Context: an optimization exercise on an open-source flow, tuned for small area, a short achievable clock period and few clock cycles. The choices shown serve that exercise and are no tape-out recipe. At most, simulation tests tie the RTL to the original design; equivalence was not proved. Some runs may be left out. An edit can pass the tests and still lose a function that they never use. No functional check of the RTL was part of runs 2 to 11. The clock cells of runs 8 to 11 come from the design's own scripts or RTL, not from TritonCTS. The clock input has no modelled driver; a real chip could not lean on it and would need a root buffer or a full tree. Power figures rest on the tool's default switching activity, not on a simulated workload.

==> design/flow/design.v <==
`timescale 1ns / 1ps
module conversion(
	ready,postfix,
	clk,reset,load,infix
);
input clk, reset, load;
input [7:0] infix;
output ready;
output [7:0] postfix;
localparam QN = 29;           
reg       iv, c_dig, c_opn, c_cls, c_hi, c_lo;
reg [3:0] nib;
wire [3:0] in_n = infix[3:0];
always @(posedge clk) begin
	iv    <= load & ~reset;
	c_dig <= load & ~reset & infix[4];
	c_opn <= load & ~reset & ~infix[4] & ~in_n[2] & ~in_n[1] & ~in_n[0];
	c_cls <= load & ~reset & ~infix[4] & ~in_n[2] & ~in_n[1] &  in_n[0];
	c_hi  <= load & ~reset & ~infix[4] &  in_n[1] & ~(in_n[0] ^ in_n[2]);
	c_lo  <= load & ~reset & ~infix[4] &  (in_n[2] ^ in_n[1]) & in_n[0];
	nib   <= in_n;
end
reg        lv, lo, hv, ho;
reg [4:0]  wp;                
reg [2:0]  sp;                
reg        snd, rdy, hd;
reg [3:0]  h;
reg [3:0]  q [1:QN+1];
wire [3:0] hi_n = {1'b1, ho, 1'b1, ho};
wire [3:0] lo_n = {1'b1, lo, ~lo, 1'b1};
wire       pa   = c_cls | c_lo;                      
wire       n1   = c_dig | (hv & (c_hi | pa)) | (lv & pa);
wire       n2   = pa & hv & lv;
wire [3:0] wd0  = c_dig ? nib : (hv ? hi_n : lo_n);
wire [3:0] wd1  = lo_n;
wire [3:0] curv = {lv, lo, hv, ho};
wire [3:0] bus_e = c_opn ? curv : (wp[0] ? wd1 : wd0);
wire [3:0] bus_o = c_opn ? curv : (wp[0] ? wd0 : wd1);
wire [3:0] top  = q[5'd30 - {2'b00, sp}];
wire       more = (wp > 5'd1);
always @(*) q[QN+1] = bus_o;
genvar i;
generate for (i = 1; i <= QN; i = i + 1) begin : g_q
	wire we = (n1 & (wp == i)) | (n2 & (wp == i - 1)) |
	          (c_opn & ({2'b00, sp} == QN - i));
	always @(posedge clk)
		if (snd)      q[i] <= q[i+1];
		else if (we)  q[i] <= (i % 2 == 0) ? bus_e : bus_o;
end endgenerate
always @(posedge clk) begin
	if (reset) begin
		wp  <= 5'd0;
		sp  <= 3'd0;
		lv  <= 1'b0;
		hv  <= 1'b0;
		snd <= 1'b0;
		rdy <= 1'b0;
	end
	else if (snd) begin
		if (more) begin
			h  <= q[1];
			hd <= ~(q[1][3] & (q[1][2] | q[1][1]));
			wp <= wp - 5'd1;
		end
		else if (hv) begin
			h  <= hi_n;
			hd <= 1'b0;
			hv <= 1'b0;
		end
		else if (lv) begin
			h  <= lo_n;
			hd <= 1'b0;
			lv <= 1'b0;
		end
		else begin
			snd <= 1'b0;
			rdy <= 1'b0;
			wp  <= 5'd0;
		end
	end
	else begin
		if (c_dig && wp == 5'd0) begin
			h  <= nib;
			hd <= 1'b1;
		end
		wp <= wp + {3'b000, n2, n1 & ~n2};
		if (c_opn) begin
			sp <= sp + 3'd1;
			lv <= 1'b0;
			hv <= 1'b0;
		end
		else if (c_cls) begin
			sp <= sp - 3'd1;
			{lv, lo, hv, ho} <= top;
		end
		else if (c_hi) begin
			hv <= 1'b1;
			ho <= nib[2];
		end
		else if (c_lo) begin
			lv <= 1'b1;
			lo <= nib[2];
			hv <= 1'b0;
		end
		if (iv && !load) begin
			snd <= 1'b1;
			rdy <= 1'b1;
		end
	end
end
assign ready   = rdy;
assign postfix = {3'b001, hd, h};
endmodule
==> design/flow/run.sh <==
#!/bin/bash
# synth_recipe.tcl (not shown) runs the flow's synth.tcl, then flattens the netlist and writes it again
# the make line also repeats each setting of config.mk as NAME=value (left out here)
make -C /OpenROAD-flow-scripts/flow DESIGN_CONFIG=/design/flow/config.mk WORK_HOME=/design/flow/orfs CLKGATE_MAP_FILE= SYNTH_SCRIPT=/design/flow/synth_recipe.tcl finish
==> design/flow/config.mk <==
export PLATFORM = sky130hd
export DESIGN_NAME = conversion
export DESIGN_NICKNAME = conversion
export VERILOG_FILES = /design/flow/design.v
export SDC_FILE = /design/flow/constraint.sdc
export NUM_CORES = 4
export LEC_CHECK = 0
export CAP_MARGIN = 20
export CORE_MARGIN = 2
export CORE_UTILIZATION = 40
export SLEW_MARGIN = 20
==> design/flow/constraint.sdc <==
create_clock -name core_clock -period 4.5 [get_ports {clk}]
set_input_delay 0.9000 -clock core_clock [delete_from_list [all_inputs] [get_ports {clk}]]
set_output_delay 0.9000 -clock core_clock [all_outputs]
set_load 0.01 [all_outputs]
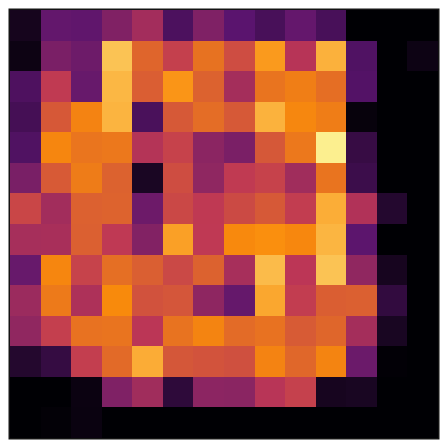
Run 1: cell area per tile
14 x 14 tiles, from black (low) to pale yellow (high), 0 to 100% covered.
fullest tile: 97%
tiles over 75% full: 8.2%
mean over tiles: 40%
nearly empty tiles: 19%
emptiest ninth of the die: bottom right

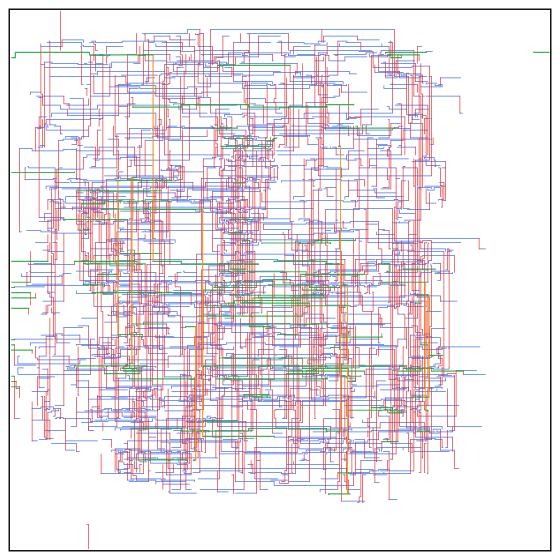
Run 1: wiring by layer
| colour | layer | wire length |
|---|---|---|
| blue | M1 | 8590 um |
| orange | M4 | 424 um |
| red | M2 | 8600 um |
| green | M3 | 1250 um |

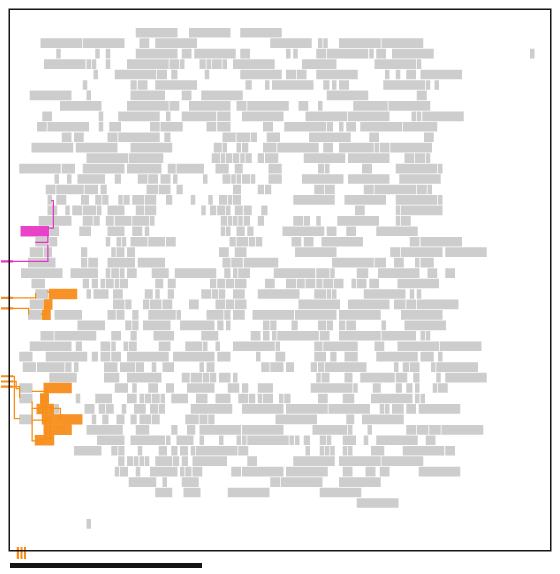
Run 1: port wiring
The bar under the picture is 50 um long.
| colour | port | bits | direction | edge | end cells | buffers | wire |
|---|---|---|---|---|---|---|---|
| orange | infix | 8 | input | 5 left, 3 bottom | 12 | 5 | 102 um |
| magenta | ready | 1 | output | left | 1 | 1 | 27.9 um |

==> out/metrics.yaml, run 1 <==
run_status:
  outcome: "timing/DRC/antenna clean"
synthesis:
  synthFlopType: "edfxtp_1"
  synth_async_sr_flop_share: 0
  synth_top_family_by_area: "compound AO/OA/AOI/OAI gates"
  synthMuxAreaShare: 0.0111
  synthCells: 686
  ys_ff_latch: 145
  yosys.area_share.xor_xnor: 0.00235
  ys_warn_count: 6
  avgSynthCellArea_um2: 10.9
  yosys-top-cells-area: "edfxtp_1 50%, a21o_1 7.3%, dfxtp_1 5.9%"
  synth_fa_ha_area_frac: 0.0295
  synth_cell_types: 77
  ys_seq_area_frac: 0.554
  netlist_area_mm2: 0.00746
grt:
  antenna_found_initial: 0
  overflow: 0
  grt_util_met3: 0.0421
  grt_use_met2: 0.305
  grt_busiest_layer: "met2"
  grt_pass1_wl_um: 29900
timing:
  hold_viol: 0
  setup_slack_ps: 1590
  setup_violations: 0
  max-slew-margin-rel: 0.298
  period_share: 0.647
  skew_ps: 9.84
  worst_slew_pin_slew_ps: 1040
  finalMaxSlewViolations: 0
power:
  p_sw_frac: 0.246
  seq_power_share: 0.474
  leakage_nw: 3.01
  p_comb_frac: 0.097
  p_total_mw: 3.35
  pwr_density_cell_mw_per_mm2: 409
  internal-power_mw: 2.53
  p_clk_frac: 0.429
  p_seq_mw: 1.59
  max-vdd-ir-drop_mv: 0.259
cts:
  cts_sinks: 145
  cts_tree: "done"
  cts_buffers: 17
  clk_latency_ps: 430
  htreeDepth: 4
  clockRootBuffer: "clkbuf_16"
  ctsLongestPathBuffers: 2
critical_path:
  arrival_ps: 3210
  endpoint: "ho$_DFFE_PP_"
  r2r_setup_slack_ps: 1590
  cp.required_ps: 4800
  crit-reg2reg-launch: "sp[0]$_SDFFE_PP0P_"
  path_class: "flip-flop to flip-flop"
  critPathLaunch: "sp[0]$_SDFFE_PP0P_"
  r2r_end: "ho$_DFFE_PP_"
die:
  die_y_um: 141
  std_cell_rows: 49
  start_util: 0.411
  coreArea_mm2: 0.0181
  pin_count: 20
  dieArea_mm2: 0.0198
finish:
  final-seq-area_mm2: 0.00414
  fin_util: 0.452
  final_layout_size_suffix_gt1_frac: 0.0741
  layout_commonest_cell: "edfxtp_1"
  area_growth_pct: 9.93
  fin_cells: 904
placed_design:
  port_buffers: 13
  place_congestion: 0.896
  place_area_mm2: 0.00761
  dp.cells: 872
route:
  wl_met3_um: 1250
  vias_per_cell: 5.96
  drt-pass1-iter-count: 6
  wl_met1_um: 8590
  dr_total_vias: 5390
  dr.max_layer_used: "met4"
  drcViolationCount: 0
  wl_met2_um: 8600
hold_path:
  hold_depth: 2
  worst_hold_startpoint: "rdy$_SDFFE_PP0P_"
  hold_end: "rdy$_SDFFE_PP0P_"
  min_path_type: "flip-flop to flip-flop"
job:
  max_cap_viol_count: 0
Testbench counts for the RTL of run 1, summed over its fixed seeds: cycles 5,210.
[run 1: final cells by class]
cell class | count | share of cell area
clock buffers | 18 | 0.0523
multi-input cells | 452 | 0.356
inverters | 31 | 0.0142
well taps | 229 | 0.0349
flip-flops and latches | 145 | 0.505
clock inverters | 14 | 0.0198
repair buffers | 15 | 0.0177
[run 1: worst max-delay path: stages (launching register included)]
cell,delay (ps)
dfxtp_1,510
inv_1,140
ha_1,530
or3_4,550
nand3_1,100
a31oi_1,90
o32ai_1,570
o221a_1,280
[run 1: kinds of logic (layout without fill, tap and decap cells)]
| kind of cell | count (synthesis) | count (layout) |
|---|---|---|
| buffers and inverters | 90 | 78 |
| adders and majority gates | 17 | 17 |
| xor gates and xnor gates | 2 | 2 |
| AOI/OAI and AO/OA | 236 | 236 |
| and+or+nand+nor | 186 | 186 |
| other | 2 | 3 |
| muxes | 8 | 8 |
| DFF | 145 | 145 |
[run 1: sequential cells by signal, indices dropped and copies added, names as in the netlist, 3 cells and up]
| register | flops |
|---|---|
| h | 4 |
| nib | 4 |
| q | 116 |
| sp | 3 |
| wp | 5 |
Run 1, placed cells, one colour a class:
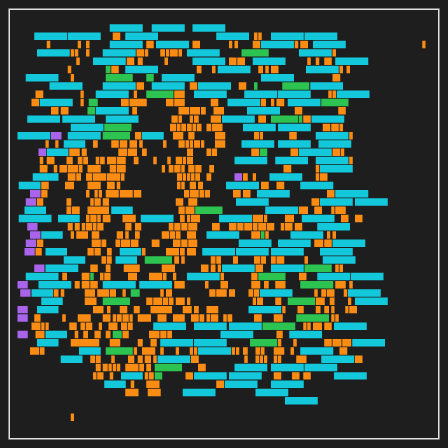

## Run 2: what changed since run 1
--- a/design/flow/design.v
+++ b/design/flow/design.v
@@ -36,13 +36,24 @@
 wire [3:0] curv = {lv, lo, hv, ho};
 wire [3:0] bus_e = c_opn ? curv : (wp[0] ? wd1 : wd0);
 wire [3:0] bus_o = c_opn ? curv : (wp[0] ? wd0 : wd1);
-wire [3:0] top  = q[5'd30 - {2'b00, sp}];
+reg  [3:0] top;
+always @(*)
+	case (sp)
+	3'd1: top = q[29];
+	3'd2: top = q[28];
+	3'd3: top = q[27];
+	3'd4: top = q[26];
+	3'd5: top = q[25];
+	default: top = q[24];
+	endcase
+wire [31:0] dw = 32'd1 << wp;       
+wire [7:0]  ds = 8'd1 << sp;        
 wire       more = (wp > 5'd1);
 always @(*) q[QN+1] = bus_o;
 genvar i;
 generate for (i = 1; i <= QN; i = i + 1) begin : g_q
-	wire we = (n1 & (wp == i)) | (n2 & (wp == i - 1)) |
-	          (c_opn & ({2'b00, sp} == QN - i));
+	wire we = (n1 & dw[i]) | (n2 & dw[i-1]) |
+	          ((QN - i < 8) ? (c_opn & ds[(QN - i) % 8]) : 1'b0);
 	always @(posedge clk)
 		if (snd)      q[i] <= q[i+1];
 		else if (we)  q[i] <= (i % 2 == 0) ? bus_e : bus_o;
--- a/design/flow/config.mk
+++ b/design/flow/config.mk
@@ -5,7 +5,9 @@
 export SDC_FILE = /design/flow/constraint.sdc
 export NUM_CORES = 4
 export LEC_CHECK = 0
+export ABC_CLOCK_PERIOD_IN_PS = 1500
 export CAP_MARGIN = 20
 export CORE_MARGIN = 2
 export CORE_UTILIZATION = 40
+export SETUP_SLACK_MARGIN = 3.0
 export SLEW_MARGIN = 20
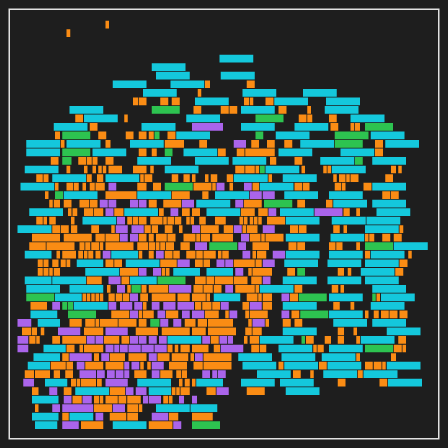
Run 2: placed cells, one colour a class
| colour | class | cells |
|---|---|---|
| green | clock drivers and dummy loads | 32 |
| cyan | registers | 145 |
| purple | remaining buffers and delay cells | 121 |
| orange | remaining logic cells | 438 |

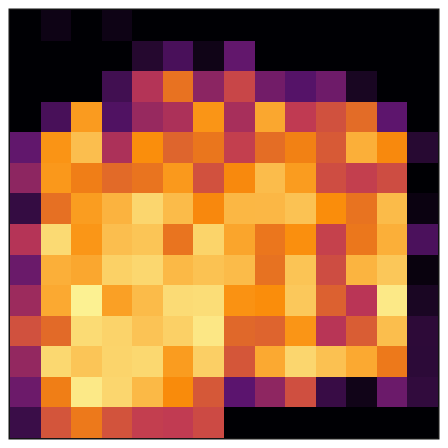
Run 2: cell area per tile
14 x 14 tiles, from black (low) to pale yellow (high), 0 to 100% covered.
nearly empty tiles: 19%
tiles over 75% full: 35%
fullest tile: 97%
densest ninth of the die: middle
mean over tiles: 50%

==> run 2 against run 1 <==
Against the previous run: non-clock buffer count up 106; sequential share of layout area shrank 6.9 points; flip-flop and latch count unchanged; wire length grew 12%; worst hold slack better by 44 ps; clock-buffer cell count is the same; total power rose by 1.8%; largest cell class unchanged; sequential power about the same; final area increased by 17%; still clean; die area fell by 5.6%; clock power is 9% lower.
==> out/metrics.yaml, run 2 <==
run_status:
  outcome: "timing/DRC/antenna clean"
route:
  drt-pass1-iter-count: 5
  vias_per_cell: 5.85
  dr_total_vias: 5623
  drcViolationCount: 0
critical_path:
  slowest_stage: "o32a_1"
  cp_cell_sequence: "o32a_1, nor2_4, nor2_4, ha_4, inv_2, fa_2, nor2_4, a21o_1, a222oi_1, o32ai_1"
  cp_common_cell: "nor2_4"
  slowest_delay_ps: 400
  arrival_ps: 2380
  path_class: "flip-flop to flip-flop"
finish:
  final_layout_size_suffix_gt1_frac: 0.390
  largest-register: "q"
  fin_util: 0.558
  layout.nonclk_buf_frac: 0.120
  buffers: 121
  numSequentialCells: 145
  dominant_cells: "sequential cells"
  top_regs: "q: 116 flops, wp: 5 flops"
  multi_input_area_share: 0.347
  final-seq-area_mm2: 0.00419
  final-clk-cell-share: 0.0568
  num-multi-input-gates: 414
  area_growth_pct: 36.9
  largest_reg_flops: 116
  layout_commonest_cell: "edfxtp_1"
  n_clock_buffer: 18
synthesis:
  netlist_area_mm2: 0.00703
  synthFlopType: "edfxtp_1"
  avgSynthCellArea_um2: 11.1
  synthCells: 633
  synth_async_sr_flop_share: 0
  synth_fa_ha_area_frac: 0.0278
  synthMuxAreaShare: 0.00445
  ys_warn_count: 2
  yosys.area_share.xor_xnor: 0.00498
  ys_seq_area_frac: 0.588
  synth_cell_types: 62
placed_design:
  place_congestion: 0.844
  dp.cells: 824
  port_buffers: 13
  place_area_mm2: 0.00736
die:
  pin_count: 20
  coreArea_mm2: 0.0172
  std_cell_rows: 48
  start_util: 0.408
  die_y_um: 137
  dieArea_mm2: 0.0187
power:
  internal-power_mw: 2.52
  p_comb_frac: 0.154
  p_clk_frac: 0.385
  max-vdd-ir-drop_mv: 0.292
  pwr_density_cell_mw_per_mm2: 354
  p_sw_frac: 0.262
  leakage_nw: 3.65
  seq_power_share: 0.461
  p_total_mw: 3.41
job:
  max_cap_viol_count: 0
cts:
  cts_buffers: 17
  ctsLongestPathBuffers: 2
  htreeDepth: 4
  clockRootBuffer: "clkbuf_16"
  clk_latency_ps: 440
  cts_sinks: 145
timing:
  period_share: 0.461
  worst_slew_pin_slew_ps: 564
  setup_slack_ps: 2430
  hold_viol: 0
  max-slew-margin-rel: 0.624
hold_path:
  min_path_type: "flip-flop to flip-flop"
grt:
  overflow: 0
  grt_pass1_wl_um: 29900
  antenna_found_initial: 0
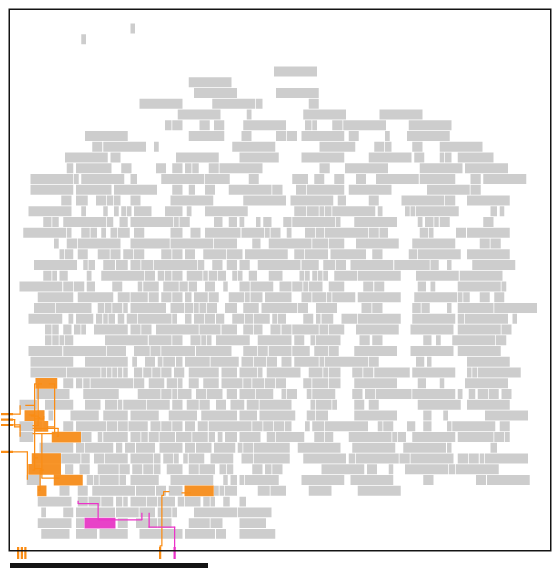
Run 2: port wiring
The bar under the picture is 50 um long.
| colour | port | bits | direction | edge | end cells | buffers | wire |
|---|---|---|---|---|---|---|---|
| magenta | ready | 1 | output | bottom | 1 | 1 | 38.0 um |
| orange | infix | 8 | input | 4 left, 4 bottom | 12 | 5 | 142 um |

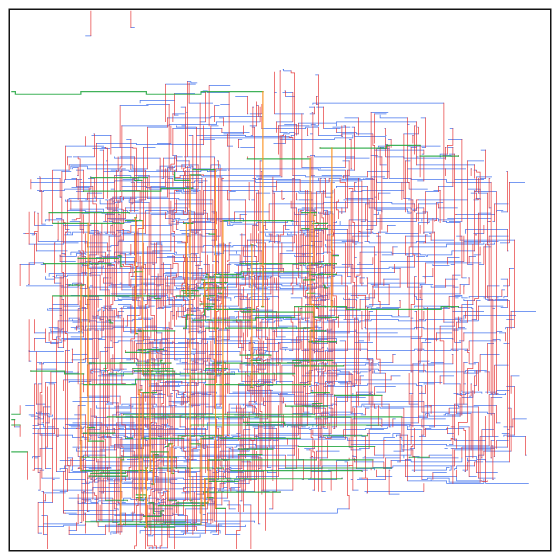
Run 2: wiring by layer
| colour | layer | wire length |
|---|---|---|
| blue | M1 | 8570 um |
| green | M3 | 1510 um |
| red | M2 | 10200 um |
| orange | M4 | 810 um |

==> run 2: power groups by stage <==
stage,Clock [mW],Sequential (mW),Combinational (mW)
after detailed placement,0,1.61,0.318
after floorplan,0,1.59,0.255
after CTS,1.32,1.58,0.420
final,1.31,1.57,0.524
after global routing,1.38,1.58,0.559
after global placement,0,1.61,0.310
==> run 2: critical path: cells and delay by family, from the launching register on <==
family / cells / cell delay, ps
AOI/OAI and AO/OA: 4 / 900
DFF: 1 / 370
buffers and inverters: 1 / 40
and+or+nand+nor: 3 / 230
adders and majority gates: 2 / 400
==> run 2: final timing paths <==
check / from / to / slack [ps] / cells after the start
min reg2reg: q[20][3]$_DFFE_PP_ / q[19][3]$_DFFE_PP_ / 520 / 1
min: q[20][3]$_DFFE_PP_ / q[19][3]$_DFFE_PP_ / 520 / 1
max reg2reg: c_cls$_DFF_P_ / wp[4]$_SDFFE_PP0P_ / 2430 / 10
max: c_cls$_DFF_P_ / wp[4]$_SDFFE_PP0P_ / 2430 / 10
==> run 2: layer usage <==
metal	wire length [um]	global-route usage	share of wire
met2	10200	0.347	0.48
met1	8570	0.269	0.41
met5	0	0	0
met3	1510	0.0630	0.071
met4	810	0.106	0.038
Run 2, path with the least slack:
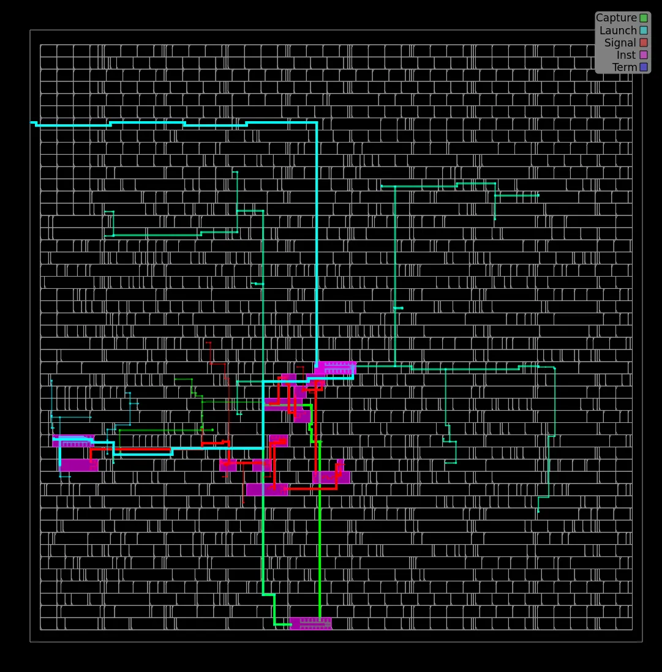

## Run 3: what changed since run 2
==> design/flow/config.mk (replaced) <==
export PLATFORM = sky130hd
export DESIGN_NAME = conversion
export DESIGN_NICKNAME = conversion
export VERILOG_FILES = /design/flow/design.v
export SDC_FILE = /design/flow/constraint.sdc
export NUM_CORES = 4
export LEC_CHECK = 0
export CAP_MARGIN = 20
export CORE_MARGIN = 2
export CORE_UTILIZATION = 40
export SLEW_MARGIN = 20
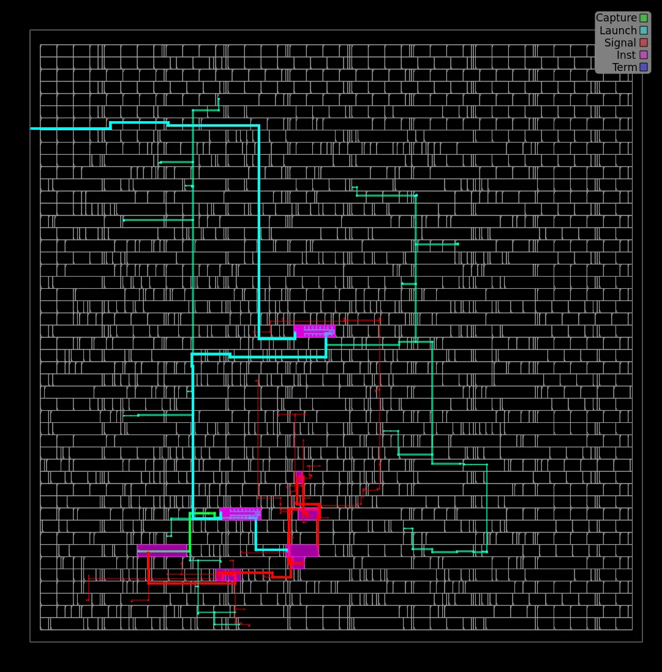
Run 3: path with the least slack
Final Core Density: 0.456
worst setup margin: 1620 ps
Final min period: 2880 ps
fin cells: 853
final setup TNS: 0 ps

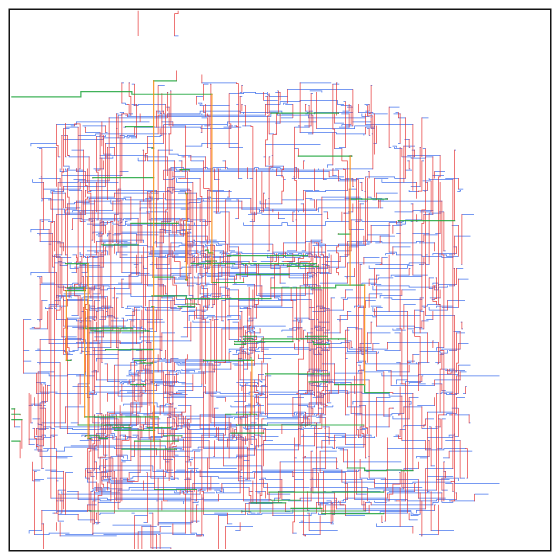
Run 3: wiring by layer
| colour | layer | wire length |
|---|---|---|
| orange | M4 | 324 um |
| blue | M1 | 7130 um |
| red | M2 | 7760 um |
| green | M3 | 794 um |

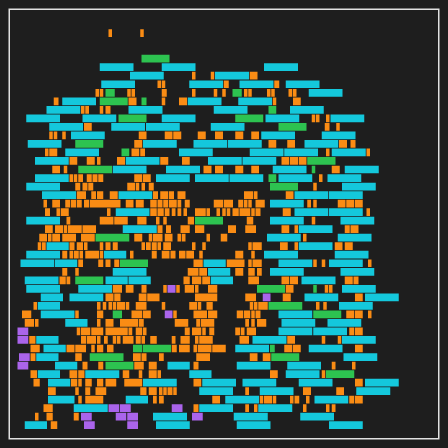
Run 3: placed cells, one colour a class
| colour | class | cells |
|---|---|---|
| purple | remaining buffers and delay cells | 16 |
| orange | remaining logic cells | 435 |
| cyan | registers | 145 |
| green | clock drivers and dummy loads | 32 |

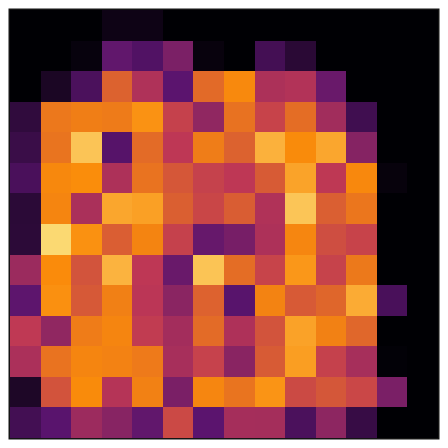
Run 3: cell area per tile
14 x 14 tiles, from black (low) to pale yellow (high), 0 to 100% covered.
emptiest ninth of the die: top right
nearly empty tiles: 22%
fullest tile: 92%
mean over tiles: 41%

==> run 3 against run 2 <==
Against the previous run: largest cell class unchanged; still clean on timing, DRC and antenna; largest power group unchanged; setup slack got worse by 810 ps; clock-buffer cell count increased by 1; total power decreased by 1.0%; critical endpoint is now h[0]$_DFFE_PP_; sequential share of layout area increased by 9.0 points; wire length decreased by 24%; critical path type unchanged; flip-flop and latch count unchanged; area after synthesis unchanged; first-iteration DRC count decreased by 5.4%; worst hold slack got worse by 5.0 ps; core utilization decreased by 10 points.
==> out/metrics.yaml, run 3 <==
cts:
  clk_latency_ps: 430
  cts_setup_buffers: 0
  clockRootBuffer: "clkbuf_16"
  post_cts_resized: 0
  cts_buffers: 17
  cts_sinks: 145
  ctsHoldBuffers: 0
  ctsLongestPathBuffers: 2
  htreeDepth: 4
  path_clk_slew_ps: 60
  cts_tree: "done"
run_status:
  outcome: "timing/DRC/antenna clean"
critical_path:
  endpoint: "h[0]$_DFFE_PP_"
  r2r_setup_slack_ps: 1620
  path_depth: 5
  crit_fanout: 11
  slowest_delay_ps: 730
  start_kind: "flip-flop"
  cp_cell_sequence: "inv_1, ha_1, o21a_1, a31oi_1, a21boi_0"
  r2r_end: "h[0]$_DFFE_PP_"
  cp.buffers_inverters: 1
  cp.required_ps: 4560
  critPathTopFamily: "compound AO/OA/AOI/OAI gates"
  path_class: "flip-flop to flip-flop"
  slowest_stage: "a21boi_0"
  crit-reg2reg-launch: "wp[1]$_SDFFE_PP0P_"
  critPathLaunch: "wp[1]$_SDFFE_PP0P_"
  end_kind: "flip-flop"
  reg2regPathDepth: 5
  arrival_ps: 2930
hold_path:
  min_path_type: "flip-flop to flip-flop"
  hold_end: "rdy$_SDFFE_PP0P_"
  worst_hold_startpoint: "rdy$_SDFFE_PP0P_"
  hold_depth: 1
die:
  dieArea_mm2: 0.0187
  die_w_um: 137
  std_cell_rows: 48
  coreArea_mm2: 0.0172
  start_util: 0.408
  die_y_um: 137
  pin_count: 20
timing:
  whs_ps: 518
  finalMaxSlewViolations: 0
  setup_violations: 0
  period_share: 0.640
  hold_viol: 0
  rsz0062_at_grt: "false"
  timing.fmax_mhz: 347
  skew_ps: 5.78
  max-slew-margin-rel: 0.275
  worst_slew_pin_slew_ps: 1090
finish:
  design_area_mm2: 0.00787
  top_regs: "q: 116 flops, wp: 5 flops"
  area_growth_pct: 11.9
  final_layout_size_suffix_gt1_frac: 0.0701
  layout_commonest_cell: "edfxtp_1"
  diodes: 0
  layout_common_cells: "123 x edfxtp_1, 100 x nand2_1, 73 x a21o_1"
  largest-register: "q"
  fin_nets: 641
  largest_reg_flops: 116
synthesis:
  synthFlopType: "edfxtp_1"
  synth-edff-count: 123
  synthCells: 633
  synth_cell_types: 62
  synth.most_common_cell: "edfxtp_1"
  synth_compound_area_frac: 0.202
  ys_ff_latch: 145
  synth_commonest_cells: "123 x edfxtp_1, 100 x nand2_1, 73 x a21o_1"
  yosys.area_share.simple: 0.122
  synth_top_family_by_area: "compound AO/OA/AOI/OAI gates"
  yosys.area_share.xor_xnor: 0.00498
  synth_top_area_frac: 0.525
  synth_async_sr_flop_share: 0
  yosys-top-cells-area: "edfxtp_1 53%, a21o_1 7.8%, dfxtp_1 6.3%"
  avgSynthCellArea_um2: 11.1
  synth_area_leader_cell: "edfxtp_1"
  ys_warn_count: 2
  synth_fa_ha_area_frac: 0.0278
  netlist_area_mm2: 0.00703
  synthMuxAreaShare: 0.00445
  ys_seq_area_frac: 0.588
route:
  routed_wl_um: 16000
  wl_per_cell_um: 18.8
  vias_per_cell: 5.70
  antenna_left: 0
  drt-initial-drc-count: 491
  drt-pass1-iter-count: 5
  drcViolationCount: 0
  dr_total_vias: 4860
grt:
  overflow: 0
  grt_max_degree: 95
  grt_pass1_vias: 4733
  grt_use_total: 0.182
  antenna_found_initial: 0
  grt_pass1_wl_um: 25500
power:
  pwr_density_cell_mw_per_mm2: 429
  p_total_mw: 3.38
  leakage_nw: 2.88
  max-vdd-ir-drop_mv: 0.252
placed_design:
  place_area_mm2: 0.00724
  post-place-ws_ps: 1330
  hpwl_um: 10200
  dp.cells: 821
  port_buffers: 13
  place_congestion: 0.850
job:
  max_cap_viol_count: 0
run 3: cell count changes in the layout (fill, tap and decap cells not counted), sizes merged:
cell           delta
a211o             -2
buf             -109
bufinv            +3
clkbuf            -2
clkdlybuf4s50     +9
clkinv            -1
clkinvlp          -4
dlygate4sd2       -1
dlymetal6s2s      -1
inv               +1
o21a              -1
run 3: layout make-up:
cell class / instances / area (um^2)
clock buffers: 19 / 433
clock inverters: 13 / 188
fillers: 1570 / 9370
inverters: 24 / 90.1
multi-input cells: 411 / 2580
flip-flops and latches: 145 / 4140
well taps: 225 / 282
repair buffers: 16 / 153
run 3: per-layer routing:
metal	wire, um	up-vias	share of wire	global-route usage
met2	7760	141	0.48	0.294
met4	323	0	0.020	0.0735
met1	7130	2416	0.45	0.239
li1	-	2277	-	-
met3	793	26	0.050	0.0396
met5	0	-	0	0
run 3: power breakdown:
part	switching [mW]	internal (mW)
Clock	0.554	0.927
Combinational	0.196	0.111
Sequential	0.0486	1.54
Total	0.798	2.58
run 3: worst reg2reg max path: cells and delay by family (launching register included):
family / cells / cell delay (ps)
compound gates: 3 / 1530
flops: 1 / 430
fa+ha+maj: 1 / 400
buf+inv: 1 / 160
Run 3, port wiring:
The bar under the picture is 50 um long.
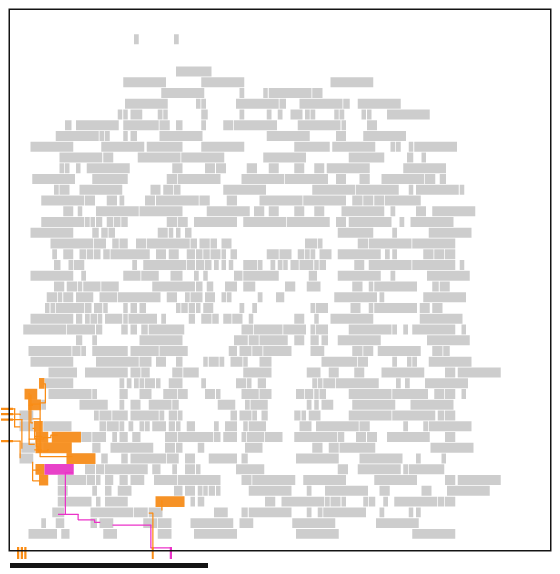

## Run 4: what changed since run 3
--- a/design/flow/design.v
+++ b/design/flow/design.v
@@ -8,7 +8,7 @@
 output ready;
 output [7:0] postfix;
 localparam QN = 29;           
-reg       iv, c_dig, c_opn, c_cls, c_hi, c_lo;
+reg       iv, c_dig, c_opn, c_cls, c_hi, c_lo, c_pa;
 reg [3:0] nib;
 wire [3:0] in_n = infix[3:0];
 always @(posedge clk) begin
@@ -18,6 +18,7 @@
 	c_cls <= load & ~reset & ~infix[4] & ~in_n[2] & ~in_n[1] &  in_n[0];
 	c_hi  <= load & ~reset & ~infix[4] &  in_n[1] & ~(in_n[0] ^ in_n[2]);
 	c_lo  <= load & ~reset & ~infix[4] &  (in_n[2] ^ in_n[1]) & in_n[0];
+	c_pa  <= load & ~reset & ~infix[4] &  ~(in_n[2] & in_n[1]) & in_n[0];
 	nib   <= in_n;
 end
 reg        lv, lo, hv, ho;
@@ -28,7 +29,7 @@
 reg [3:0]  q [1:QN+1];
 wire [3:0] hi_n = {1'b1, ho, 1'b1, ho};
 wire [3:0] lo_n = {1'b1, lo, ~lo, 1'b1};
-wire       pa   = c_cls | c_lo;                      
+wire       pa   = c_pa;                              
 wire       n1   = c_dig | (hv & (c_hi | pa)) | (lv & pa);
 wire       n2   = pa & hv & lv;
 wire [3:0] wd0  = c_dig ? nib : (hv ? hi_n : lo_n);
@@ -49,6 +50,17 @@
 wire [31:0] dw = 32'd1 << wp;       
 wire [7:0]  ds = 8'd1 << sp;        
 wire       more = (wp > 5'd1);
+wire [4:0] wp_p1 = wp + 5'd1;
+wire [4:0] wp_p2 = wp + 5'd2;
+wire [4:0] wp_m1 = wp - 5'd1;
+wire       done  = snd & ~more & ~hv & ~lv;
+always @(posedge clk)
+	if (reset | done)       wp <= 5'd0;
+	else if (snd) begin
+		if (more)           wp <= wp_m1;
+	end
+	else if (n2)            wp <= wp_p2;
+	else if (n1)            wp <= wp_p1;
 always @(*) q[QN+1] = bus_o;
 genvar i;
 generate for (i = 1; i <= QN; i = i + 1) begin : g_q
@@ -60,7 +72,6 @@
 end endgenerate
 always @(posedge clk) begin
 	if (reset) begin
-		wp  <= 5'd0;
 		sp  <= 3'd0;
 		lv  <= 1'b0;
 		hv  <= 1'b0;
@@ -71,7 +82,6 @@
 		if (more) begin
 			h  <= q[1];
 			hd <= ~(q[1][3] & (q[1][2] | q[1][1]));
-			wp <= wp - 5'd1;
 		end
 		else if (hv) begin
 			h  <= hi_n;
@@ -86,7 +96,6 @@
 		else begin
 			snd <= 1'b0;
 			rdy <= 1'b0;
-			wp  <= 5'd0;
 		end
 	end
 	else begin
@@ -94,7 +103,6 @@
 			h  <= nib;
 			hd <= 1'b1;
 		end
-		wp <= wp + {3'b000, n2, n1 & ~n2};
 		if (c_opn) begin
 			sp <= sp + 3'd1;
 			lv <= 1'b0;
--- a/design/flow/config.mk
+++ b/design/flow/config.mk
@@ -5,7 +5,9 @@
 export SDC_FILE = /design/flow/constraint.sdc
 export NUM_CORES = 4
 export LEC_CHECK = 0
+export ABC_CLOCK_PERIOD_IN_PS = 1900
 export CAP_MARGIN = 20
 export CORE_MARGIN = 2
 export CORE_UTILIZATION = 40
+export SETUP_SLACK_MARGIN = 2.6
 export SLEW_MARGIN = 20
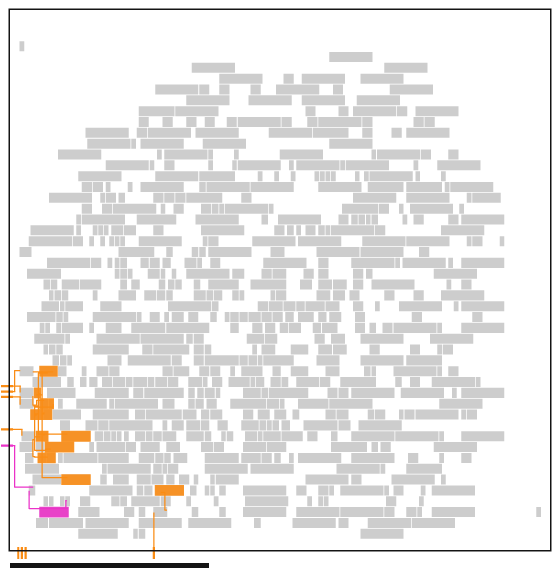
Run 4: port wiring
The bar under the picture is 50 um long.
| colour | port | bits | direction | edge | end cells | buffers | wire |
|---|---|---|---|---|---|---|---|
| orange | infix | 8 | input | 4 left, 4 bottom | 13 | 5 | 140 um |
| magenta | ready | 1 | output | left | 1 | 1 | 32.0 um |

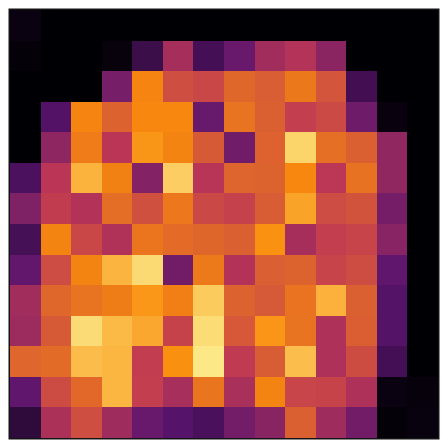
Run 4: cell area per tile
14 x 14 tiles, from black (low) to pale yellow (high), 0 to 100% covered.
fullest tile: 95%
nearly empty tiles: 19%
mean over tiles: 44%
tiles over 75% full: 11%

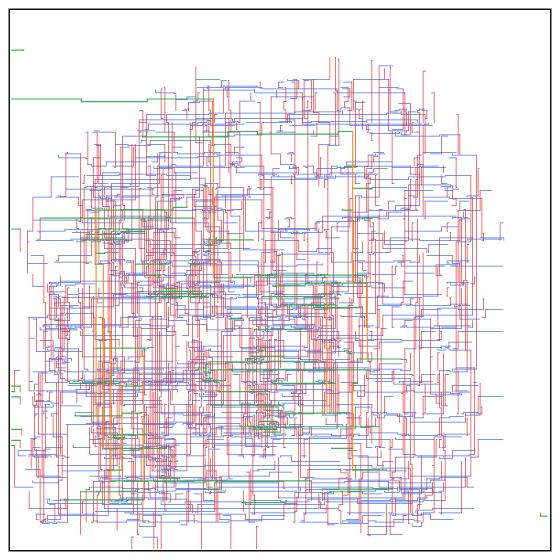
Run 4: wiring by layer
| colour | layer | wire length |
|---|---|---|
| green | M3 | 891 um |
| red | M2 | 8220 um |
| orange | M4 | 350 um |
| blue | M1 | 7460 um |

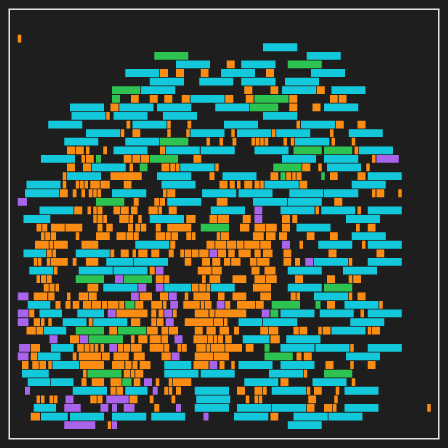
Run 4: placed cells, one colour a class
| colour | class | cells |
|---|---|---|
| purple | remaining buffers and delay cells | 43 |
| green | clock drivers and dummy loads | 32 |
| cyan | registers | 146 |
| orange | remaining logic cells | 421 |

==> run 4 against run 3 <==
Against the previous run: still clean on timing, DRC and antenna; cell count grew 1.6%; non-clock buffer count grew 27; combinational power grew 11%; fmax grew 56%.
==> out/metrics.yaml, run 4 <==
timing:
  setup_slack_ps: 2650
  setup_violations: 0
  whs_ps: 517
  period_share: 0.411
  timing.fmax_mhz: 541
  skew_ps: 8.26
placed_design:
  post-place-ws_ps: 1760
  place_congestion: 0.884
  port_buffers: 13
synthesis:
  synth-edff-count: 123
  ys_seq_area_frac: 0.600
  synth_fa_ha_area_frac: 0.0322
  synthCells: 616
  synth_cell_types: 51
  avgSynthCellArea_um2: 11.2
  synth.most_common_cell: "edfxtp_1"
  ys_warn_count: 2
  yosys.area_share.simple: 0.107
  yosys-top-cells-area: "edfxtp_1 53%, a21o_1 8.2%, dfxtp_1 6.7%"
  netlist_area_mm2: 0.00692
  synth_async_sr_flop_share: 0
  synth_compound_area_frac: 0.200
power:
  p_comb_mw: 0.341
  pg_clk_mw: 1.53
  p_comb_frac: 0.099
  p_seq_mw: 1.57
  max-vdd-ir-drop_mv: 0.243
  total_switching_power_mw: 0.782
  seq_power_share: 0.456
  leakage_nw: 3.15
die:
  dieArea_mm2: 0.0184
  coreArea_mm2: 0.0171
  pin_count: 20
cts:
  ctsHoldBuffers: 0
  clockRootBuffer: "clkbuf_16"
  cts_buffers: 17
grt:
  overflow: 0
  grt_pass1_vias: 4715
route:
  wl_per_cell_um: 19.5
  drt-pass1-iter-count: 5
  drcViolationCount: 0
  vias_per_cell: 5.65
  dr_total_vias: 4901
  routed_wl_um: 16900
finish:
  diodes: 0
  fin_nets: 657
  largest_reg_flops: 116
  top_regs: "q: 116 flops, wp: 5 flops"
  largest-register: "q"
  layout_commonest_cell: "edfxtp_1"
critical_path:
  end_kind: "flip-flop"
  reg2regPathDepth: 7
  critPathTopFamily: "compound AO/OA/AOI/OAI gates"
  crit_fanout: 11
  r2r_end: "wp[2]$_SDFFE_PP0P_"
  start_kind: "flip-flop"
hold_path:
  worst_hold_startpoint: "sp[0]$_SDFFE_PP0P_"
  hold_end: "sp[0]$_SDFFE_PP0P_"
run_status:
  outcome: "timing/DRC/antenna clean"
job:
  max_cap_viol_count: 0
==> run 4: cell type report <==
type,count,area [um^2]
Tap cell,225,282
Fill cell,1537,8760
Clock buffer,17,425
Timing Repair inverter,1,7.51
Sequential cell,146,4190
Timing Repair Buffer,43,377
Inverter,27,109
Clock inverter,15,214
Multi-Input combinational cell,393,2750
==> run 4: worst max path at each step <==
stage | startpoint | to | slack, ps | cells past startpoint
3_3_place_gp | wp[0]$_SDFFE_PP0P_ | h[1]$_DFFE_PP_ | 1800 | 5
4_1_cts | snd$_SDFF_PP0_ | q[8][1]$_DFFE_PP_ | 2600 | 4
5_1_grt | wp[2]$_SDFFE_PP0P_ | wp[2]$_SDFFE_PP0P_ | 2560 | 7
6_report | wp[2]$_SDFFE_PP0P_ | wp[2]$_SDFFE_PP0P_ | 2650 | 7
3_5_place_dp | wp[0]$_SDFFE_PP0P_ | h[2]$_DFFE_PP_ | 1760 | 5
2_1_floorplan | lv$_SDFFE_PP0P_ | q[18][0]$_DFFE_PP_ | 2480 | 6
==> run 4: routing by layer <==
layer	up-vias	wire [um]	track usage
met4	0	350	0.0689
met1	2437	7460	0.252
met3	25	890	0.0408
met2	160	8220	0.311
li1	2279	-	-
met5	-	0	0
## Run 5: what changed since run 4
--- a/design/flow/config.mk
+++ b/design/flow/config.mk
@@ -9,5 +9,7 @@
 export CAP_MARGIN = 20
 export CORE_MARGIN = 2
 export CORE_UTILIZATION = 40
+export CTS_CLUSTER_DIAMETER = 200
+export CTS_CLUSTER_SIZE = 40
 export SETUP_SLACK_MARGIN = 2.6
 export SLEW_MARGIN = 20
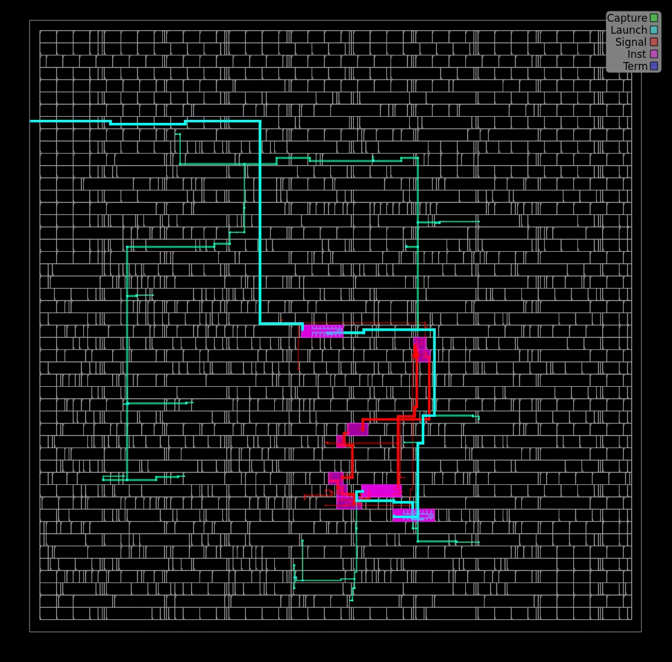
Run 5: path with the least slack
fin cells: 867
worst setup margin: 2650 ps
Final min period: 1850 ps

==> run 5 against run 4 <==
Against the previous run: clock power about the same; largest cell class unchanged; via count unchanged; fmax unchanged; area after synthesis unchanged; die area unchanged; clock-buffer cell count unchanged; sequential power about the same; non-clock buffer count unchanged; total power unchanged; synthesized cell count unchanged; still clean on timing, DRC and antenna; sequential share of layout area unchanged.
==> out/metrics.yaml, run 5 <==
run_status:
  outcome: "timing/DRC/antenna clean"
timing:
  worst_slew_pin_slew_ps: 993
  whs_ps: 517
  rsz0062_at_grt: "true"
  setup_violations: 0
  skew_ps: 8.26
  timing.fmax_mhz: 541
  max-slew-margin-rel: 0.336
  fin_setup_tns_ps: 0
  finalMaxSlewViolations: 0
  period_share: 0.411
  hold_viol: 0
placed_design:
  place_area_mm2: 0.00722
  hpwl_um: 10200
  place_congestion: 0.884
  dp.cells: 805
  port_buffers: 13
cts:
  cts_sinks: 146
  cts_tree: "done"
  clk_latency_ps: 430
  cts_setup_buffers: 21
  htreeDepth: 4
  ctsHoldBuffers: 0
  cts_buffers: 17
  post_cts_resized: 88
  clockRootBuffer: "clkbuf_16"
  ctsLongestPathBuffers: 2
  path_clk_slew_ps: 60
critical_path:
  path_class: "flip-flop to flip-flop"
  crit_fanout: 11
  crit-reg2reg-launch: "wp[2]$_SDFFE_PP0P_"
  reg2regPathDepth: 7
  cp.required_ps: 4810
  critPathLaunch: "wp[2]$_SDFFE_PP0P_"
  r2r_setup_slack_ps: 2650
  r2r_end: "wp[2]$_SDFFE_PP0P_"
  end_kind: "flip-flop"
  endpoint: "wp[2]$_SDFFE_PP0P_"
  start_kind: "flip-flop"
  arrival_ps: 2160
finish:
  buffers: 43
  num-multi-input-gates: 393
  dominant_cells: "sequential cells"
  n_all_inverters: 28
  top_regs: "q: 116 flops, wp: 5 flops"
  design_area_mm2: 0.00835
  fillerInstances: 1537
  multi_input_area_mm2: 0.00275
  largest_reg_flops: 116
  largest-register: "q"
  final-seq-area_mm2: 0.00419
  layout_common_cells: "123 x edfxtp_1, 84 x nand2_1, 76 x a21o_1"
  layout.nonclk_buf_frac: 0.0451
  final_layout_size_suffix_gt1_frac: 0.215
  fin_nets: 657
  multi_input_area_share: 0.329
  final-clk-cell-share: 0.0766
  n_clock_buffer: 17
  diodes: 0
  seq_share: 0.502
  layout_commonest_cell: "edfxtp_1"
  numSequentialCells: 146
  area_growth_pct: 20.6
die:
  std_cell_rows: 48
  die_w_um: 136
  dieArea_mm2: 0.0184
  coreArea_mm2: 0.0171
  die_y_um: 136
  start_util: 0.404
  pin_count: 20
  nWellTaps: 225
synthesis:
  synth-edff-count: 123
  synthCells: 616
  synth_cell_types: 51
  ys_warn_count: 2
  synth_commonest_cells: "123 x edfxtp_1, 85 x nand2_1, 76 x a21o_1"
  ys_seq_area_frac: 0.600
  yosys-top-cells-area: "edfxtp_1 53%, a21o_1 8.2%, dfxtp_1 6.7%"
  synthFlopType: "edfxtp_1"
  netlist_area_mm2: 0.00692
  ys_ff_latch: 146
  synth_area_leader_cell: "edfxtp_1"
  synth_async_sr_flop_share: 0
  synth_top_area_frac: 0.534
  synth.most_common_cell: "edfxtp_1"
  avgSynthCellArea_um2: 11.2
grt:
  grt_pass1_vias: 4715
  grt_use_total: 0.191
  grt_pass1_wl_um: 26200
  overflow: 0
  grt_max_degree: 112
  antenna_found_initial: 0
hold_path:
  hold_depth: 2
  worst_hold_startpoint: "sp[0]$_SDFFE_PP0P_"
  min_path_type: "flip-flop to flip-flop"
  hold_end: "sp[0]$_SDFFE_PP0P_"
power:
  pwr_density_cell_mw_per_mm2: 411
  p_total_mw: 3.43
  max-vdd-ir-drop_mv: 0.243
  leakage_nw: 3.15
route:
  dr_total_vias: 4901
  wl_per_cell_um: 19.5
  antenna_left: 0
  routed_wl_um: 16900
  drcViolationCount: 0
  drt-pass1-iter-count: 5
  vias_per_cell: 5.65
  drt-initial-drc-count: 383
job:
  max_cap_viol_count: 0
-- run 5: power breakdown --
group	internal [mW]	total [mW]	switching [mW]
clock	0.978	1.53	0.547
combinational	0.136	0.341	0.205
sequential	1.54	1.57	0.0304
total	2.65	3.43	0.782
-- run 5: stage by stage --
| step | utilization | setup slack [ps] |
|---|---|---|
| after floorplan | - | 2480 |
| after global placement | 0.421 | 1800 |
| after detailed placement | 0.422 | 1760 |
| after CTS | 0.481 | 2600 |
| after global routing | 0.488 | 2560 |
| final | 0.488 | 2650 |
-- run 5: logic make-up after synthesis --
logic type	count (synthesis)	share of synthesized area
xor+xnor	3	0.00380
flops	146	0.600
fa+ha+maj	18	0.0322
simple gates	166	0.107
other cells	2	0.00108
buf+inv	78	0.0454
mux	7	0.0105
compound gates	196	0.200
-- run 5: worst max-delay path, cell delays in order (launching register included) --
cell        delay, ps
dfxtp_4           370
clkinvlp_4        110
buf_4             210
ha_1              300
nor3_1            220
a31o_2            150
o22ai_1            90
a2111oi_2         300
-- run 5: per-layer routing --
metal  track usage  wire [um]  vias up
met5             0          0        -
met4        0.0689        350        0
met3        0.0408        890       25
met2         0.311       8220      160
met1         0.252       7460     2437
li1              -          -     2279
## Run 6: what changed since run 5
==> design/flow/design.v (replaced) <==
`timescale 1ns / 1ps
module conversion(
	ready,postfix,
	clk,reset,load,infix
);
input clk, reset, load;
input [7:0] infix;
output ready;
output [7:0] postfix;
localparam QN = 29;           
reg       c_dig, c_opn, c_cls, c_hi, c_pa;
reg [3:0] nib;
wire [3:0] in_n = infix[3:0];
wire       ld   = load & ~reset;
always @(posedge clk) begin
	c_dig <= ld &  infix[4];
	c_opn <= ld & ~infix[4] & ~in_n[2] & ~in_n[1] & ~in_n[0];           
	c_cls <= ld & ~infix[4] & ~in_n[2] & ~in_n[1] &  in_n[0];           
	c_hi  <= ld & ~infix[4] &  in_n[1] & ~(in_n[0] ^ in_n[2]);          
	c_pa  <= ld & ~infix[4] & ~(in_n[2] & in_n[1]) & in_n[0];           
	nib   <= in_n;
end
wire iv   = c_dig | c_opn | c_hi | c_pa;
wire c_lo = c_pa & ~c_cls;
reg        lv, lo, hv, ho;
reg [3:0]  hp;                
reg        p;
reg [2:0]  sp;                
reg        snd, rdy, hd;
reg [3:0]  h;
reg [3:0]  q [1:QN+1];
wire [3:0] hi_n = {1'b1, ho, 1'b1, ho};
wire [3:0] lo_n = {1'b1, lo, ~lo, 1'b1};
wire       n1   = c_dig | (hv & (c_hi | c_pa)) | (lv & c_pa);    
wire       n2   = c_pa & hv & lv;                                
wire       wa   = ~p & n1;                   
wire       wb   =  p & n2;                   
wire       wc   = (p & n1) | (~p & n2);      
wire [3:0] wd0  = c_dig ? nib : (hv ? hi_n : lo_n);
wire [3:0] wd1  = lo_n;
wire [3:0] curv = {lv, lo, hv, ho};
wire [3:0] bus_e = c_opn ? curv : (p ? wd1 : wd0);
wire [3:0] bus_o = c_opn ? curv : (p ? wd0 : wd1);
reg  [3:0] top;
always @(*)
	case (sp)
	3'd1: top = q[29];
	3'd2: top = q[28];
	3'd3: top = q[27];
	3'd4: top = q[26];
	3'd5: top = q[25];
	default: top = q[24];
	endcase
reg [15:0] dh;                
reg [7:0]  ds;                
integer k;
always @(*) begin
	for (k = 0; k < 16; k = k + 1) dh[k] = (hp == k);
	for (k = 0; k < 8; k = k + 1)  ds[k] = (sp == k);
end
wire       more = (hp != 4'd0);             
wire       done = snd & ~more & ~hv & ~lv;
wire       inc  = n2 | (n1 & p);
wire [3:0] hp_p1 = hp + 4'd1;
wire [3:0] hp_m1 = hp - 4'd1;
always @(posedge clk)
	if (reset | done) begin
		hp <= 4'd0;
		p  <= 1'b0;
	end
	else if (snd) begin
		if (more) begin
			p <= ~p;
			if (!p) hp <= hp_m1;
		end
	end
	else begin
		p <= p ^ (n1 & ~n2);
		if (inc) hp <= hp_p1;
	end
always @(*) q[QN+1] = bus_o;
genvar i;
generate for (i = 1; i <= QN; i = i + 1) begin : g_q
	wire we;
	if (i % 2 == 0)
		assign we = (wa & dh[i/2]) | (wb & dh[i/2-1]) |
		            ((QN - i < 8) ? (c_opn & ds[(QN - i) % 8]) : 1'b0);
	else
		assign we = (wc & dh[i/2]) |
		            ((QN - i < 8) ? (c_opn & ds[(QN - i) % 8]) : 1'b0);
	always @(posedge clk)
		if (snd)      q[i] <= q[i+1];
		else if (we)  q[i] <= (i % 2 == 0) ? bus_e : bus_o;
end endgenerate
always @(posedge clk) begin
	if (reset) begin
		sp  <= 3'd0;
		lv  <= 1'b0;
		hv  <= 1'b0;
		snd <= 1'b0;
		rdy <= 1'b0;
	end
	else if (snd) begin
		if (more) begin
			h  <= q[1];
			hd <= ~(q[1][3] & (q[1][2] | q[1][1]));
		end
		else if (hv) begin
			h  <= hi_n;
			hd <= 1'b0;
			hv <= 1'b0;
		end
		else if (lv) begin
			h  <= lo_n;
			hd <= 1'b0;
			lv <= 1'b0;
		end
		else begin
			snd <= 1'b0;
			rdy <= 1'b0;
		end
	end
	else begin
		if (c_dig && hp == 4'd0 && !p) begin
			h  <= nib;
			hd <= 1'b1;
		end
		if (c_opn) begin
			sp <= sp + 3'd1;
			lv <= 1'b0;
			hv <= 1'b0;
		end
		else if (c_cls) begin
			sp <= sp - 3'd1;
			{lv, lo, hv, ho} <= top;
		end
		else if (c_hi) begin
			hv <= 1'b1;
			ho <= nib[2];
		end
		else if (c_lo) begin
			lv <= 1'b1;
			lo <= nib[2];
			hv <= 1'b0;
		end
		if (iv && !load) begin
			snd <= 1'b1;
			rdy <= 1'b1;
		end
	end
end
assign ready   = rdy;
assign postfix = {3'b001, hd, h};
endmodule
--- a/design/flow/config.mk
+++ b/design/flow/config.mk
@@ -9,7 +9,5 @@
 export CAP_MARGIN = 20
 export CORE_MARGIN = 2
 export CORE_UTILIZATION = 40
-export CTS_CLUSTER_DIAMETER = 200
-export CTS_CLUSTER_SIZE = 40
 export SETUP_SLACK_MARGIN = 2.6
 export SLEW_MARGIN = 20
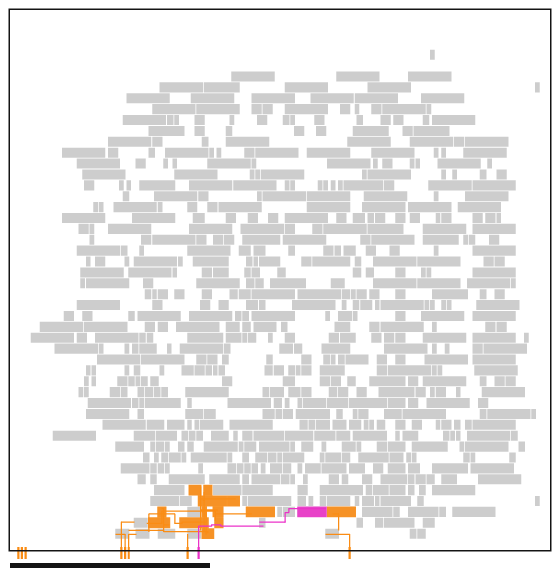
Run 6: port wiring
The bar under the picture is 50 um long.
| colour | port | bits | direction | edge | end cells | buffers | wire |
|---|---|---|---|---|---|---|---|
| magenta | ready | 1 | output | bottom | 1 | 1 | 42.4 um |
| orange | infix | 8 | input | bottom | 13 | 5 | 160 um |

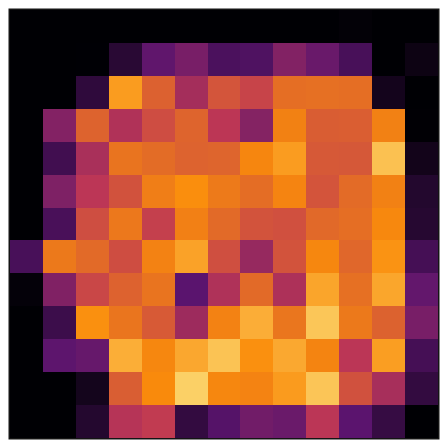
Run 6: cell area per tile
13 x 13 tiles, from black (low) to pale yellow (high), 0 to 100% covered.
fullest tile: 90%
emptiest ninth of the die: top left
mean over tiles: 43%
nearly empty tiles: 20%
tiles over 75% full: 12%

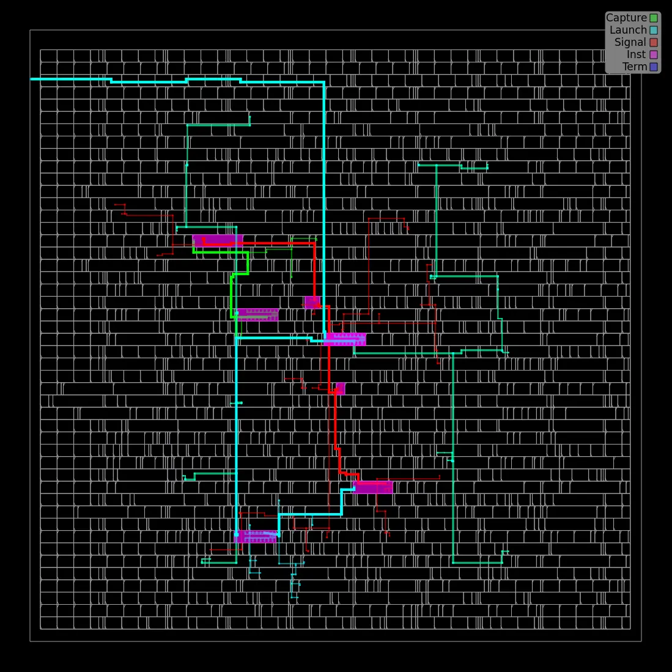
Run 6: path with the least slack
Final min period: 1870 ps
worst setup margin: 2630 ps
fin cells: 838
Final Core Density: 0.485

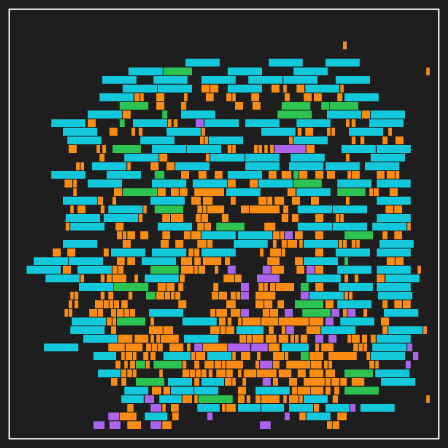
Run 6: placed cells, one colour a class
| colour | class | cells |
|---|---|---|
| orange | remaining logic cells | 406 |
| purple | remaining buffers and delay cells | 36 |
| cyan | registers | 144 |
| green | clock drivers and dummy loads | 32 |

==> run 6 against run 5 <==
Against the previous run: still clean; non-clock buffer count shrank 7; final area shrank 3.3%; die area shrank 0.91%; total power shrank 0.55%; synthesized cell count shrank 4.1%; critical path depth shrank 5; cell count shrank 3.3%.
==> out/metrics.yaml, run 6 <==
finish:
  area_growth_pct: 17.8
  final_layout_size_suffix_gt1_frac: 0.207
  fillerInstances: 1436
  largest-register: "q"
  design_area_mm2: 0.00808
  final-seq-area_mm2: 0.00414
  diodes: 0
critical_path:
  path_class: "flip-flop to flip-flop"
  critPathTopFamily: "buffers and inverters"
  reg2regPathDepth: 2
  start_kind: "flip-flop"
  cp_cell_sequence: "clkinvlp_2, o21ai_2"
  arrival_ps: 1970
  crit_fanout: 14
synthesis:
  yosys-top-cells-area: "edfxtp_1 54%, a21o_1 8.8%, dfxtp_1 6.1%"
  synth_cell_types: 64
  yosys.area_share.simple: 0.111
  synth_top_area_frac: 0.539
  synth.most_common_cell: "edfxtp_1"
  synthCells: 591
  synth-edff-count: 123
  synthMuxAreaShare: 0.00529
  yosys.area_share.xor_xnor: 0.00383
grt:
  grt_busiest_layer: "met2"
  grt_use_met2: 0.278
  grt_pass1_wl_um: 25000
  grt_use_total: 0.184
  grt_pass1_vias: 4494
  grt_util_met3: 0.0409
  overflow: 0
timing:
  finalMaxSlewViolations: 0
  skew_ps: 4.52
  fin_setup_tns_ps: 0
  period_share: 0.416
  max-slew-margin-rel: 0.548
  whs_ps: 489
run_status:
  outcome: "timing/DRC/antenna clean"
placed_design:
  hpwl_um: 9980
  port_buffers: 13
  post-place-ws_ps: 1810
  place_congestion: 0.851
route:
  antenna_left: 0
  dr.max_layer_used: "met4"
  vias_per_cell: 5.68
  drt-initial-drc-count: 370
  wl_met3_um: 978
power:
  internal-power_mw: 2.64
  maxPowerGroup: "registers"
  p_seq_mw: 1.57
  seq_power_share: 0.459
  p_clk_frac: 0.447
  max-vdd-ir-drop_mv: 0.303
  leakage_nw: 3.05
  total_switching_power_mw: 0.773
  p_total_mw: 3.41
die:
  pin_count: 20
  start_util: 0.412
cts:
  cts_sinks: 144
  ctsLongestPathBuffers: 2
  clk_latency_ps: 420
  clockRootBuffer: "clkbuf_16"
  path_clk_slew_ps: 60
  cts_buffers: 17
job:
  max_cap_viol_count: 0
hold_path:
  min_path_type: "flip-flop to flip-flop"
## run 6: cell types whose count changed after synthesis, moves of 6 or more
cell | before | now
o21ai_0 | 21 | 31
nor2_1 | 27 | 19
buf_4 | 4 | 11
buf_1 | 7 | 1
buf_2 | 5 | 18
a221o_1 | 11 | 3
nand3_1 | 7 | 13
nand4_1 | 6 | 0
a22oi_1 | 10 | 4
clkbuf_1 | 35 | 9
nor2b_1 | 13 | 5
## run 6: cell type report
class                   count  area share
flip-flops and latches    144       0.512
repair buffers             36      0.0406
repair inverters            1    0.000620
clock buffers              17      0.0527
clock inverters            15      0.0270
well taps                 220      0.0341
inverters                  30      0.0149
multi-input cells         375       0.318
## run 6: final timing paths
check,endpoint,startpoint,slack [ps]
max,q[21][3]$_DFFE_PP_,snd$_SDFF_PP0_,2630
min,rdy$_SDFFE_PP0P_,rdy$_SDFFE_PP0P_,490
max reg2reg,q[21][3]$_DFFE_PP_,snd$_SDFF_PP0_,2630
min reg2reg,rdy$_SDFFE_PP0P_,rdy$_SDFFE_PP0P_,490
## run 6: what timing repair did
action,CTS,global route
cloned,0,1
setup buffers,7,13
hold buffers,0,0
pin swaps,2,8
resized for setup,71,29
endpoints found under the setup margin,262,186
hold endpoints to repair,0,0
Run 6, wiring by layer:
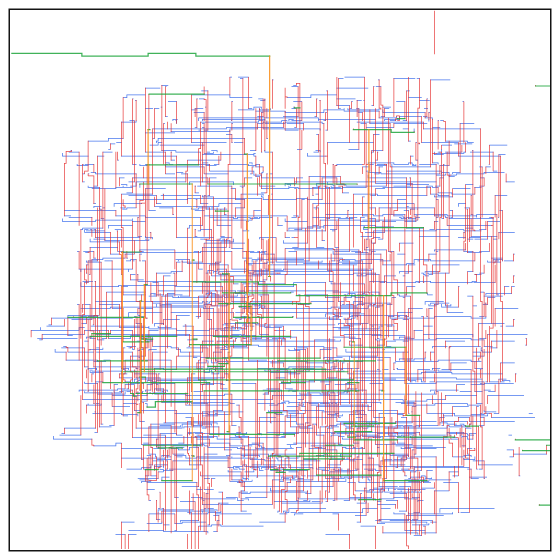

## Run 7: what changed since run 6
--- a/design/flow/design.v
+++ b/design/flow/design.v
@@ -33,9 +33,6 @@
 wire [3:0] lo_n = {1'b1, lo, ~lo, 1'b1};
 wire       n1   = c_dig | (hv & (c_hi | c_pa)) | (lv & c_pa);    
 wire       n2   = c_pa & hv & lv;                                
-wire       wa   = ~p & n1;                   
-wire       wb   =  p & n2;                   
-wire       wc   = (p & n1) | (~p & n2);      
 wire [3:0] wd0  = c_dig ? nib : (hv ? hi_n : lo_n);
 wire [3:0] wd1  = lo_n;
 wire [3:0] curv = {lv, lo, hv, ho};
@@ -83,10 +80,10 @@
 generate for (i = 1; i <= QN; i = i + 1) begin : g_q
 	wire we;
 	if (i % 2 == 0)
-		assign we = (wa & dh[i/2]) | (wb & dh[i/2-1]) |
+		assign we = (~p & dh[i/2]) | (p & dh[i/2-1]) |
 		            ((QN - i < 8) ? (c_opn & ds[(QN - i) % 8]) : 1'b0);
 	else
-		assign we = (wc & dh[i/2]) |
+		assign we = dh[i/2] |
 		            ((QN - i < 8) ? (c_opn & ds[(QN - i) % 8]) : 1'b0);
 	always @(posedge clk)
 		if (snd)      q[i] <= q[i+1];
@@ -121,9 +118,9 @@
 		end
 	end
 	else begin
-		if (c_dig && hp == 4'd0 && !p) begin
-			h  <= nib;
-			hd <= 1'b1;
+		if (hp == 4'd0 && !p) begin    
+			h  <= bus_e;
+			hd <= c_dig;
 		end
 		if (c_opn) begin
 			sp <= sp + 3'd1;
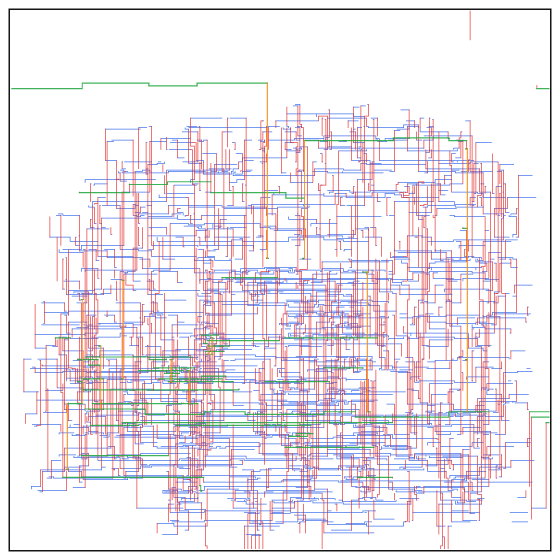
Run 7: wiring by layer
| colour | layer | wire length |
|---|---|---|
| blue | M1 | 7220 um |
| red | M2 | 7320 um |
| orange | M4 | 275 um |
| green | M3 | 780 um |

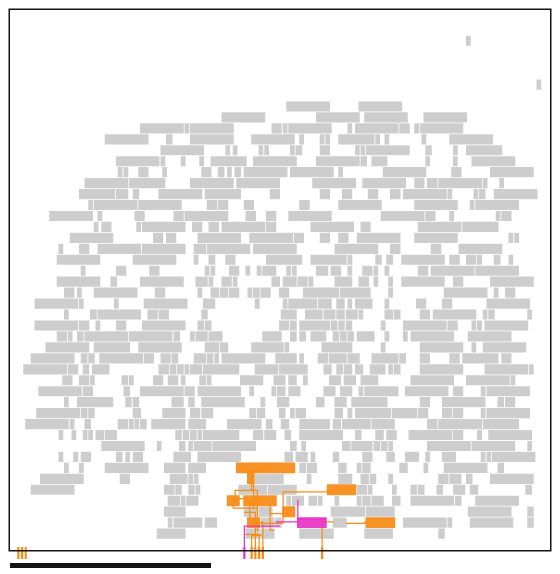
Run 7: port wiring
The bar under the picture is 50 um long.
| colour | port | bits | direction | edge | end cells | buffers | wire |
|---|---|---|---|---|---|---|---|
| magenta | ready | 1 | output | bottom | 1 | 1 | 32.2 um |
| orange | infix | 8 | input | bottom | 12 | 5 | 152 um |

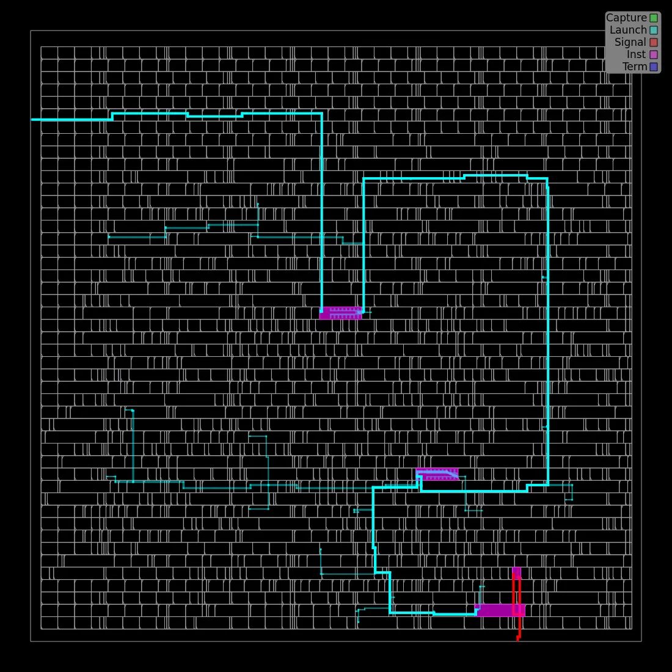
Run 7: path with the least slack
fin cells: 827
Final Core Density: 0.465

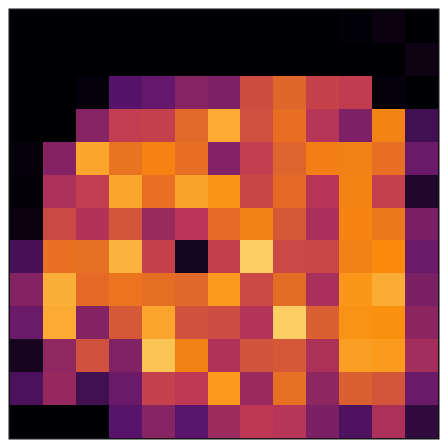
Run 7: cell area per tile
13 x 13 tiles, from black (low) to pale yellow (high), 0 to 100% covered.
fullest tile: 90%
emptiest ninth of the die: top left
mean over tiles: 41%
tiles over 75% full: 12%

==> run 7 against run 6 <==
Against the previous run: total power shrank 9.2%; core utilization down 2.0 points; critical endpoint is now postfix[1]; critical path type is now flip-flop to primary output; sequential power is essentially flat.
==> out/metrics.yaml, run 7 <==
run_status:
  outcome: "timing/DRC/antenna clean"
critical_path:
  cp.buffers_inverters: 1
  crit-reg2reg-launch: "p$_SDFFE_PP0P_"
  path_depth: 1
  crit_fanout: 1
  cp.required_ps: 3600
  reg2regPathDepth: 5
  cp_cell_sequence: "buf_2"
  arrival_ps: 940
  end_kind: "primary output"
  critPathLaunch: "h[1]$_DFFE_PP_"
synthesis:
  ys_ff_latch: 144
  ys_warn_count: 2
  yosys.area_share.xor_xnor: 0.00517
  synth_top_family_by_area: "compound AO/OA/AOI/OAI gates"
  synthFlopType: "edfxtp_1"
  synth_top_area_frac: 0.545
finish:
  layout_common_cells: "123 x edfxtp_1, 94 x nand2_1, 72 x a21o_1"
  fin_nets: 618
  seq_share: 0.536
  fillerInstances: 1567
  multi_input_area_mm2: 0.00243
  largest-register: "q"
  layout.nonclk_buf_frac: 0.0302
  final_layout_size_suffix_gt1_frac: 0.153
  n_all_inverters: 29
  largest_reg_flops: 116
  diodes: 0
  final-seq-area_mm2: 0.00414
  design_area_mm2: 0.00772
placed_design:
  hpwl_um: 9560
  place_congestion: 0.864
  dp.cells: 785
  post-place-ws_ps: 1620
  place_area_mm2: 0.00696
route:
  dr_total_vias: 4546
  vias_per_cell: 5.50
  drt-initial-drc-count: 395
  routed_wl_um: 15600
power:
  internal-power_mw: 2.37
  pwr_density_cell_mw_per_mm2: 401
  seq_power_share: 0.503
  max-vdd-ir-drop_mv: 0.310
grt:
  grt_pass1_wl_um: 25000
  overflow: 0
  grt_use_total: 0.184
  grt_max_degree: 61
cts:
  path_clk_slew_ps: 60
  cts_sinks: 144
  ctsHoldBuffers: 0
die:
  die_w_um: 134
  pin_count: 20
  nWellTaps: 220
  dieArea_mm2: 0.0180
timing:
  fin_setup_tns_ps: 0
  timing.fmax_mhz: 543
  period_share: 0.409
  rsz0062_at_grt: "true"
  whs_ps: 493
  finalMaxSlewViolations: 0
  hold_viol: 0
  worst_slew_pin_slew_ps: 537
hold_path:
  min_path_type: "flip-flop to flip-flop"
run 7: changes by cell type in the layout (fill, tap and decap cells not counted), sizes merged, moves of 4 or more:
cell / delta
bufinv: -4
mux2i: +4
a21o: -8
nand2: +12
buf: -8
run 7: repair_timing:
| action | 4_1_cts | 5_1_grt |
|---|---|---|
| gates cloned | 1 | 0 |
| setup buffers | 5 | 5 |
| pin swaps | 2 | 1 |
| gates resized for setup | 63 | 18 |
| setup endpoints to repair | 250 | 95 |
run 7: per-layer routing:
metal / GRT usage / up-vias / part of all wire / wire (um)
li1: - / 2142 / - / -
met1: 0.248 / 2270 / 0.46 / 7220
met2: 0.291 / 107 / 0.47 / 7320
met3: 0.0491 / 27 / 0.050 / 780
met4: 0.0626 / 0 / 0.018 / 274
met5: 0 / - / 0 / 0
run 7: power groups by stage:
stage,Sequential [mW],Combinational (mW),Clock [mW]
4_1_cts,1.56,0.253,1.31
2_1_floorplan,1.57,0.178,0
6_report,1.56,0.256,1.28
3_5_place_dp,1.60,0.232,0
5_1_grt,1.56,0.284,1.36
3_3_place_gp,1.59,0.225,0
Run 7, placed cells, one colour a class:
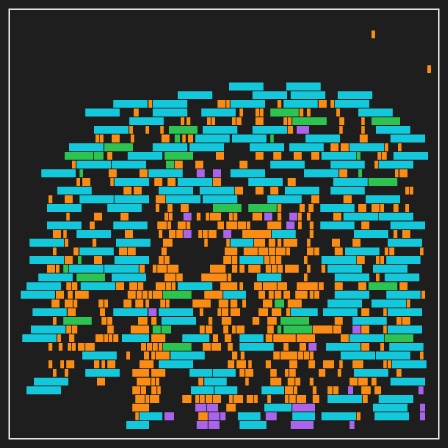

## Run 8: what changed since run 7
==> design/flow/flow/run.sh (new file) <==
#!/bin/bash
# Standard ORFS flow, except that the clock tree is built by flow/cts.tcl.
set -euo pipefail
R=orfs/results/$FLOW_PLATFORM/conversion/base
bash standard.sh place > flow_place.log 2>&1
RES=$R SETUP_MARGIN=2.85 NROOT=4 NLEAF=2 ROOTBUF=sky130_fd_sc_hd__clkbuf_8 LEAFBUF=sky130_fd_sc_hd__clkbuf_16 \
	openroad -exit -no_init -threads $NUM_CORES flow/cts.tcl > flow_cts.log 2>&1
bash standard.sh finish > flow_finish.log 2>&1
==> design/flow/flow/cts.tcl (new file) <==
# Clock tree step in place of ORFS's TritonCTS: a shallow balanced tree built
# by tree.tcl (NROOT buffers on the clock port, NLEAF leaf buffers under
# each), then the same timing repair and legalisation as ORFS's cts step.
set R $::env(RES)
set margin $::env(SETUP_MARGIN)
read_liberty $::env(FLOW_HOME)/platforms/sky130hd/lib/sky130_fd_sc_hd__tt_025C_1v80.lib
read_db $R/3_place.odb
read_sdc $R/3_place.sdc
source $::env(FLOW_HOME)/platforms/sky130hd/setRC.tcl
set_dont_use [get_lib_cells {sky130_fd_sc_hd__probe_p_8 sky130_fd_sc_hd__probec_p_8 sky130_fd_sc_hd__lpflow_*}]
source [file join [file dirname [info script]] tree.tcl]
build_tree $::env(NROOT) $::env(NLEAF) $::env(ROOTBUF) $::env(LEAFBUF)
detailed_placement
estimate_parasitics -placement
set_propagated_clock [all_clocks]
report_clock_latency
repair_timing -setup_margin $margin -verbose
detailed_placement
check_placement -verbose
estimate_parasitics -placement
report_clock_latency
report_worst_slack -max
report_worst_slack -min
write_db $R/4_1_cts.odb
write_sdc -no_timestamp $R/4_cts.sdc
==> design/flow/flow/tree.tcl (new file) <==
# One- or two-level clock tree, built by hand: the clock port drives NROOT
# buffers; each drives NLEAF leaf buffers (or, with NLEAF 0, the flip-flops
# directly). Flip-flops are split into equal groups by recursive bisection
# of their locations, alternating x and y, so the leaves see equal loads.
proc bisect { items k axis } {
  if {$k <= 1} { return [list $items] }
  set items [lsort -integer -index $axis $items]
  set n [llength $items]
  set k1 [expr {$k / 2}]
  set n1 [expr {($n * $k1 + $k / 2) / $k}]
  set other [expr {$axis == 1 ? 2 : 1}]
  return [concat [bisect [lrange $items 0 [expr {$n1 - 1}]] $k1 $other] \
                 [bisect [lrange $items $n1 end] [expr {$k - $k1}] $other]]
}

proc centre { items } {
  set sx 0; set sy 0
  foreach s $items { incr sx [lindex $s 1]; incr sy [lindex $s 2] }
  set n [llength $items]
  return [list [expr {$sx / $n}] [expr {$sy / $n}]]
}

proc add_buf { name master innet xy } {
  set block [ord::get_db_block]
  set inst [odb::dbInst_create $block $master $name]
  set net [odb::dbNet_create $block "${name}_net"]
  $net setSigType CLOCK
  [$inst findITerm A] connect $innet
  [$inst findITerm X] connect $net
  $inst setLocation [expr {[lindex $xy 0] - [$master getWidth] / 2}] \
                    [expr {[lindex $xy 1] - [$master getHeight] / 2}]
  $inst setPlacementStatus PLACED
  return $net
}

proc build_tree { nroot nleaf root_master leaf_master } {
  set block [ord::get_db_block]
  set db [ord::get_db]
  set rm [$db findMaster $root_master]
  set lm [$db findMaster $leaf_master]
  set clk [$block findNet clk]
  set sinks {}
  foreach it [$clk getITerms] {
    set box [[$it getInst] getBBox]
    lappend sinks [list $it [expr {([$box xMin] + [$box xMax]) / 2}] [expr {([$box yMin] + [$box yMax]) / 2}]]
  }
  set roots [bisect $sinks $nroot 1]
  set r 0
  foreach rg $roots {
    set rnet [add_buf "clkroot_$r" $rm $clk [centre $rg]]
    if {$nleaf == 0} {
      foreach s $rg { set it [lindex $s 0]; $it disconnect; $it connect $rnet }
      puts "root $r: [llength $rg] sinks"
    } else {
      set l 0
      foreach lg [bisect $rg $nleaf 2] {
        set lnet [add_buf "clkleaf_${r}_$l" $lm $rnet [centre $lg]]
        foreach s $lg { set it [lindex $s 0]; $it disconnect; $it connect $lnet }
        puts "leaf $r $l: [llength $lg] sinks"
        incr l
      }
    }
    incr r
  }
}
==> design/flow/standard.sh (new file) <==
#!/bin/bash
# synth_recipe.tcl (not shown) runs the flow's synth.tcl, then flattens the netlist and writes it again
# the make line also repeats each setting of config.mk as NAME=value (left out here)
make -C /OpenROAD-flow-scripts/flow DESIGN_CONFIG=/design/flow/config.mk WORK_HOME=/design/flow/orfs CLKGATE_MAP_FILE= SYNTH_SCRIPT=/design/flow/synth_recipe.tcl "${@:-finish}"
--- a/design/flow/config.mk
+++ b/design/flow/config.mk
@@ -9,5 +9,5 @@
 export CAP_MARGIN = 20
 export CORE_MARGIN = 2
 export CORE_UTILIZATION = 40
-export SETUP_SLACK_MARGIN = 2.6
+export SETUP_SLACK_MARGIN = 2.85
 export SLEW_MARGIN = 20
removed: design/flow/run.sh
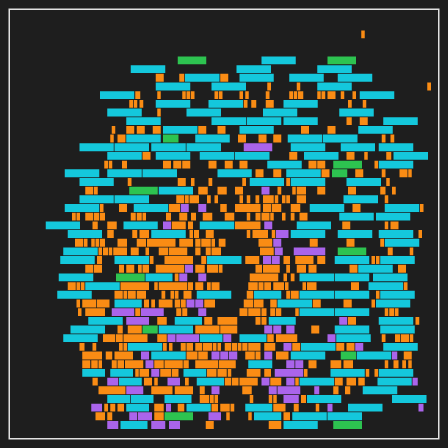
Run 8: placed cells, one colour a class
| colour | class | cells |
|---|---|---|
| orange | remaining logic cells | 405 |
| cyan | registers | 144 |
| purple | remaining buffers and delay cells | 63 |
| green | clock-net drivers | 12 |

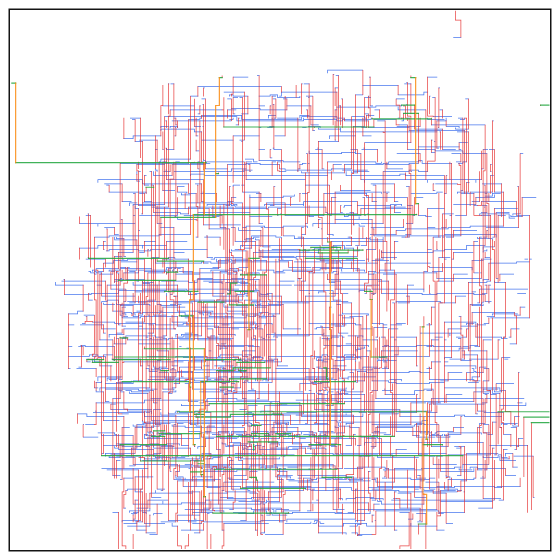
Run 8: wiring by layer
| colour | layer | wire length |
|---|---|---|
| orange | M4 | 380 um |
| red | M2 | 8260 um |
| green | M3 | 906 um |
| blue | M1 | 7240 um |

==> run 8 against run 7 <==
Against the previous run: area after synthesis stayed put; flip-flop and latch count stayed put; worst hold slack better by 13 ps; final area is 5.3% higher; combinational power is 22% higher; sequential power hardly changed; largest cell class unchanged.
==> out/metrics.yaml, run 8 <==
critical_path:
  cp.buffers_inverters: 1
  endpoint: "postfix[3]"
  path_class: "flip-flop to primary output"
  end_kind: "primary output"
  critPathTopFamily: "flip-flops"
  arrival_ps: 820
  path_depth: 1
  reg2regPathDepth: 6
  start_kind: "flip-flop"
  slowest_delay_ps: 380
  r2r_setup_slack_ps: 2790
  critPathLaunch: "h[3]$_DFFE_PP_"
  crit_fanout: 1
  slowest_stage: "edfxtp_1"
  cp_cell_sequence: "clkbuf_2"
  r2r_end: "h[0]$_DFFE_PP_"
  cp.required_ps: 3600
  crit-reg2reg-launch: "hp[1]$_SDFFE_PP0P_"
timing:
  setup_violations: 0
  period_share: 0.383
  finalMaxSlewViolations: 0
  timing.fmax_mhz: 581
  skew_ps: 20.7
  fin_setup_tns_ps: 0
  whs_ps: 506
  period_minus_slack_ps: 1720
  setup_slack_ps: 2780
  rsz0062_at_grt: "true"
  hold_viol: 0
synthesis:
  synth.most_common_cell: "edfxtp_1"
  avgSynthCellArea_um2: 11.4
  netlist_area_mm2: 0.00677
  ys_ff_latch: 144
  synth_async_sr_flop_share: 0
  synth_cell_types: 60
  synth_area_leader_cell: "edfxtp_1"
  ys_warn_count: 2
  synthCells: 594
  ys_seq_area_frac: 0.607
  synthFlopType: "edfxtp_1"
  synth_commonest_cells: "123 x edfxtp_1, 95 x nand2_1, 72 x a21o_1"
  synth_top_area_frac: 0.545
  synth-edff-count: 123
  yosys-top-cells-area: "edfxtp_1 55%, a21o_1 8.0%, dfxtp_1 6.2%"
hold_path:
  hold_depth: 1
  worst_hold_startpoint: "rdy$_SDFFE_PP0P_"
  min_path_type: "flip-flop to flip-flop"
grt:
  antenna_found_initial: 0
  grt_busiest_layer: "met2"
  grt_max_degree: 40
  overflow: 0
  grt_pass1_vias: 4690
  use_met1: 0.258
  grt_util_met3: 0.0178
  grt_use_total: 0.182
  grt_use_met2: 0.305
  grt_pass1_wl_um: 26100
route:
  drt-pass1-iter-count: 6
  wl_met2_um: 8260
  drt-initial-drc-count: 480
  dr.max_layer_used: "met4"
  wl_met3_um: 906
  routed_wl_um: 16800
  vias_per_cell: 5.70
  wl_met1_um: 7240
  dr_total_vias: 4807
  antenna_left: 0
  drcViolationCount: 0
  wl_per_cell_um: 19.9
power:
  p_seq_mw: 1.55
  p_clk_frac: 0.302
  p_total_mw: 2.66
  p_sw_frac: 0.231
  maxPowerGroup: "registers"
  leakage_nw: 3.06
  p_comb_mw: 0.313
  pwr_density_cell_mw_per_mm2: 328
  seq_power_share: 0.580
  p_comb_frac: 0.117
  pg_clk_mw: 0.805
  max-vdd-ir-drop_mv: 0.184
  total_switching_power_mw: 0.617
  internal-power_mw: 2.05
die:
  die_y_um: 134
  die_w_um: 134
  start_util: 0.408
  dieArea_mm2: 0.0180
  pin_count: 20
  std_cell_rows: 47
  coreArea_mm2: 0.0166
finish:
  layout_common_cells: "123 x edfxtp_1, 94 x nand2_1, 72 x a21o_1"
  fin_nets: 649
  final_layout_size_suffix_gt1_frac: 0.248
  design_area_mm2: 0.00812
  largest_reg_flops: 116
  largest-register: "q"
  area_growth_pct: 19.9
  layout_commonest_cell: "edfxtp_1"
  diodes: 0
run_status:
  outcome: "timing/DRC/antenna clean"
cts:
  clk_latency_ps: 300
  path_clk_slew_ps: 80
placed_design:
  place_congestion: 0.865
  dp.cells: 785
  post-place-ws_ps: 1870
  place_area_mm2: 0.00699
  hpwl_um: 9600
  port_buffers: 13
job:
  max_cap_viol_count: 0
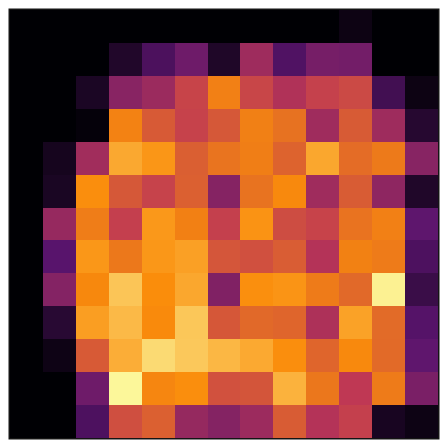
Run 8: cell area per tile
13 x 13 tiles, from black (low) to pale yellow (high), 0 to 100% covered.
emptiest ninth of the die: top left
fullest tile: 98%
nearly empty tiles: 20%
tiles over 75% full: 17%

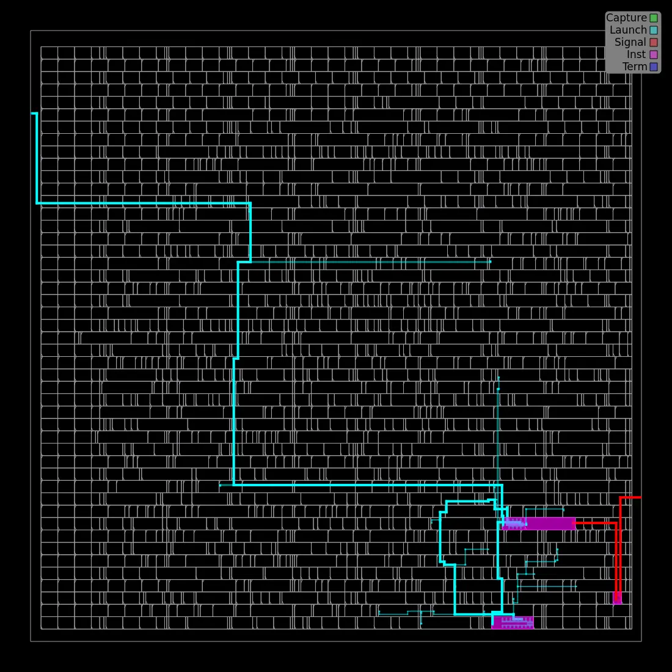
Run 8: path with the least slack
fin cells: 844
Final Core Density: 0.490

run 8: cell count changes in the layout (fill, tap and decap cells not counted), moves of 6 or more:
cell	previous run	this run
buf_4	11	37
clkbuf_2	0	6
clkbuf_16	17	10
o21ai_1	8	2
a21oi_1	32	26
dfxtp_4	5	11
buf_2	6	0
run 8: cell type report:
class / instances / area, um^2
fill: 1488 / 8460
sequential: 144 / 4160
multi-input combinational: 377 / 2700
timing repair buffer: 63 / 621
tap: 220 / 275
buffer: 12 / 255
inverter: 28 / 114
run 8: worst min path at each step:
stage                               endpoint  slack (ps)
after detailed placement    rdy$_SDFFE_PP0P_         480
after global routing        rdy$_SDFFE_PP0P_         510
after global placement      rdy$_SDFFE_PP0P_         470
final                       rdy$_SDFFE_PP0P_         510
after floorplan           hp[0]$_SDFFE_PP0P_         490
run 8: kinds of logic (layout without fill, tap and decap cells):
group	count (synthesis)	in the layout	synth area share
compound gates	178	178	0.179
simple gates	173	174	0.122
flops	144	144	0.607
buf+inv	75	103	0.0532
fa+ha+maj	12	12	0.0222
mux	6	6	0.00961
xor+xnor	4	4	0.00517
other cells	2	3	0.00111
Run 8, port wiring:
The bar under the picture is 50 um long.
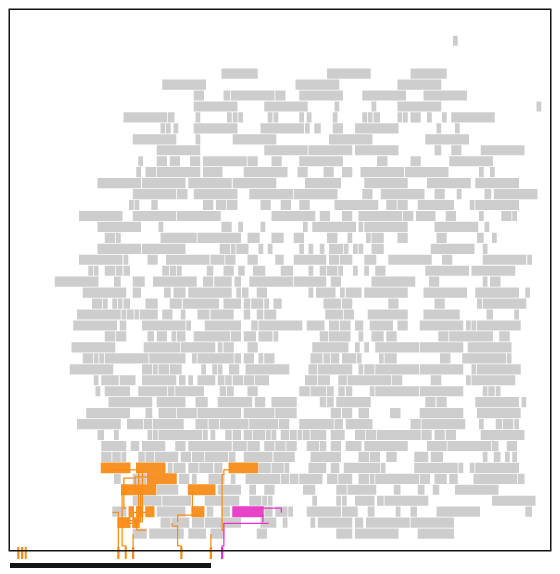

## Run 9: what changed since run 8
==> design/flow/flow/run.sh (replaced) <==
#!/bin/bash
# Standard ORFS flow, except that the clock tree is built by flow/cts.tcl.
set -euo pipefail
R=orfs/results/$FLOW_PLATFORM/conversion/base
bash standard.sh place > flow_place.log 2>&1
RES=$R SETUP_MARGIN=2.9 NROOT=4 NLEAF=3 ROOTBUF=sky130_fd_sc_hd__buf_12 LEAFBUF=sky130_fd_sc_hd__buf_6 \
	openroad -exit -no_init -threads $NUM_CORES flow/cts.tcl > flow_cts.log 2>&1
bash standard.sh finish > flow_finish.log 2>&1
--- a/design/flow/config.mk
+++ b/design/flow/config.mk
@@ -9,5 +9,5 @@
 export CAP_MARGIN = 20
 export CORE_MARGIN = 2
 export CORE_UTILIZATION = 40
-export SETUP_SLACK_MARGIN = 2.85
+export SETUP_SLACK_MARGIN = 2.9
 export SLEW_MARGIN = 20
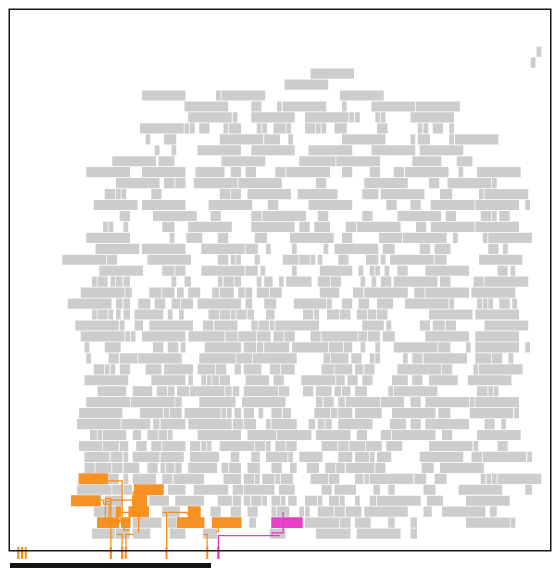
Run 9: port wiring
The bar under the picture is 50 um long.
| colour | port | bits | direction | edge | end cells | buffers | wire |
|---|---|---|---|---|---|---|---|
| magenta | ready | 1 | output | bottom | 1 | 1 | 30.8 um |
| orange | infix | 8 | input | bottom | 12 | 5 | 139 um |

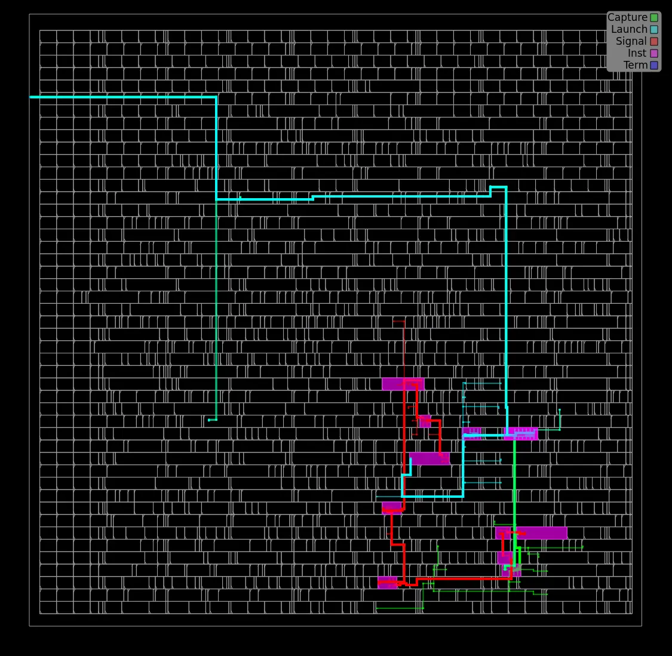
Run 9: path with the least slack
fin cells: 864
worst setup margin: 2800 ps
Final Core Density: 0.505
Final min period: 1700 ps

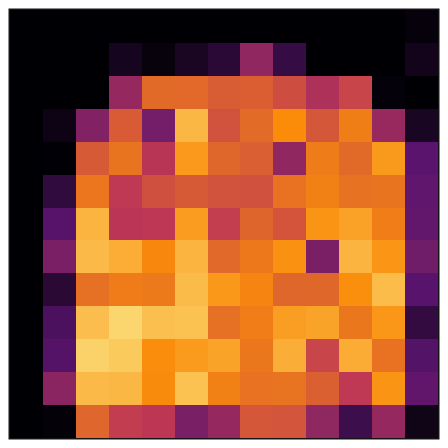
Run 9: cell area per tile
13 x 13 tiles, from black (low) to pale yellow (high), 0 to 100% covered.
mean over tiles: 45%
tiles over 75% full: 21%
nearly empty tiles: 21%

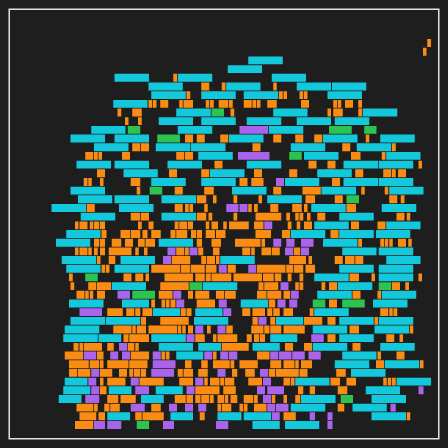
Run 9: placed cells, one colour a class
| colour | class | cells |
|---|---|---|
| purple | remaining buffers and delay cells | 75 |
| orange | remaining logic cells | 409 |
| cyan | registers | 144 |
| green | clock-net drivers | 16 |

==> run 9 against run 8 <==
Against the previous run: sequential share of layout area is 1.5 points lower; clock skew rose by 6.7 ps; fmax increased by 1.2%; combinational power is 7.0% higher; flip-flop and latch count is the same; wire length is 5.4% higher; area after synthesis stayed put; die area is the same; first-iteration DRC count shrank 4.6%; final area increased by 3.1%; critical path type is now flip-flop to flip-flop; critical endpoint is now h[0]$_DFFE_PP_.
==> out/metrics.yaml, run 9 <==
placed_design:
  place_congestion: 0.851
  hpwl_um: 9680
  place_area_mm2: 0.00701
  post-place-ws_ps: 2050
  port_buffers: 13
  dp.cells: 786
finish:
  diodes: 0
  area_growth_pct: 23.7
  largest_reg_flops: 116
  fillerInstances: 1470
  layout_common_cells: "123 x edfxtp_1, 94 x nand2_1, 71 x a21o_1"
  design_area_mm2: 0.00838
  final_layout_size_suffix_gt1_frac: 0.314
  layout_commonest_cell: "edfxtp_1"
  fin_nets: 669
  largest-register: "q"
hold_path:
  min_path_type: "flip-flop to flip-flop"
  hold_end: "rdy$_SDFFE_PP0P_"
  hold_depth: 1
  worst_hold_startpoint: "rdy$_SDFFE_PP0P_"
synthesis:
  ys_ff_latch: 144
  avgSynthCellArea_um2: 11.4
  synth_top_area_frac: 0.545
  synth_commonest_cells: "123 x edfxtp_1, 95 x nand2_1, 72 x a21o_1"
  synthCells: 594
  netlist_area_mm2: 0.00677
  ys_seq_area_frac: 0.607
  synthFlopType: "edfxtp_1"
  synth_async_sr_flop_share: 0
  yosys-top-cells-area: "edfxtp_1 55%, a21o_1 8.0%, dfxtp_1 6.2%"
  synth.most_common_cell: "edfxtp_1"
  synth-edff-count: 123
  ys_warn_count: 2
  synth_area_leader_cell: "edfxtp_1"
  synth_cell_types: 60
critical_path:
  reg2regPathDepth: 6
  slowest_stage: "or3b_4"
  end_kind: "flip-flop"
  endpoint: "h[0]$_DFFE_PP_"
  r2r_end: "h[0]$_DFFE_PP_"
  crit-reg2reg-launch: "hp[0]$_SDFFE_PP0P_"
  cp_common_cell: "o21ai_2"
  cp_cell_sequence: "inv_4, ha_4, or3b_4, or3_4, o21ai_2, o21ai_2"
  start_kind: "flip-flop"
  critPathLaunch: "hp[0]$_SDFFE_PP0P_"
  crit_fanout: 4
  r2r_setup_slack_ps: 2800
  slowest_delay_ps: 400
  path_class: "flip-flop to flip-flop"
  arrival_ps: 1680
  cp.required_ps: 4480
timing:
  finalMaxSlewViolations: 0
  rsz0062_at_grt: "true"
  whs_ps: 493
  setup_violations: 0
  period_share: 0.378
  max-slew-margin-rel: 0.652
  fin_setup_tns_ps: 0
  worst_slew_pin_slew_ps: 521
  timing.fmax_mhz: 588
  hold_viol: 0
  skew_ps: 27.3
cts:
  clk_latency_ps: 240
  path_clk_slew_ps: 90
route:
  vias_per_cell: 5.73
  wl_per_cell_um: 20.5
  drt-initial-drc-count: 458
  wl_met3_um: 1050
  wl_met2_um: 8490
  wl_met1_um: 7730
  dr_total_vias: 4954
  drt-pass1-iter-count: 5
  routed_wl_um: 17700
  antenna_left: 0
  dr.max_layer_used: "met4"
  drcViolationCount: 0
grt:
  grt_use_total: 0.184
  grt_pass1_vias: 4683
  grt_pass1_wl_um: 26200
  grt_use_met2: 0.311
  grt_max_degree: 67
  antenna_found_initial: 0
  use_met1: 0.258
  grt_util_met3: 0.0223
  overflow: 0
  grt_busiest_layer: "met2"
power:
  max-vdd-ir-drop_mv: 0.149
  leakage_nw: 3.16
  p_total_mw: 2.63
  pwr_density_cell_mw_per_mm2: 313
job:
  max_cap_viol_count: 0
die:
  die_w_um: 134
  pin_count: 20
  start_util: 0.408
  dieArea_mm2: 0.0180
  std_cell_rows: 47
  coreArea_mm2: 0.0166
  die_y_um: 134
run_status:
  outcome: "timing/DRC/antenna clean"
## run 9: cell count changes in the layout (fill, tap and decap cells not counted), sizes merged, moves of 2 or more
cell / change
buf: +31
clkbuf: -15
clkdlybuf4s50: -2
clkinvlp: +2
dlymetal6s2s: +2
## run 9: worst max-delay path: cells and delay by family, from the launching register on
kind            cells  cell delay [ps]
simple gates        2              750
flops               1              360
buf+inv             1               70
compound gates      2              120
fa+ha+maj           1              150
## run 9: area by class of cell
type                            instances  area (um^2)  share of cell area
Sequential cell                       144         4160               0.497
Multi-Input combinational cell        380         2910               0.347
Timing Repair Buffer                   75          696              0.0830
Tap cell                              220          275              0.0329
Buffer                                 16          215              0.0257
Inverter                               28          118              0.0140
Timing Repair inverter                  1         7.51            0.000896
## run 9: where the power goes
group          switching, mW  total (mW)  internal, mW  leakage, nW
Combinational          0.199       0.335         0.135         1.78
Sequential            0.0254        1.55          1.52         1.26
Clock                  0.396       0.743         0.348        0.110
## run 9: cells by family after synthesis
family	Yosys count	synth area share
compound gates	178	0.179
xor+xnor	4	0.00517
fa+ha+maj	12	0.0222
buf+inv	75	0.0532
flops	144	0.607
mux	6	0.00961
other cells	2	0.00111
simple gates	173	0.122
Run 9, wiring by layer:
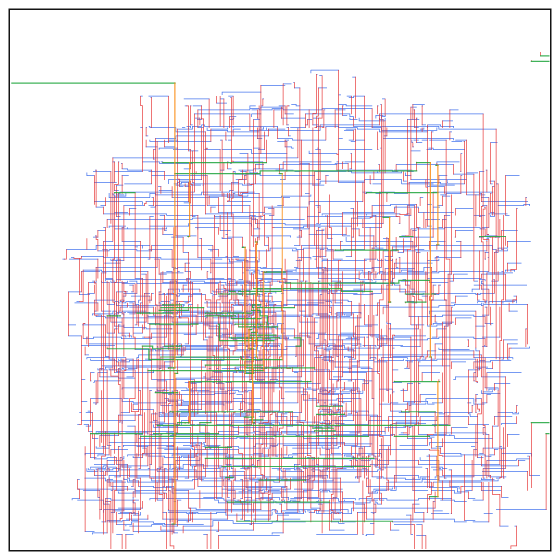

## Run 10: what changed since run 9
==> design/flow/flow/run.sh (replaced) <==
#!/bin/bash
# Standard ORFS flow, except that the clock tree is built by flow/cts.tcl.
set -euo pipefail
R=orfs/results/$FLOW_PLATFORM/conversion/base
bash standard.sh place > flow_place.log 2>&1
RES=$R SETUP_MARGIN=2.75 NROOT=4 NLEAF=3 ROOTBUF=sky130_fd_sc_hd__buf_12 LEAFBUF=sky130_fd_sc_hd__buf_6 \
	openroad -exit -no_init -threads $NUM_CORES flow/cts.tcl > flow_cts.log 2>&1
bash standard.sh finish > flow_finish.log 2>&1
--- a/design/flow/config.mk
+++ b/design/flow/config.mk
@@ -9,5 +9,5 @@
 export CAP_MARGIN = 20
 export CORE_MARGIN = 2
 export CORE_UTILIZATION = 40
-export SETUP_SLACK_MARGIN = 2.9
+export SETUP_SLACK_MARGIN = 2.75
 export SLEW_MARGIN = 20
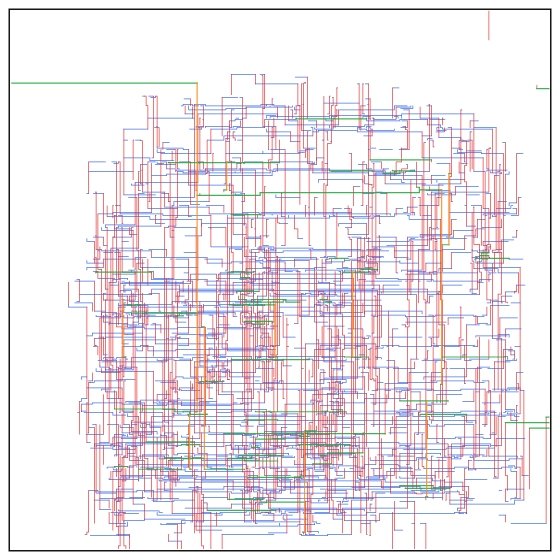
Run 10: wiring by layer
| colour | layer | wire length |
|---|---|---|
| green | M3 | 701 um |
| orange | M4 | 301 um |
| blue | M1 | 7070 um |
| red | M2 | 7570 um |

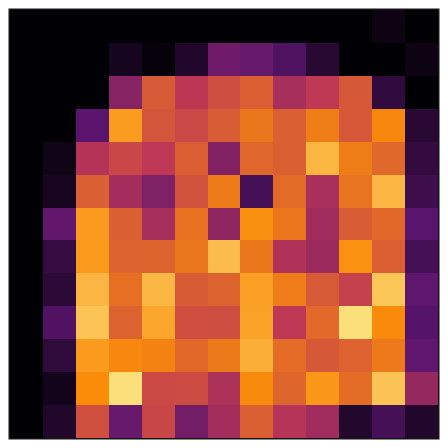
Run 10: cell area per tile
13 x 13 tiles, from black (low) to pale yellow (high), 0 to 100% covered.
tiles over 75% full: 12%
mean over tiles: 42%
nearly empty tiles: 20%
fullest tile: 93%
emptiest ninth of the die: top left

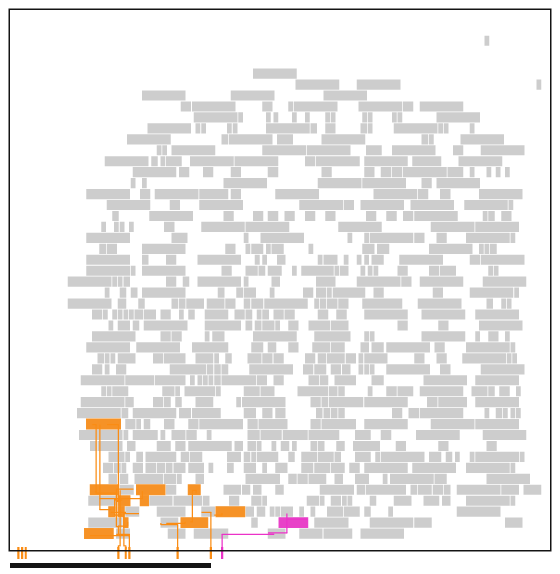
Run 10: port wiring
The bar under the picture is 50 um long.
| colour | port | bits | direction | edge | end cells | buffers | wire |
|---|---|---|---|---|---|---|---|
| orange | infix | 8 | input | bottom | 12 | 5 | 197 um |
| magenta | ready | 1 | output | bottom | 1 | 1 | 30.9 um |

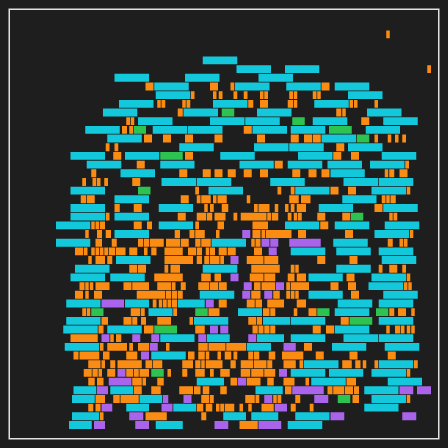
Run 10: placed cells, one colour a class
| colour | class | cells |
|---|---|---|
| green | clock-net drivers | 16 |
| orange | remaining logic cells | 405 |
| purple | remaining buffers and delay cells | 45 |
| cyan | registers | 144 |

==> run 10 against run 9 <==
Against the previous run: wire length decreased by 12%; register-to-register slack lost 50 ps; first-iteration DRC count is 18% lower; clock power down 1%; largest cell class unchanged; clock skew shrank 12 ps; global-route usage shrank 1.4 points; cell count is 3.9% lower; fmax fell by 2.8%; still clean on timing, DRC and antenna.
==> out/metrics.yaml, run 10 <==
timing:
  fin_setup_tns_ps: 0
  max-slew-margin-rel: 0.654
  whs_ps: 492
  skew_ps: 15.1
  period_minus_slack_ps: 1750
  worst_slew_pin_slew_ps: 518
  period_share: 0.389
  hold_viol: 0
  rsz0062_at_grt: "true"
  setup_slack_ps: 2750
  finalMaxSlewViolations: 0
  timing.fmax_mhz: 571
  setup_violations: 0
synthesis:
  synthCells: 594
  synth_commonest_cells: "123 x edfxtp_1, 95 x nand2_1, 72 x a21o_1"
  synth_top_area_frac: 0.545
  synth_async_sr_flop_share: 0
  netlist_area_mm2: 0.00677
  synthFlopType: "edfxtp_1"
  ys_warn_count: 2
  synth_cell_types: 60
  avgSynthCellArea_um2: 11.4
  yosys-top-cells-area: "edfxtp_1 55%, a21o_1 8.0%, dfxtp_1 6.2%"
  synth_area_leader_cell: "edfxtp_1"
  synth.most_common_cell: "edfxtp_1"
  ys_seq_area_frac: 0.607
  synth-edff-count: 123
  ys_ff_latch: 144
grt:
  grt_max_degree: 64
  antenna_found_initial: 0
  grt_use_total: 0.171
  grt_pass1_vias: 4483
  grt_pass1_wl_um: 24600
  overflow: 0
power:
  p_sw_frac: 0.227
  pg_clk_mw: 0.732
  internal-power_mw: 1.99
  p_comb_frac: 0.114
  p_comb_mw: 0.293
  maxPowerGroup: "registers"
  p_total_mw: 2.58
  p_clk_frac: 0.284
  leakage_nw: 2.97
  total_switching_power_mw: 0.586
  max-vdd-ir-drop_mv: 0.206
  pwr_density_cell_mw_per_mm2: 329
  p_seq_mw: 1.55
  seq_power_share: 0.602
placed_design:
  port_buffers: 13
  dp.cells: 785
  hpwl_um: 9350
  place_congestion: 0.852
  place_area_mm2: 0.00698
  post-place-ws_ps: 1720
critical_path:
  cp.buffers_inverters: 1
  path_class: "flip-flop to flip-flop"
  cp_common_cell: "o21ai_2"
  crit_fanout: 6
  critPathTopFamily: "simple AND/OR/NAND/NOR gates"
  cp.required_ps: 4470
  arrival_ps: 1720
  start_kind: "flip-flop"
  slowest_stage: "or3b_4"
  end_kind: "flip-flop"
  slowest_delay_ps: 420
  cp_cell_sequence: "inv_4, ha_4, or3b_4, or3_4, o21ai_2, o21ai_2"
route:
  drt-initial-drc-count: 375
  routed_wl_um: 15600
  vias_per_cell: 5.54
  dr_total_vias: 4602
  drcViolationCount: 0
  antenna_left: 0
  drt-pass1-iter-count: 5
  wl_per_cell_um: 18.8
finish:
  numSequentialCells: 144
  diodes: 0
  fin_nets: 635
  layout_commonest_cell: "edfxtp_1"
  seq_share: 0.531
  dominant_cells: "sequential cells"
  fillerInstances: 1531
  multi_input_area_mm2: 0.00259
  n_all_inverters: 29
  fin_util: 0.472
  final_layout_size_suffix_gt1_frac: 0.197
  final-seq-area_mm2: 0.00415
  largest_reg_flops: 116
  area_growth_pct: 15.5
  num-multi-input-gates: 376
  layout_common_cells: "123 x edfxtp_1, 94 x nand2_1, 72 x a21o_1"
  largest-register: "q"
  fin_cells: 830
  design_area_mm2: 0.00782
  multi_input_area_share: 0.331
cts:
  path_clk_slew_ps: 90
  clk_latency_ps: 220
hold_path:
  min_path_type: "flip-flop to flip-flop"
die:
  coreArea_mm2: 0.0166
  pin_count: 20
  dieArea_mm2: 0.0180
  die_w_um: 134
  die_y_um: 134
  std_cell_rows: 47
  start_util: 0.408
  nWellTaps: 220
job:
  max_cap_viol_count: 0
run_status:
  outcome: "timing/DRC/antenna clean"
## run 10: path summary, 6_finish.rpt
path                                    startpoint               end  slack, ps  cells past startpoint
worst max-delay path            hp[1]$_SDFFE_PP0P_    h[0]$_DFFE_PP_       2750                      6
worst min-delay path              rdy$_SDFFE_PP0P_  rdy$_SDFFE_PP0P_        490                      1
worst max register to register  hp[1]$_SDFFE_PP0P_    h[0]$_DFFE_PP_       2750                      6
worst min register to register    rdy$_SDFFE_PP0P_  rdy$_SDFFE_PP0P_        490                      1
## run 10: per-layer routing
metal  track usage  share of wire  up-vias
met5             0              0        -
met4        0.0339          0.019        0
met3        0.0147          0.045       24
met2         0.287           0.48      139
met1         0.244           0.45     2276
li1              -              -     2163
## run 10: kinds of logic (layout without fill, tap and decap cells)
group                      Yosys count  in the layout  synth area share
adders and majority gates           12             12            0.0222
buffers and inverters               75             90            0.0532
and+or+nand+nor                    173            173             0.122
AOI/OAI and AO/OA                  178            178             0.179
xor gates and xnor gates             4              4           0.00517
DFF                                144            144             0.607
other                                2              3           0.00111
muxes                                6              6           0.00961
Run 10, path with the least slack:
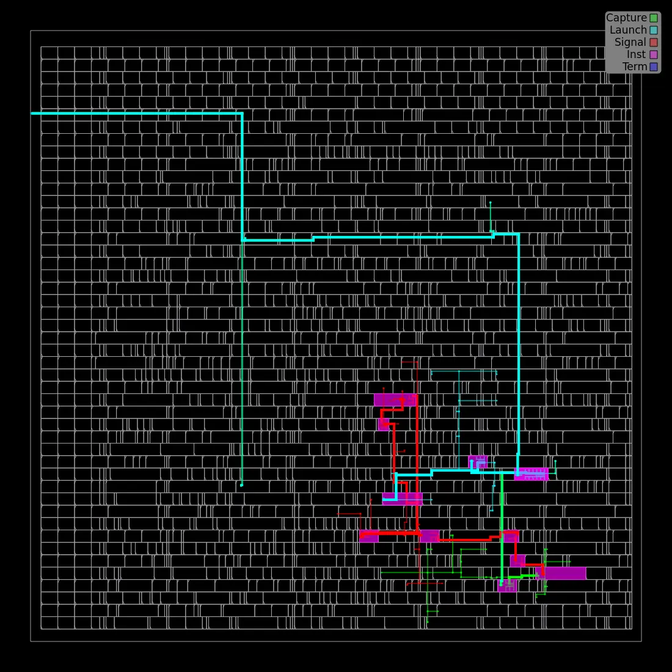

## Run 11: what changed since run 10
--- a/design/flow/design.v
+++ b/design/flow/design.v
@@ -33,6 +33,9 @@
 wire [3:0] lo_n = {1'b1, lo, ~lo, 1'b1};
 wire       n1   = c_dig | (hv & (c_hi | c_pa)) | (lv & c_pa);    
 wire       n2   = c_pa & hv & lv;                                
+wire       wa   = ~p & n1;                   
+wire       wb   =  p & n2;                   
+wire       wc   = (p & n1) | (~p & n2);      
 wire [3:0] wd0  = c_dig ? nib : (hv ? hi_n : lo_n);
 wire [3:0] wd1  = lo_n;
 wire [3:0] curv = {lv, lo, hv, ho};
@@ -80,10 +83,10 @@
 generate for (i = 1; i <= QN; i = i + 1) begin : g_q
 	wire we;
 	if (i % 2 == 0)
-		assign we = (~p & dh[i/2]) | (p & dh[i/2-1]) |
+		assign we = (wa & dh[i/2]) | (wb & dh[i/2-1]) |
 		            ((QN - i < 8) ? (c_opn & ds[(QN - i) % 8]) : 1'b0);
 	else
-		assign we = dh[i/2] |
+		assign we = (wc & dh[i/2]) |
 		            ((QN - i < 8) ? (c_opn & ds[(QN - i) % 8]) : 1'b0);
 	always @(posedge clk)
 		if (snd)      q[i] <= q[i+1];
@@ -118,9 +121,9 @@
 		end
 	end
 	else begin
-		if (hp == 4'd0 && !p) begin    
-			h  <= bus_e;
-			hd <= c_dig;
+		if (c_dig && hp == 4'd0 && !p) begin
+			h  <= nib;
+			hd <= 1'b1;
 		end
 		if (c_opn) begin
 			sp <= sp + 3'd1;
==> design/flow/flow/run.sh (replaced) <==
#!/bin/bash
# Standard ORFS flow, except that the clock tree is built by flow/cts.tcl.
set -euo pipefail
R=orfs/results/$FLOW_PLATFORM/conversion/base
bash standard.sh place > flow_place.log 2>&1
RES=$R SETUP_MARGIN=2.85 NROOT=4 NLEAF=2 ROOTBUF=sky130_fd_sc_hd__clkbuf_8 LEAFBUF=sky130_fd_sc_hd__clkbuf_16 \
	openroad -exit -no_init -threads $NUM_CORES flow/cts.tcl > flow_cts.log 2>&1
bash standard.sh finish > flow_finish.log 2>&1
--- a/design/flow/config.mk
+++ b/design/flow/config.mk
@@ -9,5 +9,5 @@
 export CAP_MARGIN = 20
 export CORE_MARGIN = 2
 export CORE_UTILIZATION = 40
-export SETUP_SLACK_MARGIN = 2.75
+export SETUP_SLACK_MARGIN = 2.85
 export SLEW_MARGIN = 20
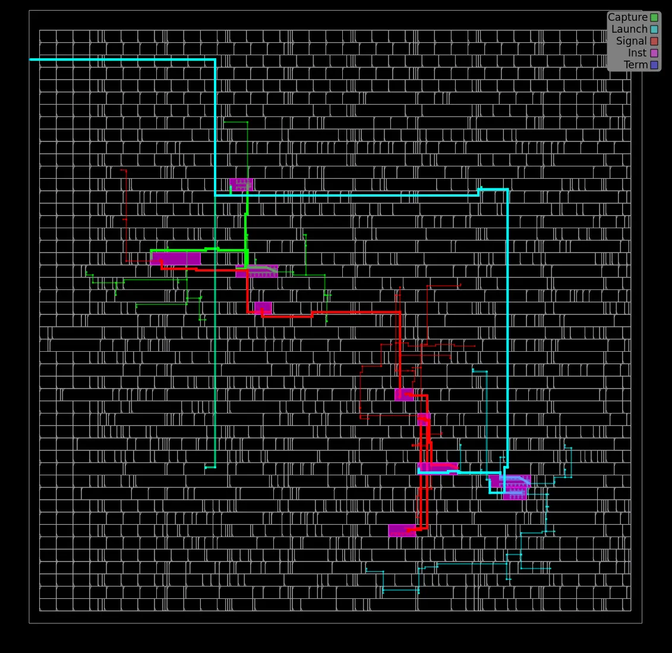
Run 11: path with the least slack
Final min period: 1820 ps
Final Core Density: 0.537
fin cells: 881
worst setup margin: 2680 ps

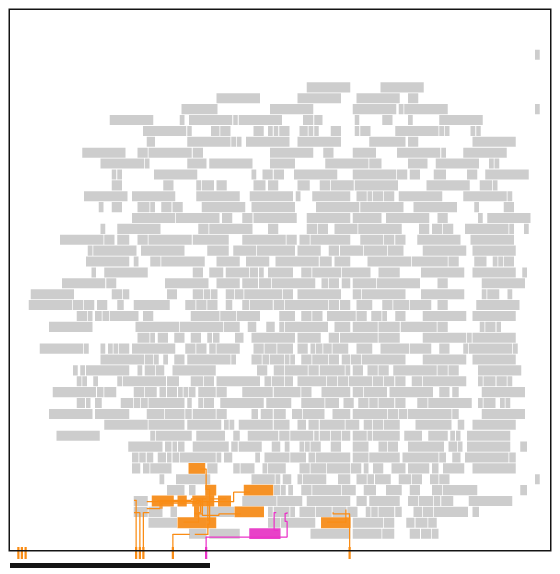
Run 11: port wiring
The bar under the picture is 50 um long.
| colour | port | bits | direction | edge | end cells | buffers | wire |
|---|---|---|---|---|---|---|---|
| orange | infix | 8 | input | bottom | 13 | 5 | 176 um |
| magenta | ready | 1 | output | bottom | 1 | 1 | 36.0 um |

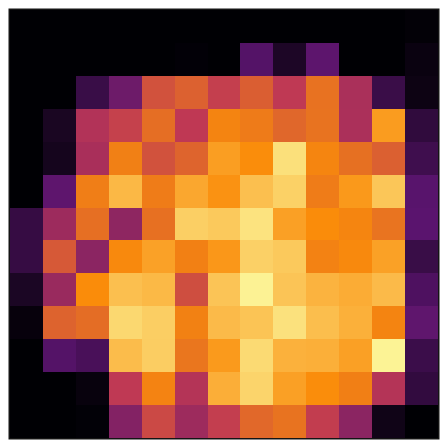
Run 11: cell area per tile
13 x 13 tiles, from black (low) to pale yellow (high), 0 to 100% covered.
nearly empty tiles: 21%
fullest tile: 97%
mean over tiles: 48%
densest ninth of the die: middle
tiles over 75% full: 28%
emptiest ninth of the die: top left

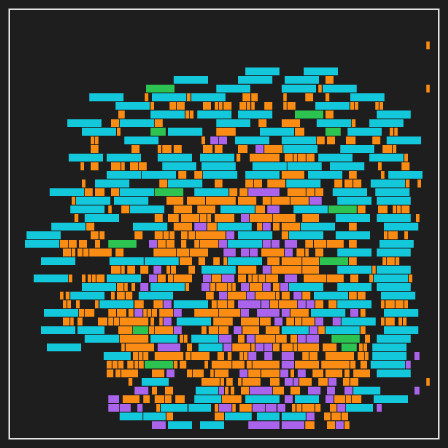
Run 11: placed cells, one colour a class
| colour | class | cells |
|---|---|---|
| orange | remaining logic cells | 409 |
| purple | remaining buffers and delay cells | 96 |
| cyan | registers | 144 |
| green | clock-net drivers | 12 |

==> run 11 against run 10 <==
Against the previous run: fmax shrank 3.6%; clock skew shrank 1.7 ps; synthesized cell count shrank 0.51%; largest power group unchanged.
==> out/metrics.yaml, run 11 <==
finish:
  largest_reg_flops: 116
  design_area_mm2: 0.00894
  final_layout_size_suffix_gt1_frac: 0.380
  fillerInstances: 1330
critical_path:
  reg2regPathDepth: 4
  cp.buffers_inverters: 1
  slowest_delay_ps: 410
  end_kind: "flip-flop"
  slowest_stage: "dfxtp_4"
  path_class: "flip-flop to flip-flop"
  crit_fanout: 6
  arrival_ps: 1790
  crit-reg2reg-launch: "p$_SDFFE_PP0P_"
  start_kind: "flip-flop"
synthesis:
  synth_top_family_by_area: "compound AO/OA/AOI/OAI gates"
  synth.most_common_cell: "edfxtp_1"
  synth_fa_ha_area_frac: 0.0235
  synthMuxAreaShare: 0.00529
  netlist_area_mm2: 0.00686
  synth_async_sr_flop_share: 0
  synth_area_leader_cell: "edfxtp_1"
  synth_compound_area_frac: 0.202
  ys_ff_latch: 144
  synth_top_area_frac: 0.539
  synth_commonest_cells: "123 x edfxtp_1, 83 x nand2_1, 80 x a21o_1"
  yosys-top-cells-area: "edfxtp_1 54%, a21o_1 8.8%, dfxtp_1 6.1%"
  yosys.area_share.simple: 0.111
  yosys.area_share.xor_xnor: 0.00383
hold_path:
  hold_depth: 1
  worst_hold_startpoint: "rdy$_SDFFE_PP0P_"
timing:
  rsz0062_at_grt: "true"
  worst_slew_pin_slew_ps: 545
  finalMaxSlewViolations: 0
  skew_ps: 13.5
  max-slew-margin-rel: 0.634
  period_share: 0.403
  hold_viol: 0
power:
  total_switching_power_mw: 0.675
  p_sw_frac: 0.242
  p_comb_frac: 0.157
  p_total_mw: 2.79
  leakage_nw: 3.34
  max-vdd-ir-drop_mv: 0.162
  maxPowerGroup: "registers"
  p_clk_frac: 0.284
  internal-power_mw: 2.11
run_status:
  outcome: "timing/DRC/antenna clean"
placed_design:
  dp.cells: 785
  place_area_mm2: 0.00707
  port_buffers: 13
  hpwl_um: 10100
route:
  dr.max_layer_used: "met4"
  routed_wl_um: 18900
  antenna_left: 0
  wl_met1_um: 7740
  drt-pass1-iter-count: 5
  drt-initial-drc-count: 564
die:
  dieArea_mm2: 0.0182
  std_cell_rows: 47
  coreArea_mm2: 0.0166
grt:
  grt_use_total: 0.189
  grt_pass1_wl_um: 27100
  antenna_found_initial: 0
  use_met1: 0.276
  grt_max_degree: 71
  grt_use_met2: 0.310
cts:
  clk_latency_ps: 290
job:
  max_cap_viol_count: 0
-- run 11: cells by family (layout without fill, tap and decap cells) --
group	count (synthesis)	count (layout)
buffers and inverters	73	139
AOI/OAI and AO/OA	195	198
and+or+nand+nor	158	158
adders and majority gates	13	13
xor gates and xnor gates	3	3
other	2	3
DFF	144	144
muxes	3	3
-- run 11: layout make-up --
class	count	share of cell area
plain buffers	12	0.0286
inverters	30	0.0143
multi-input cells	378	0.362
flip-flops and latches	144	0.466
well taps	220	0.0308
repair buffers	96	0.0983
repair inverters	1	0.000840
-- run 11: worst max-delay path by stage --
stage,start,to,slack [ps],cells after the start
2_1_floorplan,hp[1]$_SDFFE_PP0P_,h[0]$_DFFE_PP_,2790,6
3_3_place_gp,snd$_SDFF_PP0_,q[6][2]$_DFFE_PP_,1950,3
3_5_place_dp,snd$_SDFF_PP0_,q[24][2]$_DFFE_PP_,1940,3
5_1_grt,lo$_DFFE_PP_,q[6][2]$_DFFE_PP_,2630,5
6_report,p$_SDFFE_PP0P_,q[22][2]$_DFFE_PP_,2680,4
-- run 11: worst register-to-register path, cell delays in order, from the launching register on --
cell and delay, ps:
dfxtp_4 410, clkinvlp_4 200, nor3_4 330, a32o_2 260
a221o_1 300

-- re-timing with driven ports --
No port has a modelled driver above. Below, the same layouts with a new extraction and two added sets of constraints. Step 1, drivers: a clkbuf_16 drives clk and a buf_2 each remaining input, both assumed. Step 2 adds t to the input delays and takes it off the output delays; t is the mean of the earliest and latest rising clock arrival at the registers after step 1. Input paths then give back, and output paths get back, about the clock's delay inside the block. a / b / c = ideal / step 1 / step 2; a / b = the first two.
| run | t, ns | setup WS [ns] | latest minus earliest clock arrival (ns) | worst slew at a driven data input, ns |
|---|---|---|---|---|
| run 1 | 0.469 | 1.590 / 1.590 / 1.569 | 0.010 / 0.010 | 0.03 |
| run 2 | 0.475 | 2.428 / 2.428 / 2.428 | 0.011 / 0.012 | 0.05 |
| run 3 | 0.465 | 1.622 / 1.622 / 1.292 | 0.008 / 0.008 | 0.04 |
| run 4 | 0.463 | 2.651 / 2.618 / 2.347 | 0.009 / 0.008 | 0.03 |
| run 5 | 0.463 | 2.651 / 2.618 / 2.347 | 0.009 / 0.008 | 0.03 |
| run 6 | 0.462 | 2.627 / 2.617 / 2.224 | 0.005 / 0.005 | 0.03 |
| run 7 | 0.461 | 2.658 / 2.620 / 2.277 | 0.015 / 0.015 | 0.03 |
| run 8 | 0.367 | 2.778 / 2.698 / 2.559 | 0.021 / 0.021 | 0.04 |
| run 9 | 0.314 | 2.799 / 2.765 / 2.676 | 0.029 / 0.029 | 0.03 |
| run 10 | 0.308 | 2.750 / 2.747 / 2.571 | 0.015 / 0.016 | 0.03 |
| run 11 | 0.359 | 2.684 / 2.685 / 2.544 | 0.015 / 0.015 | 0.03 |
After both steps setup and hold are still met in every run listed. The setup slack of run 6, which loses most, moves by -0.010 ns with the drivers and by -0.403 ns with both steps.
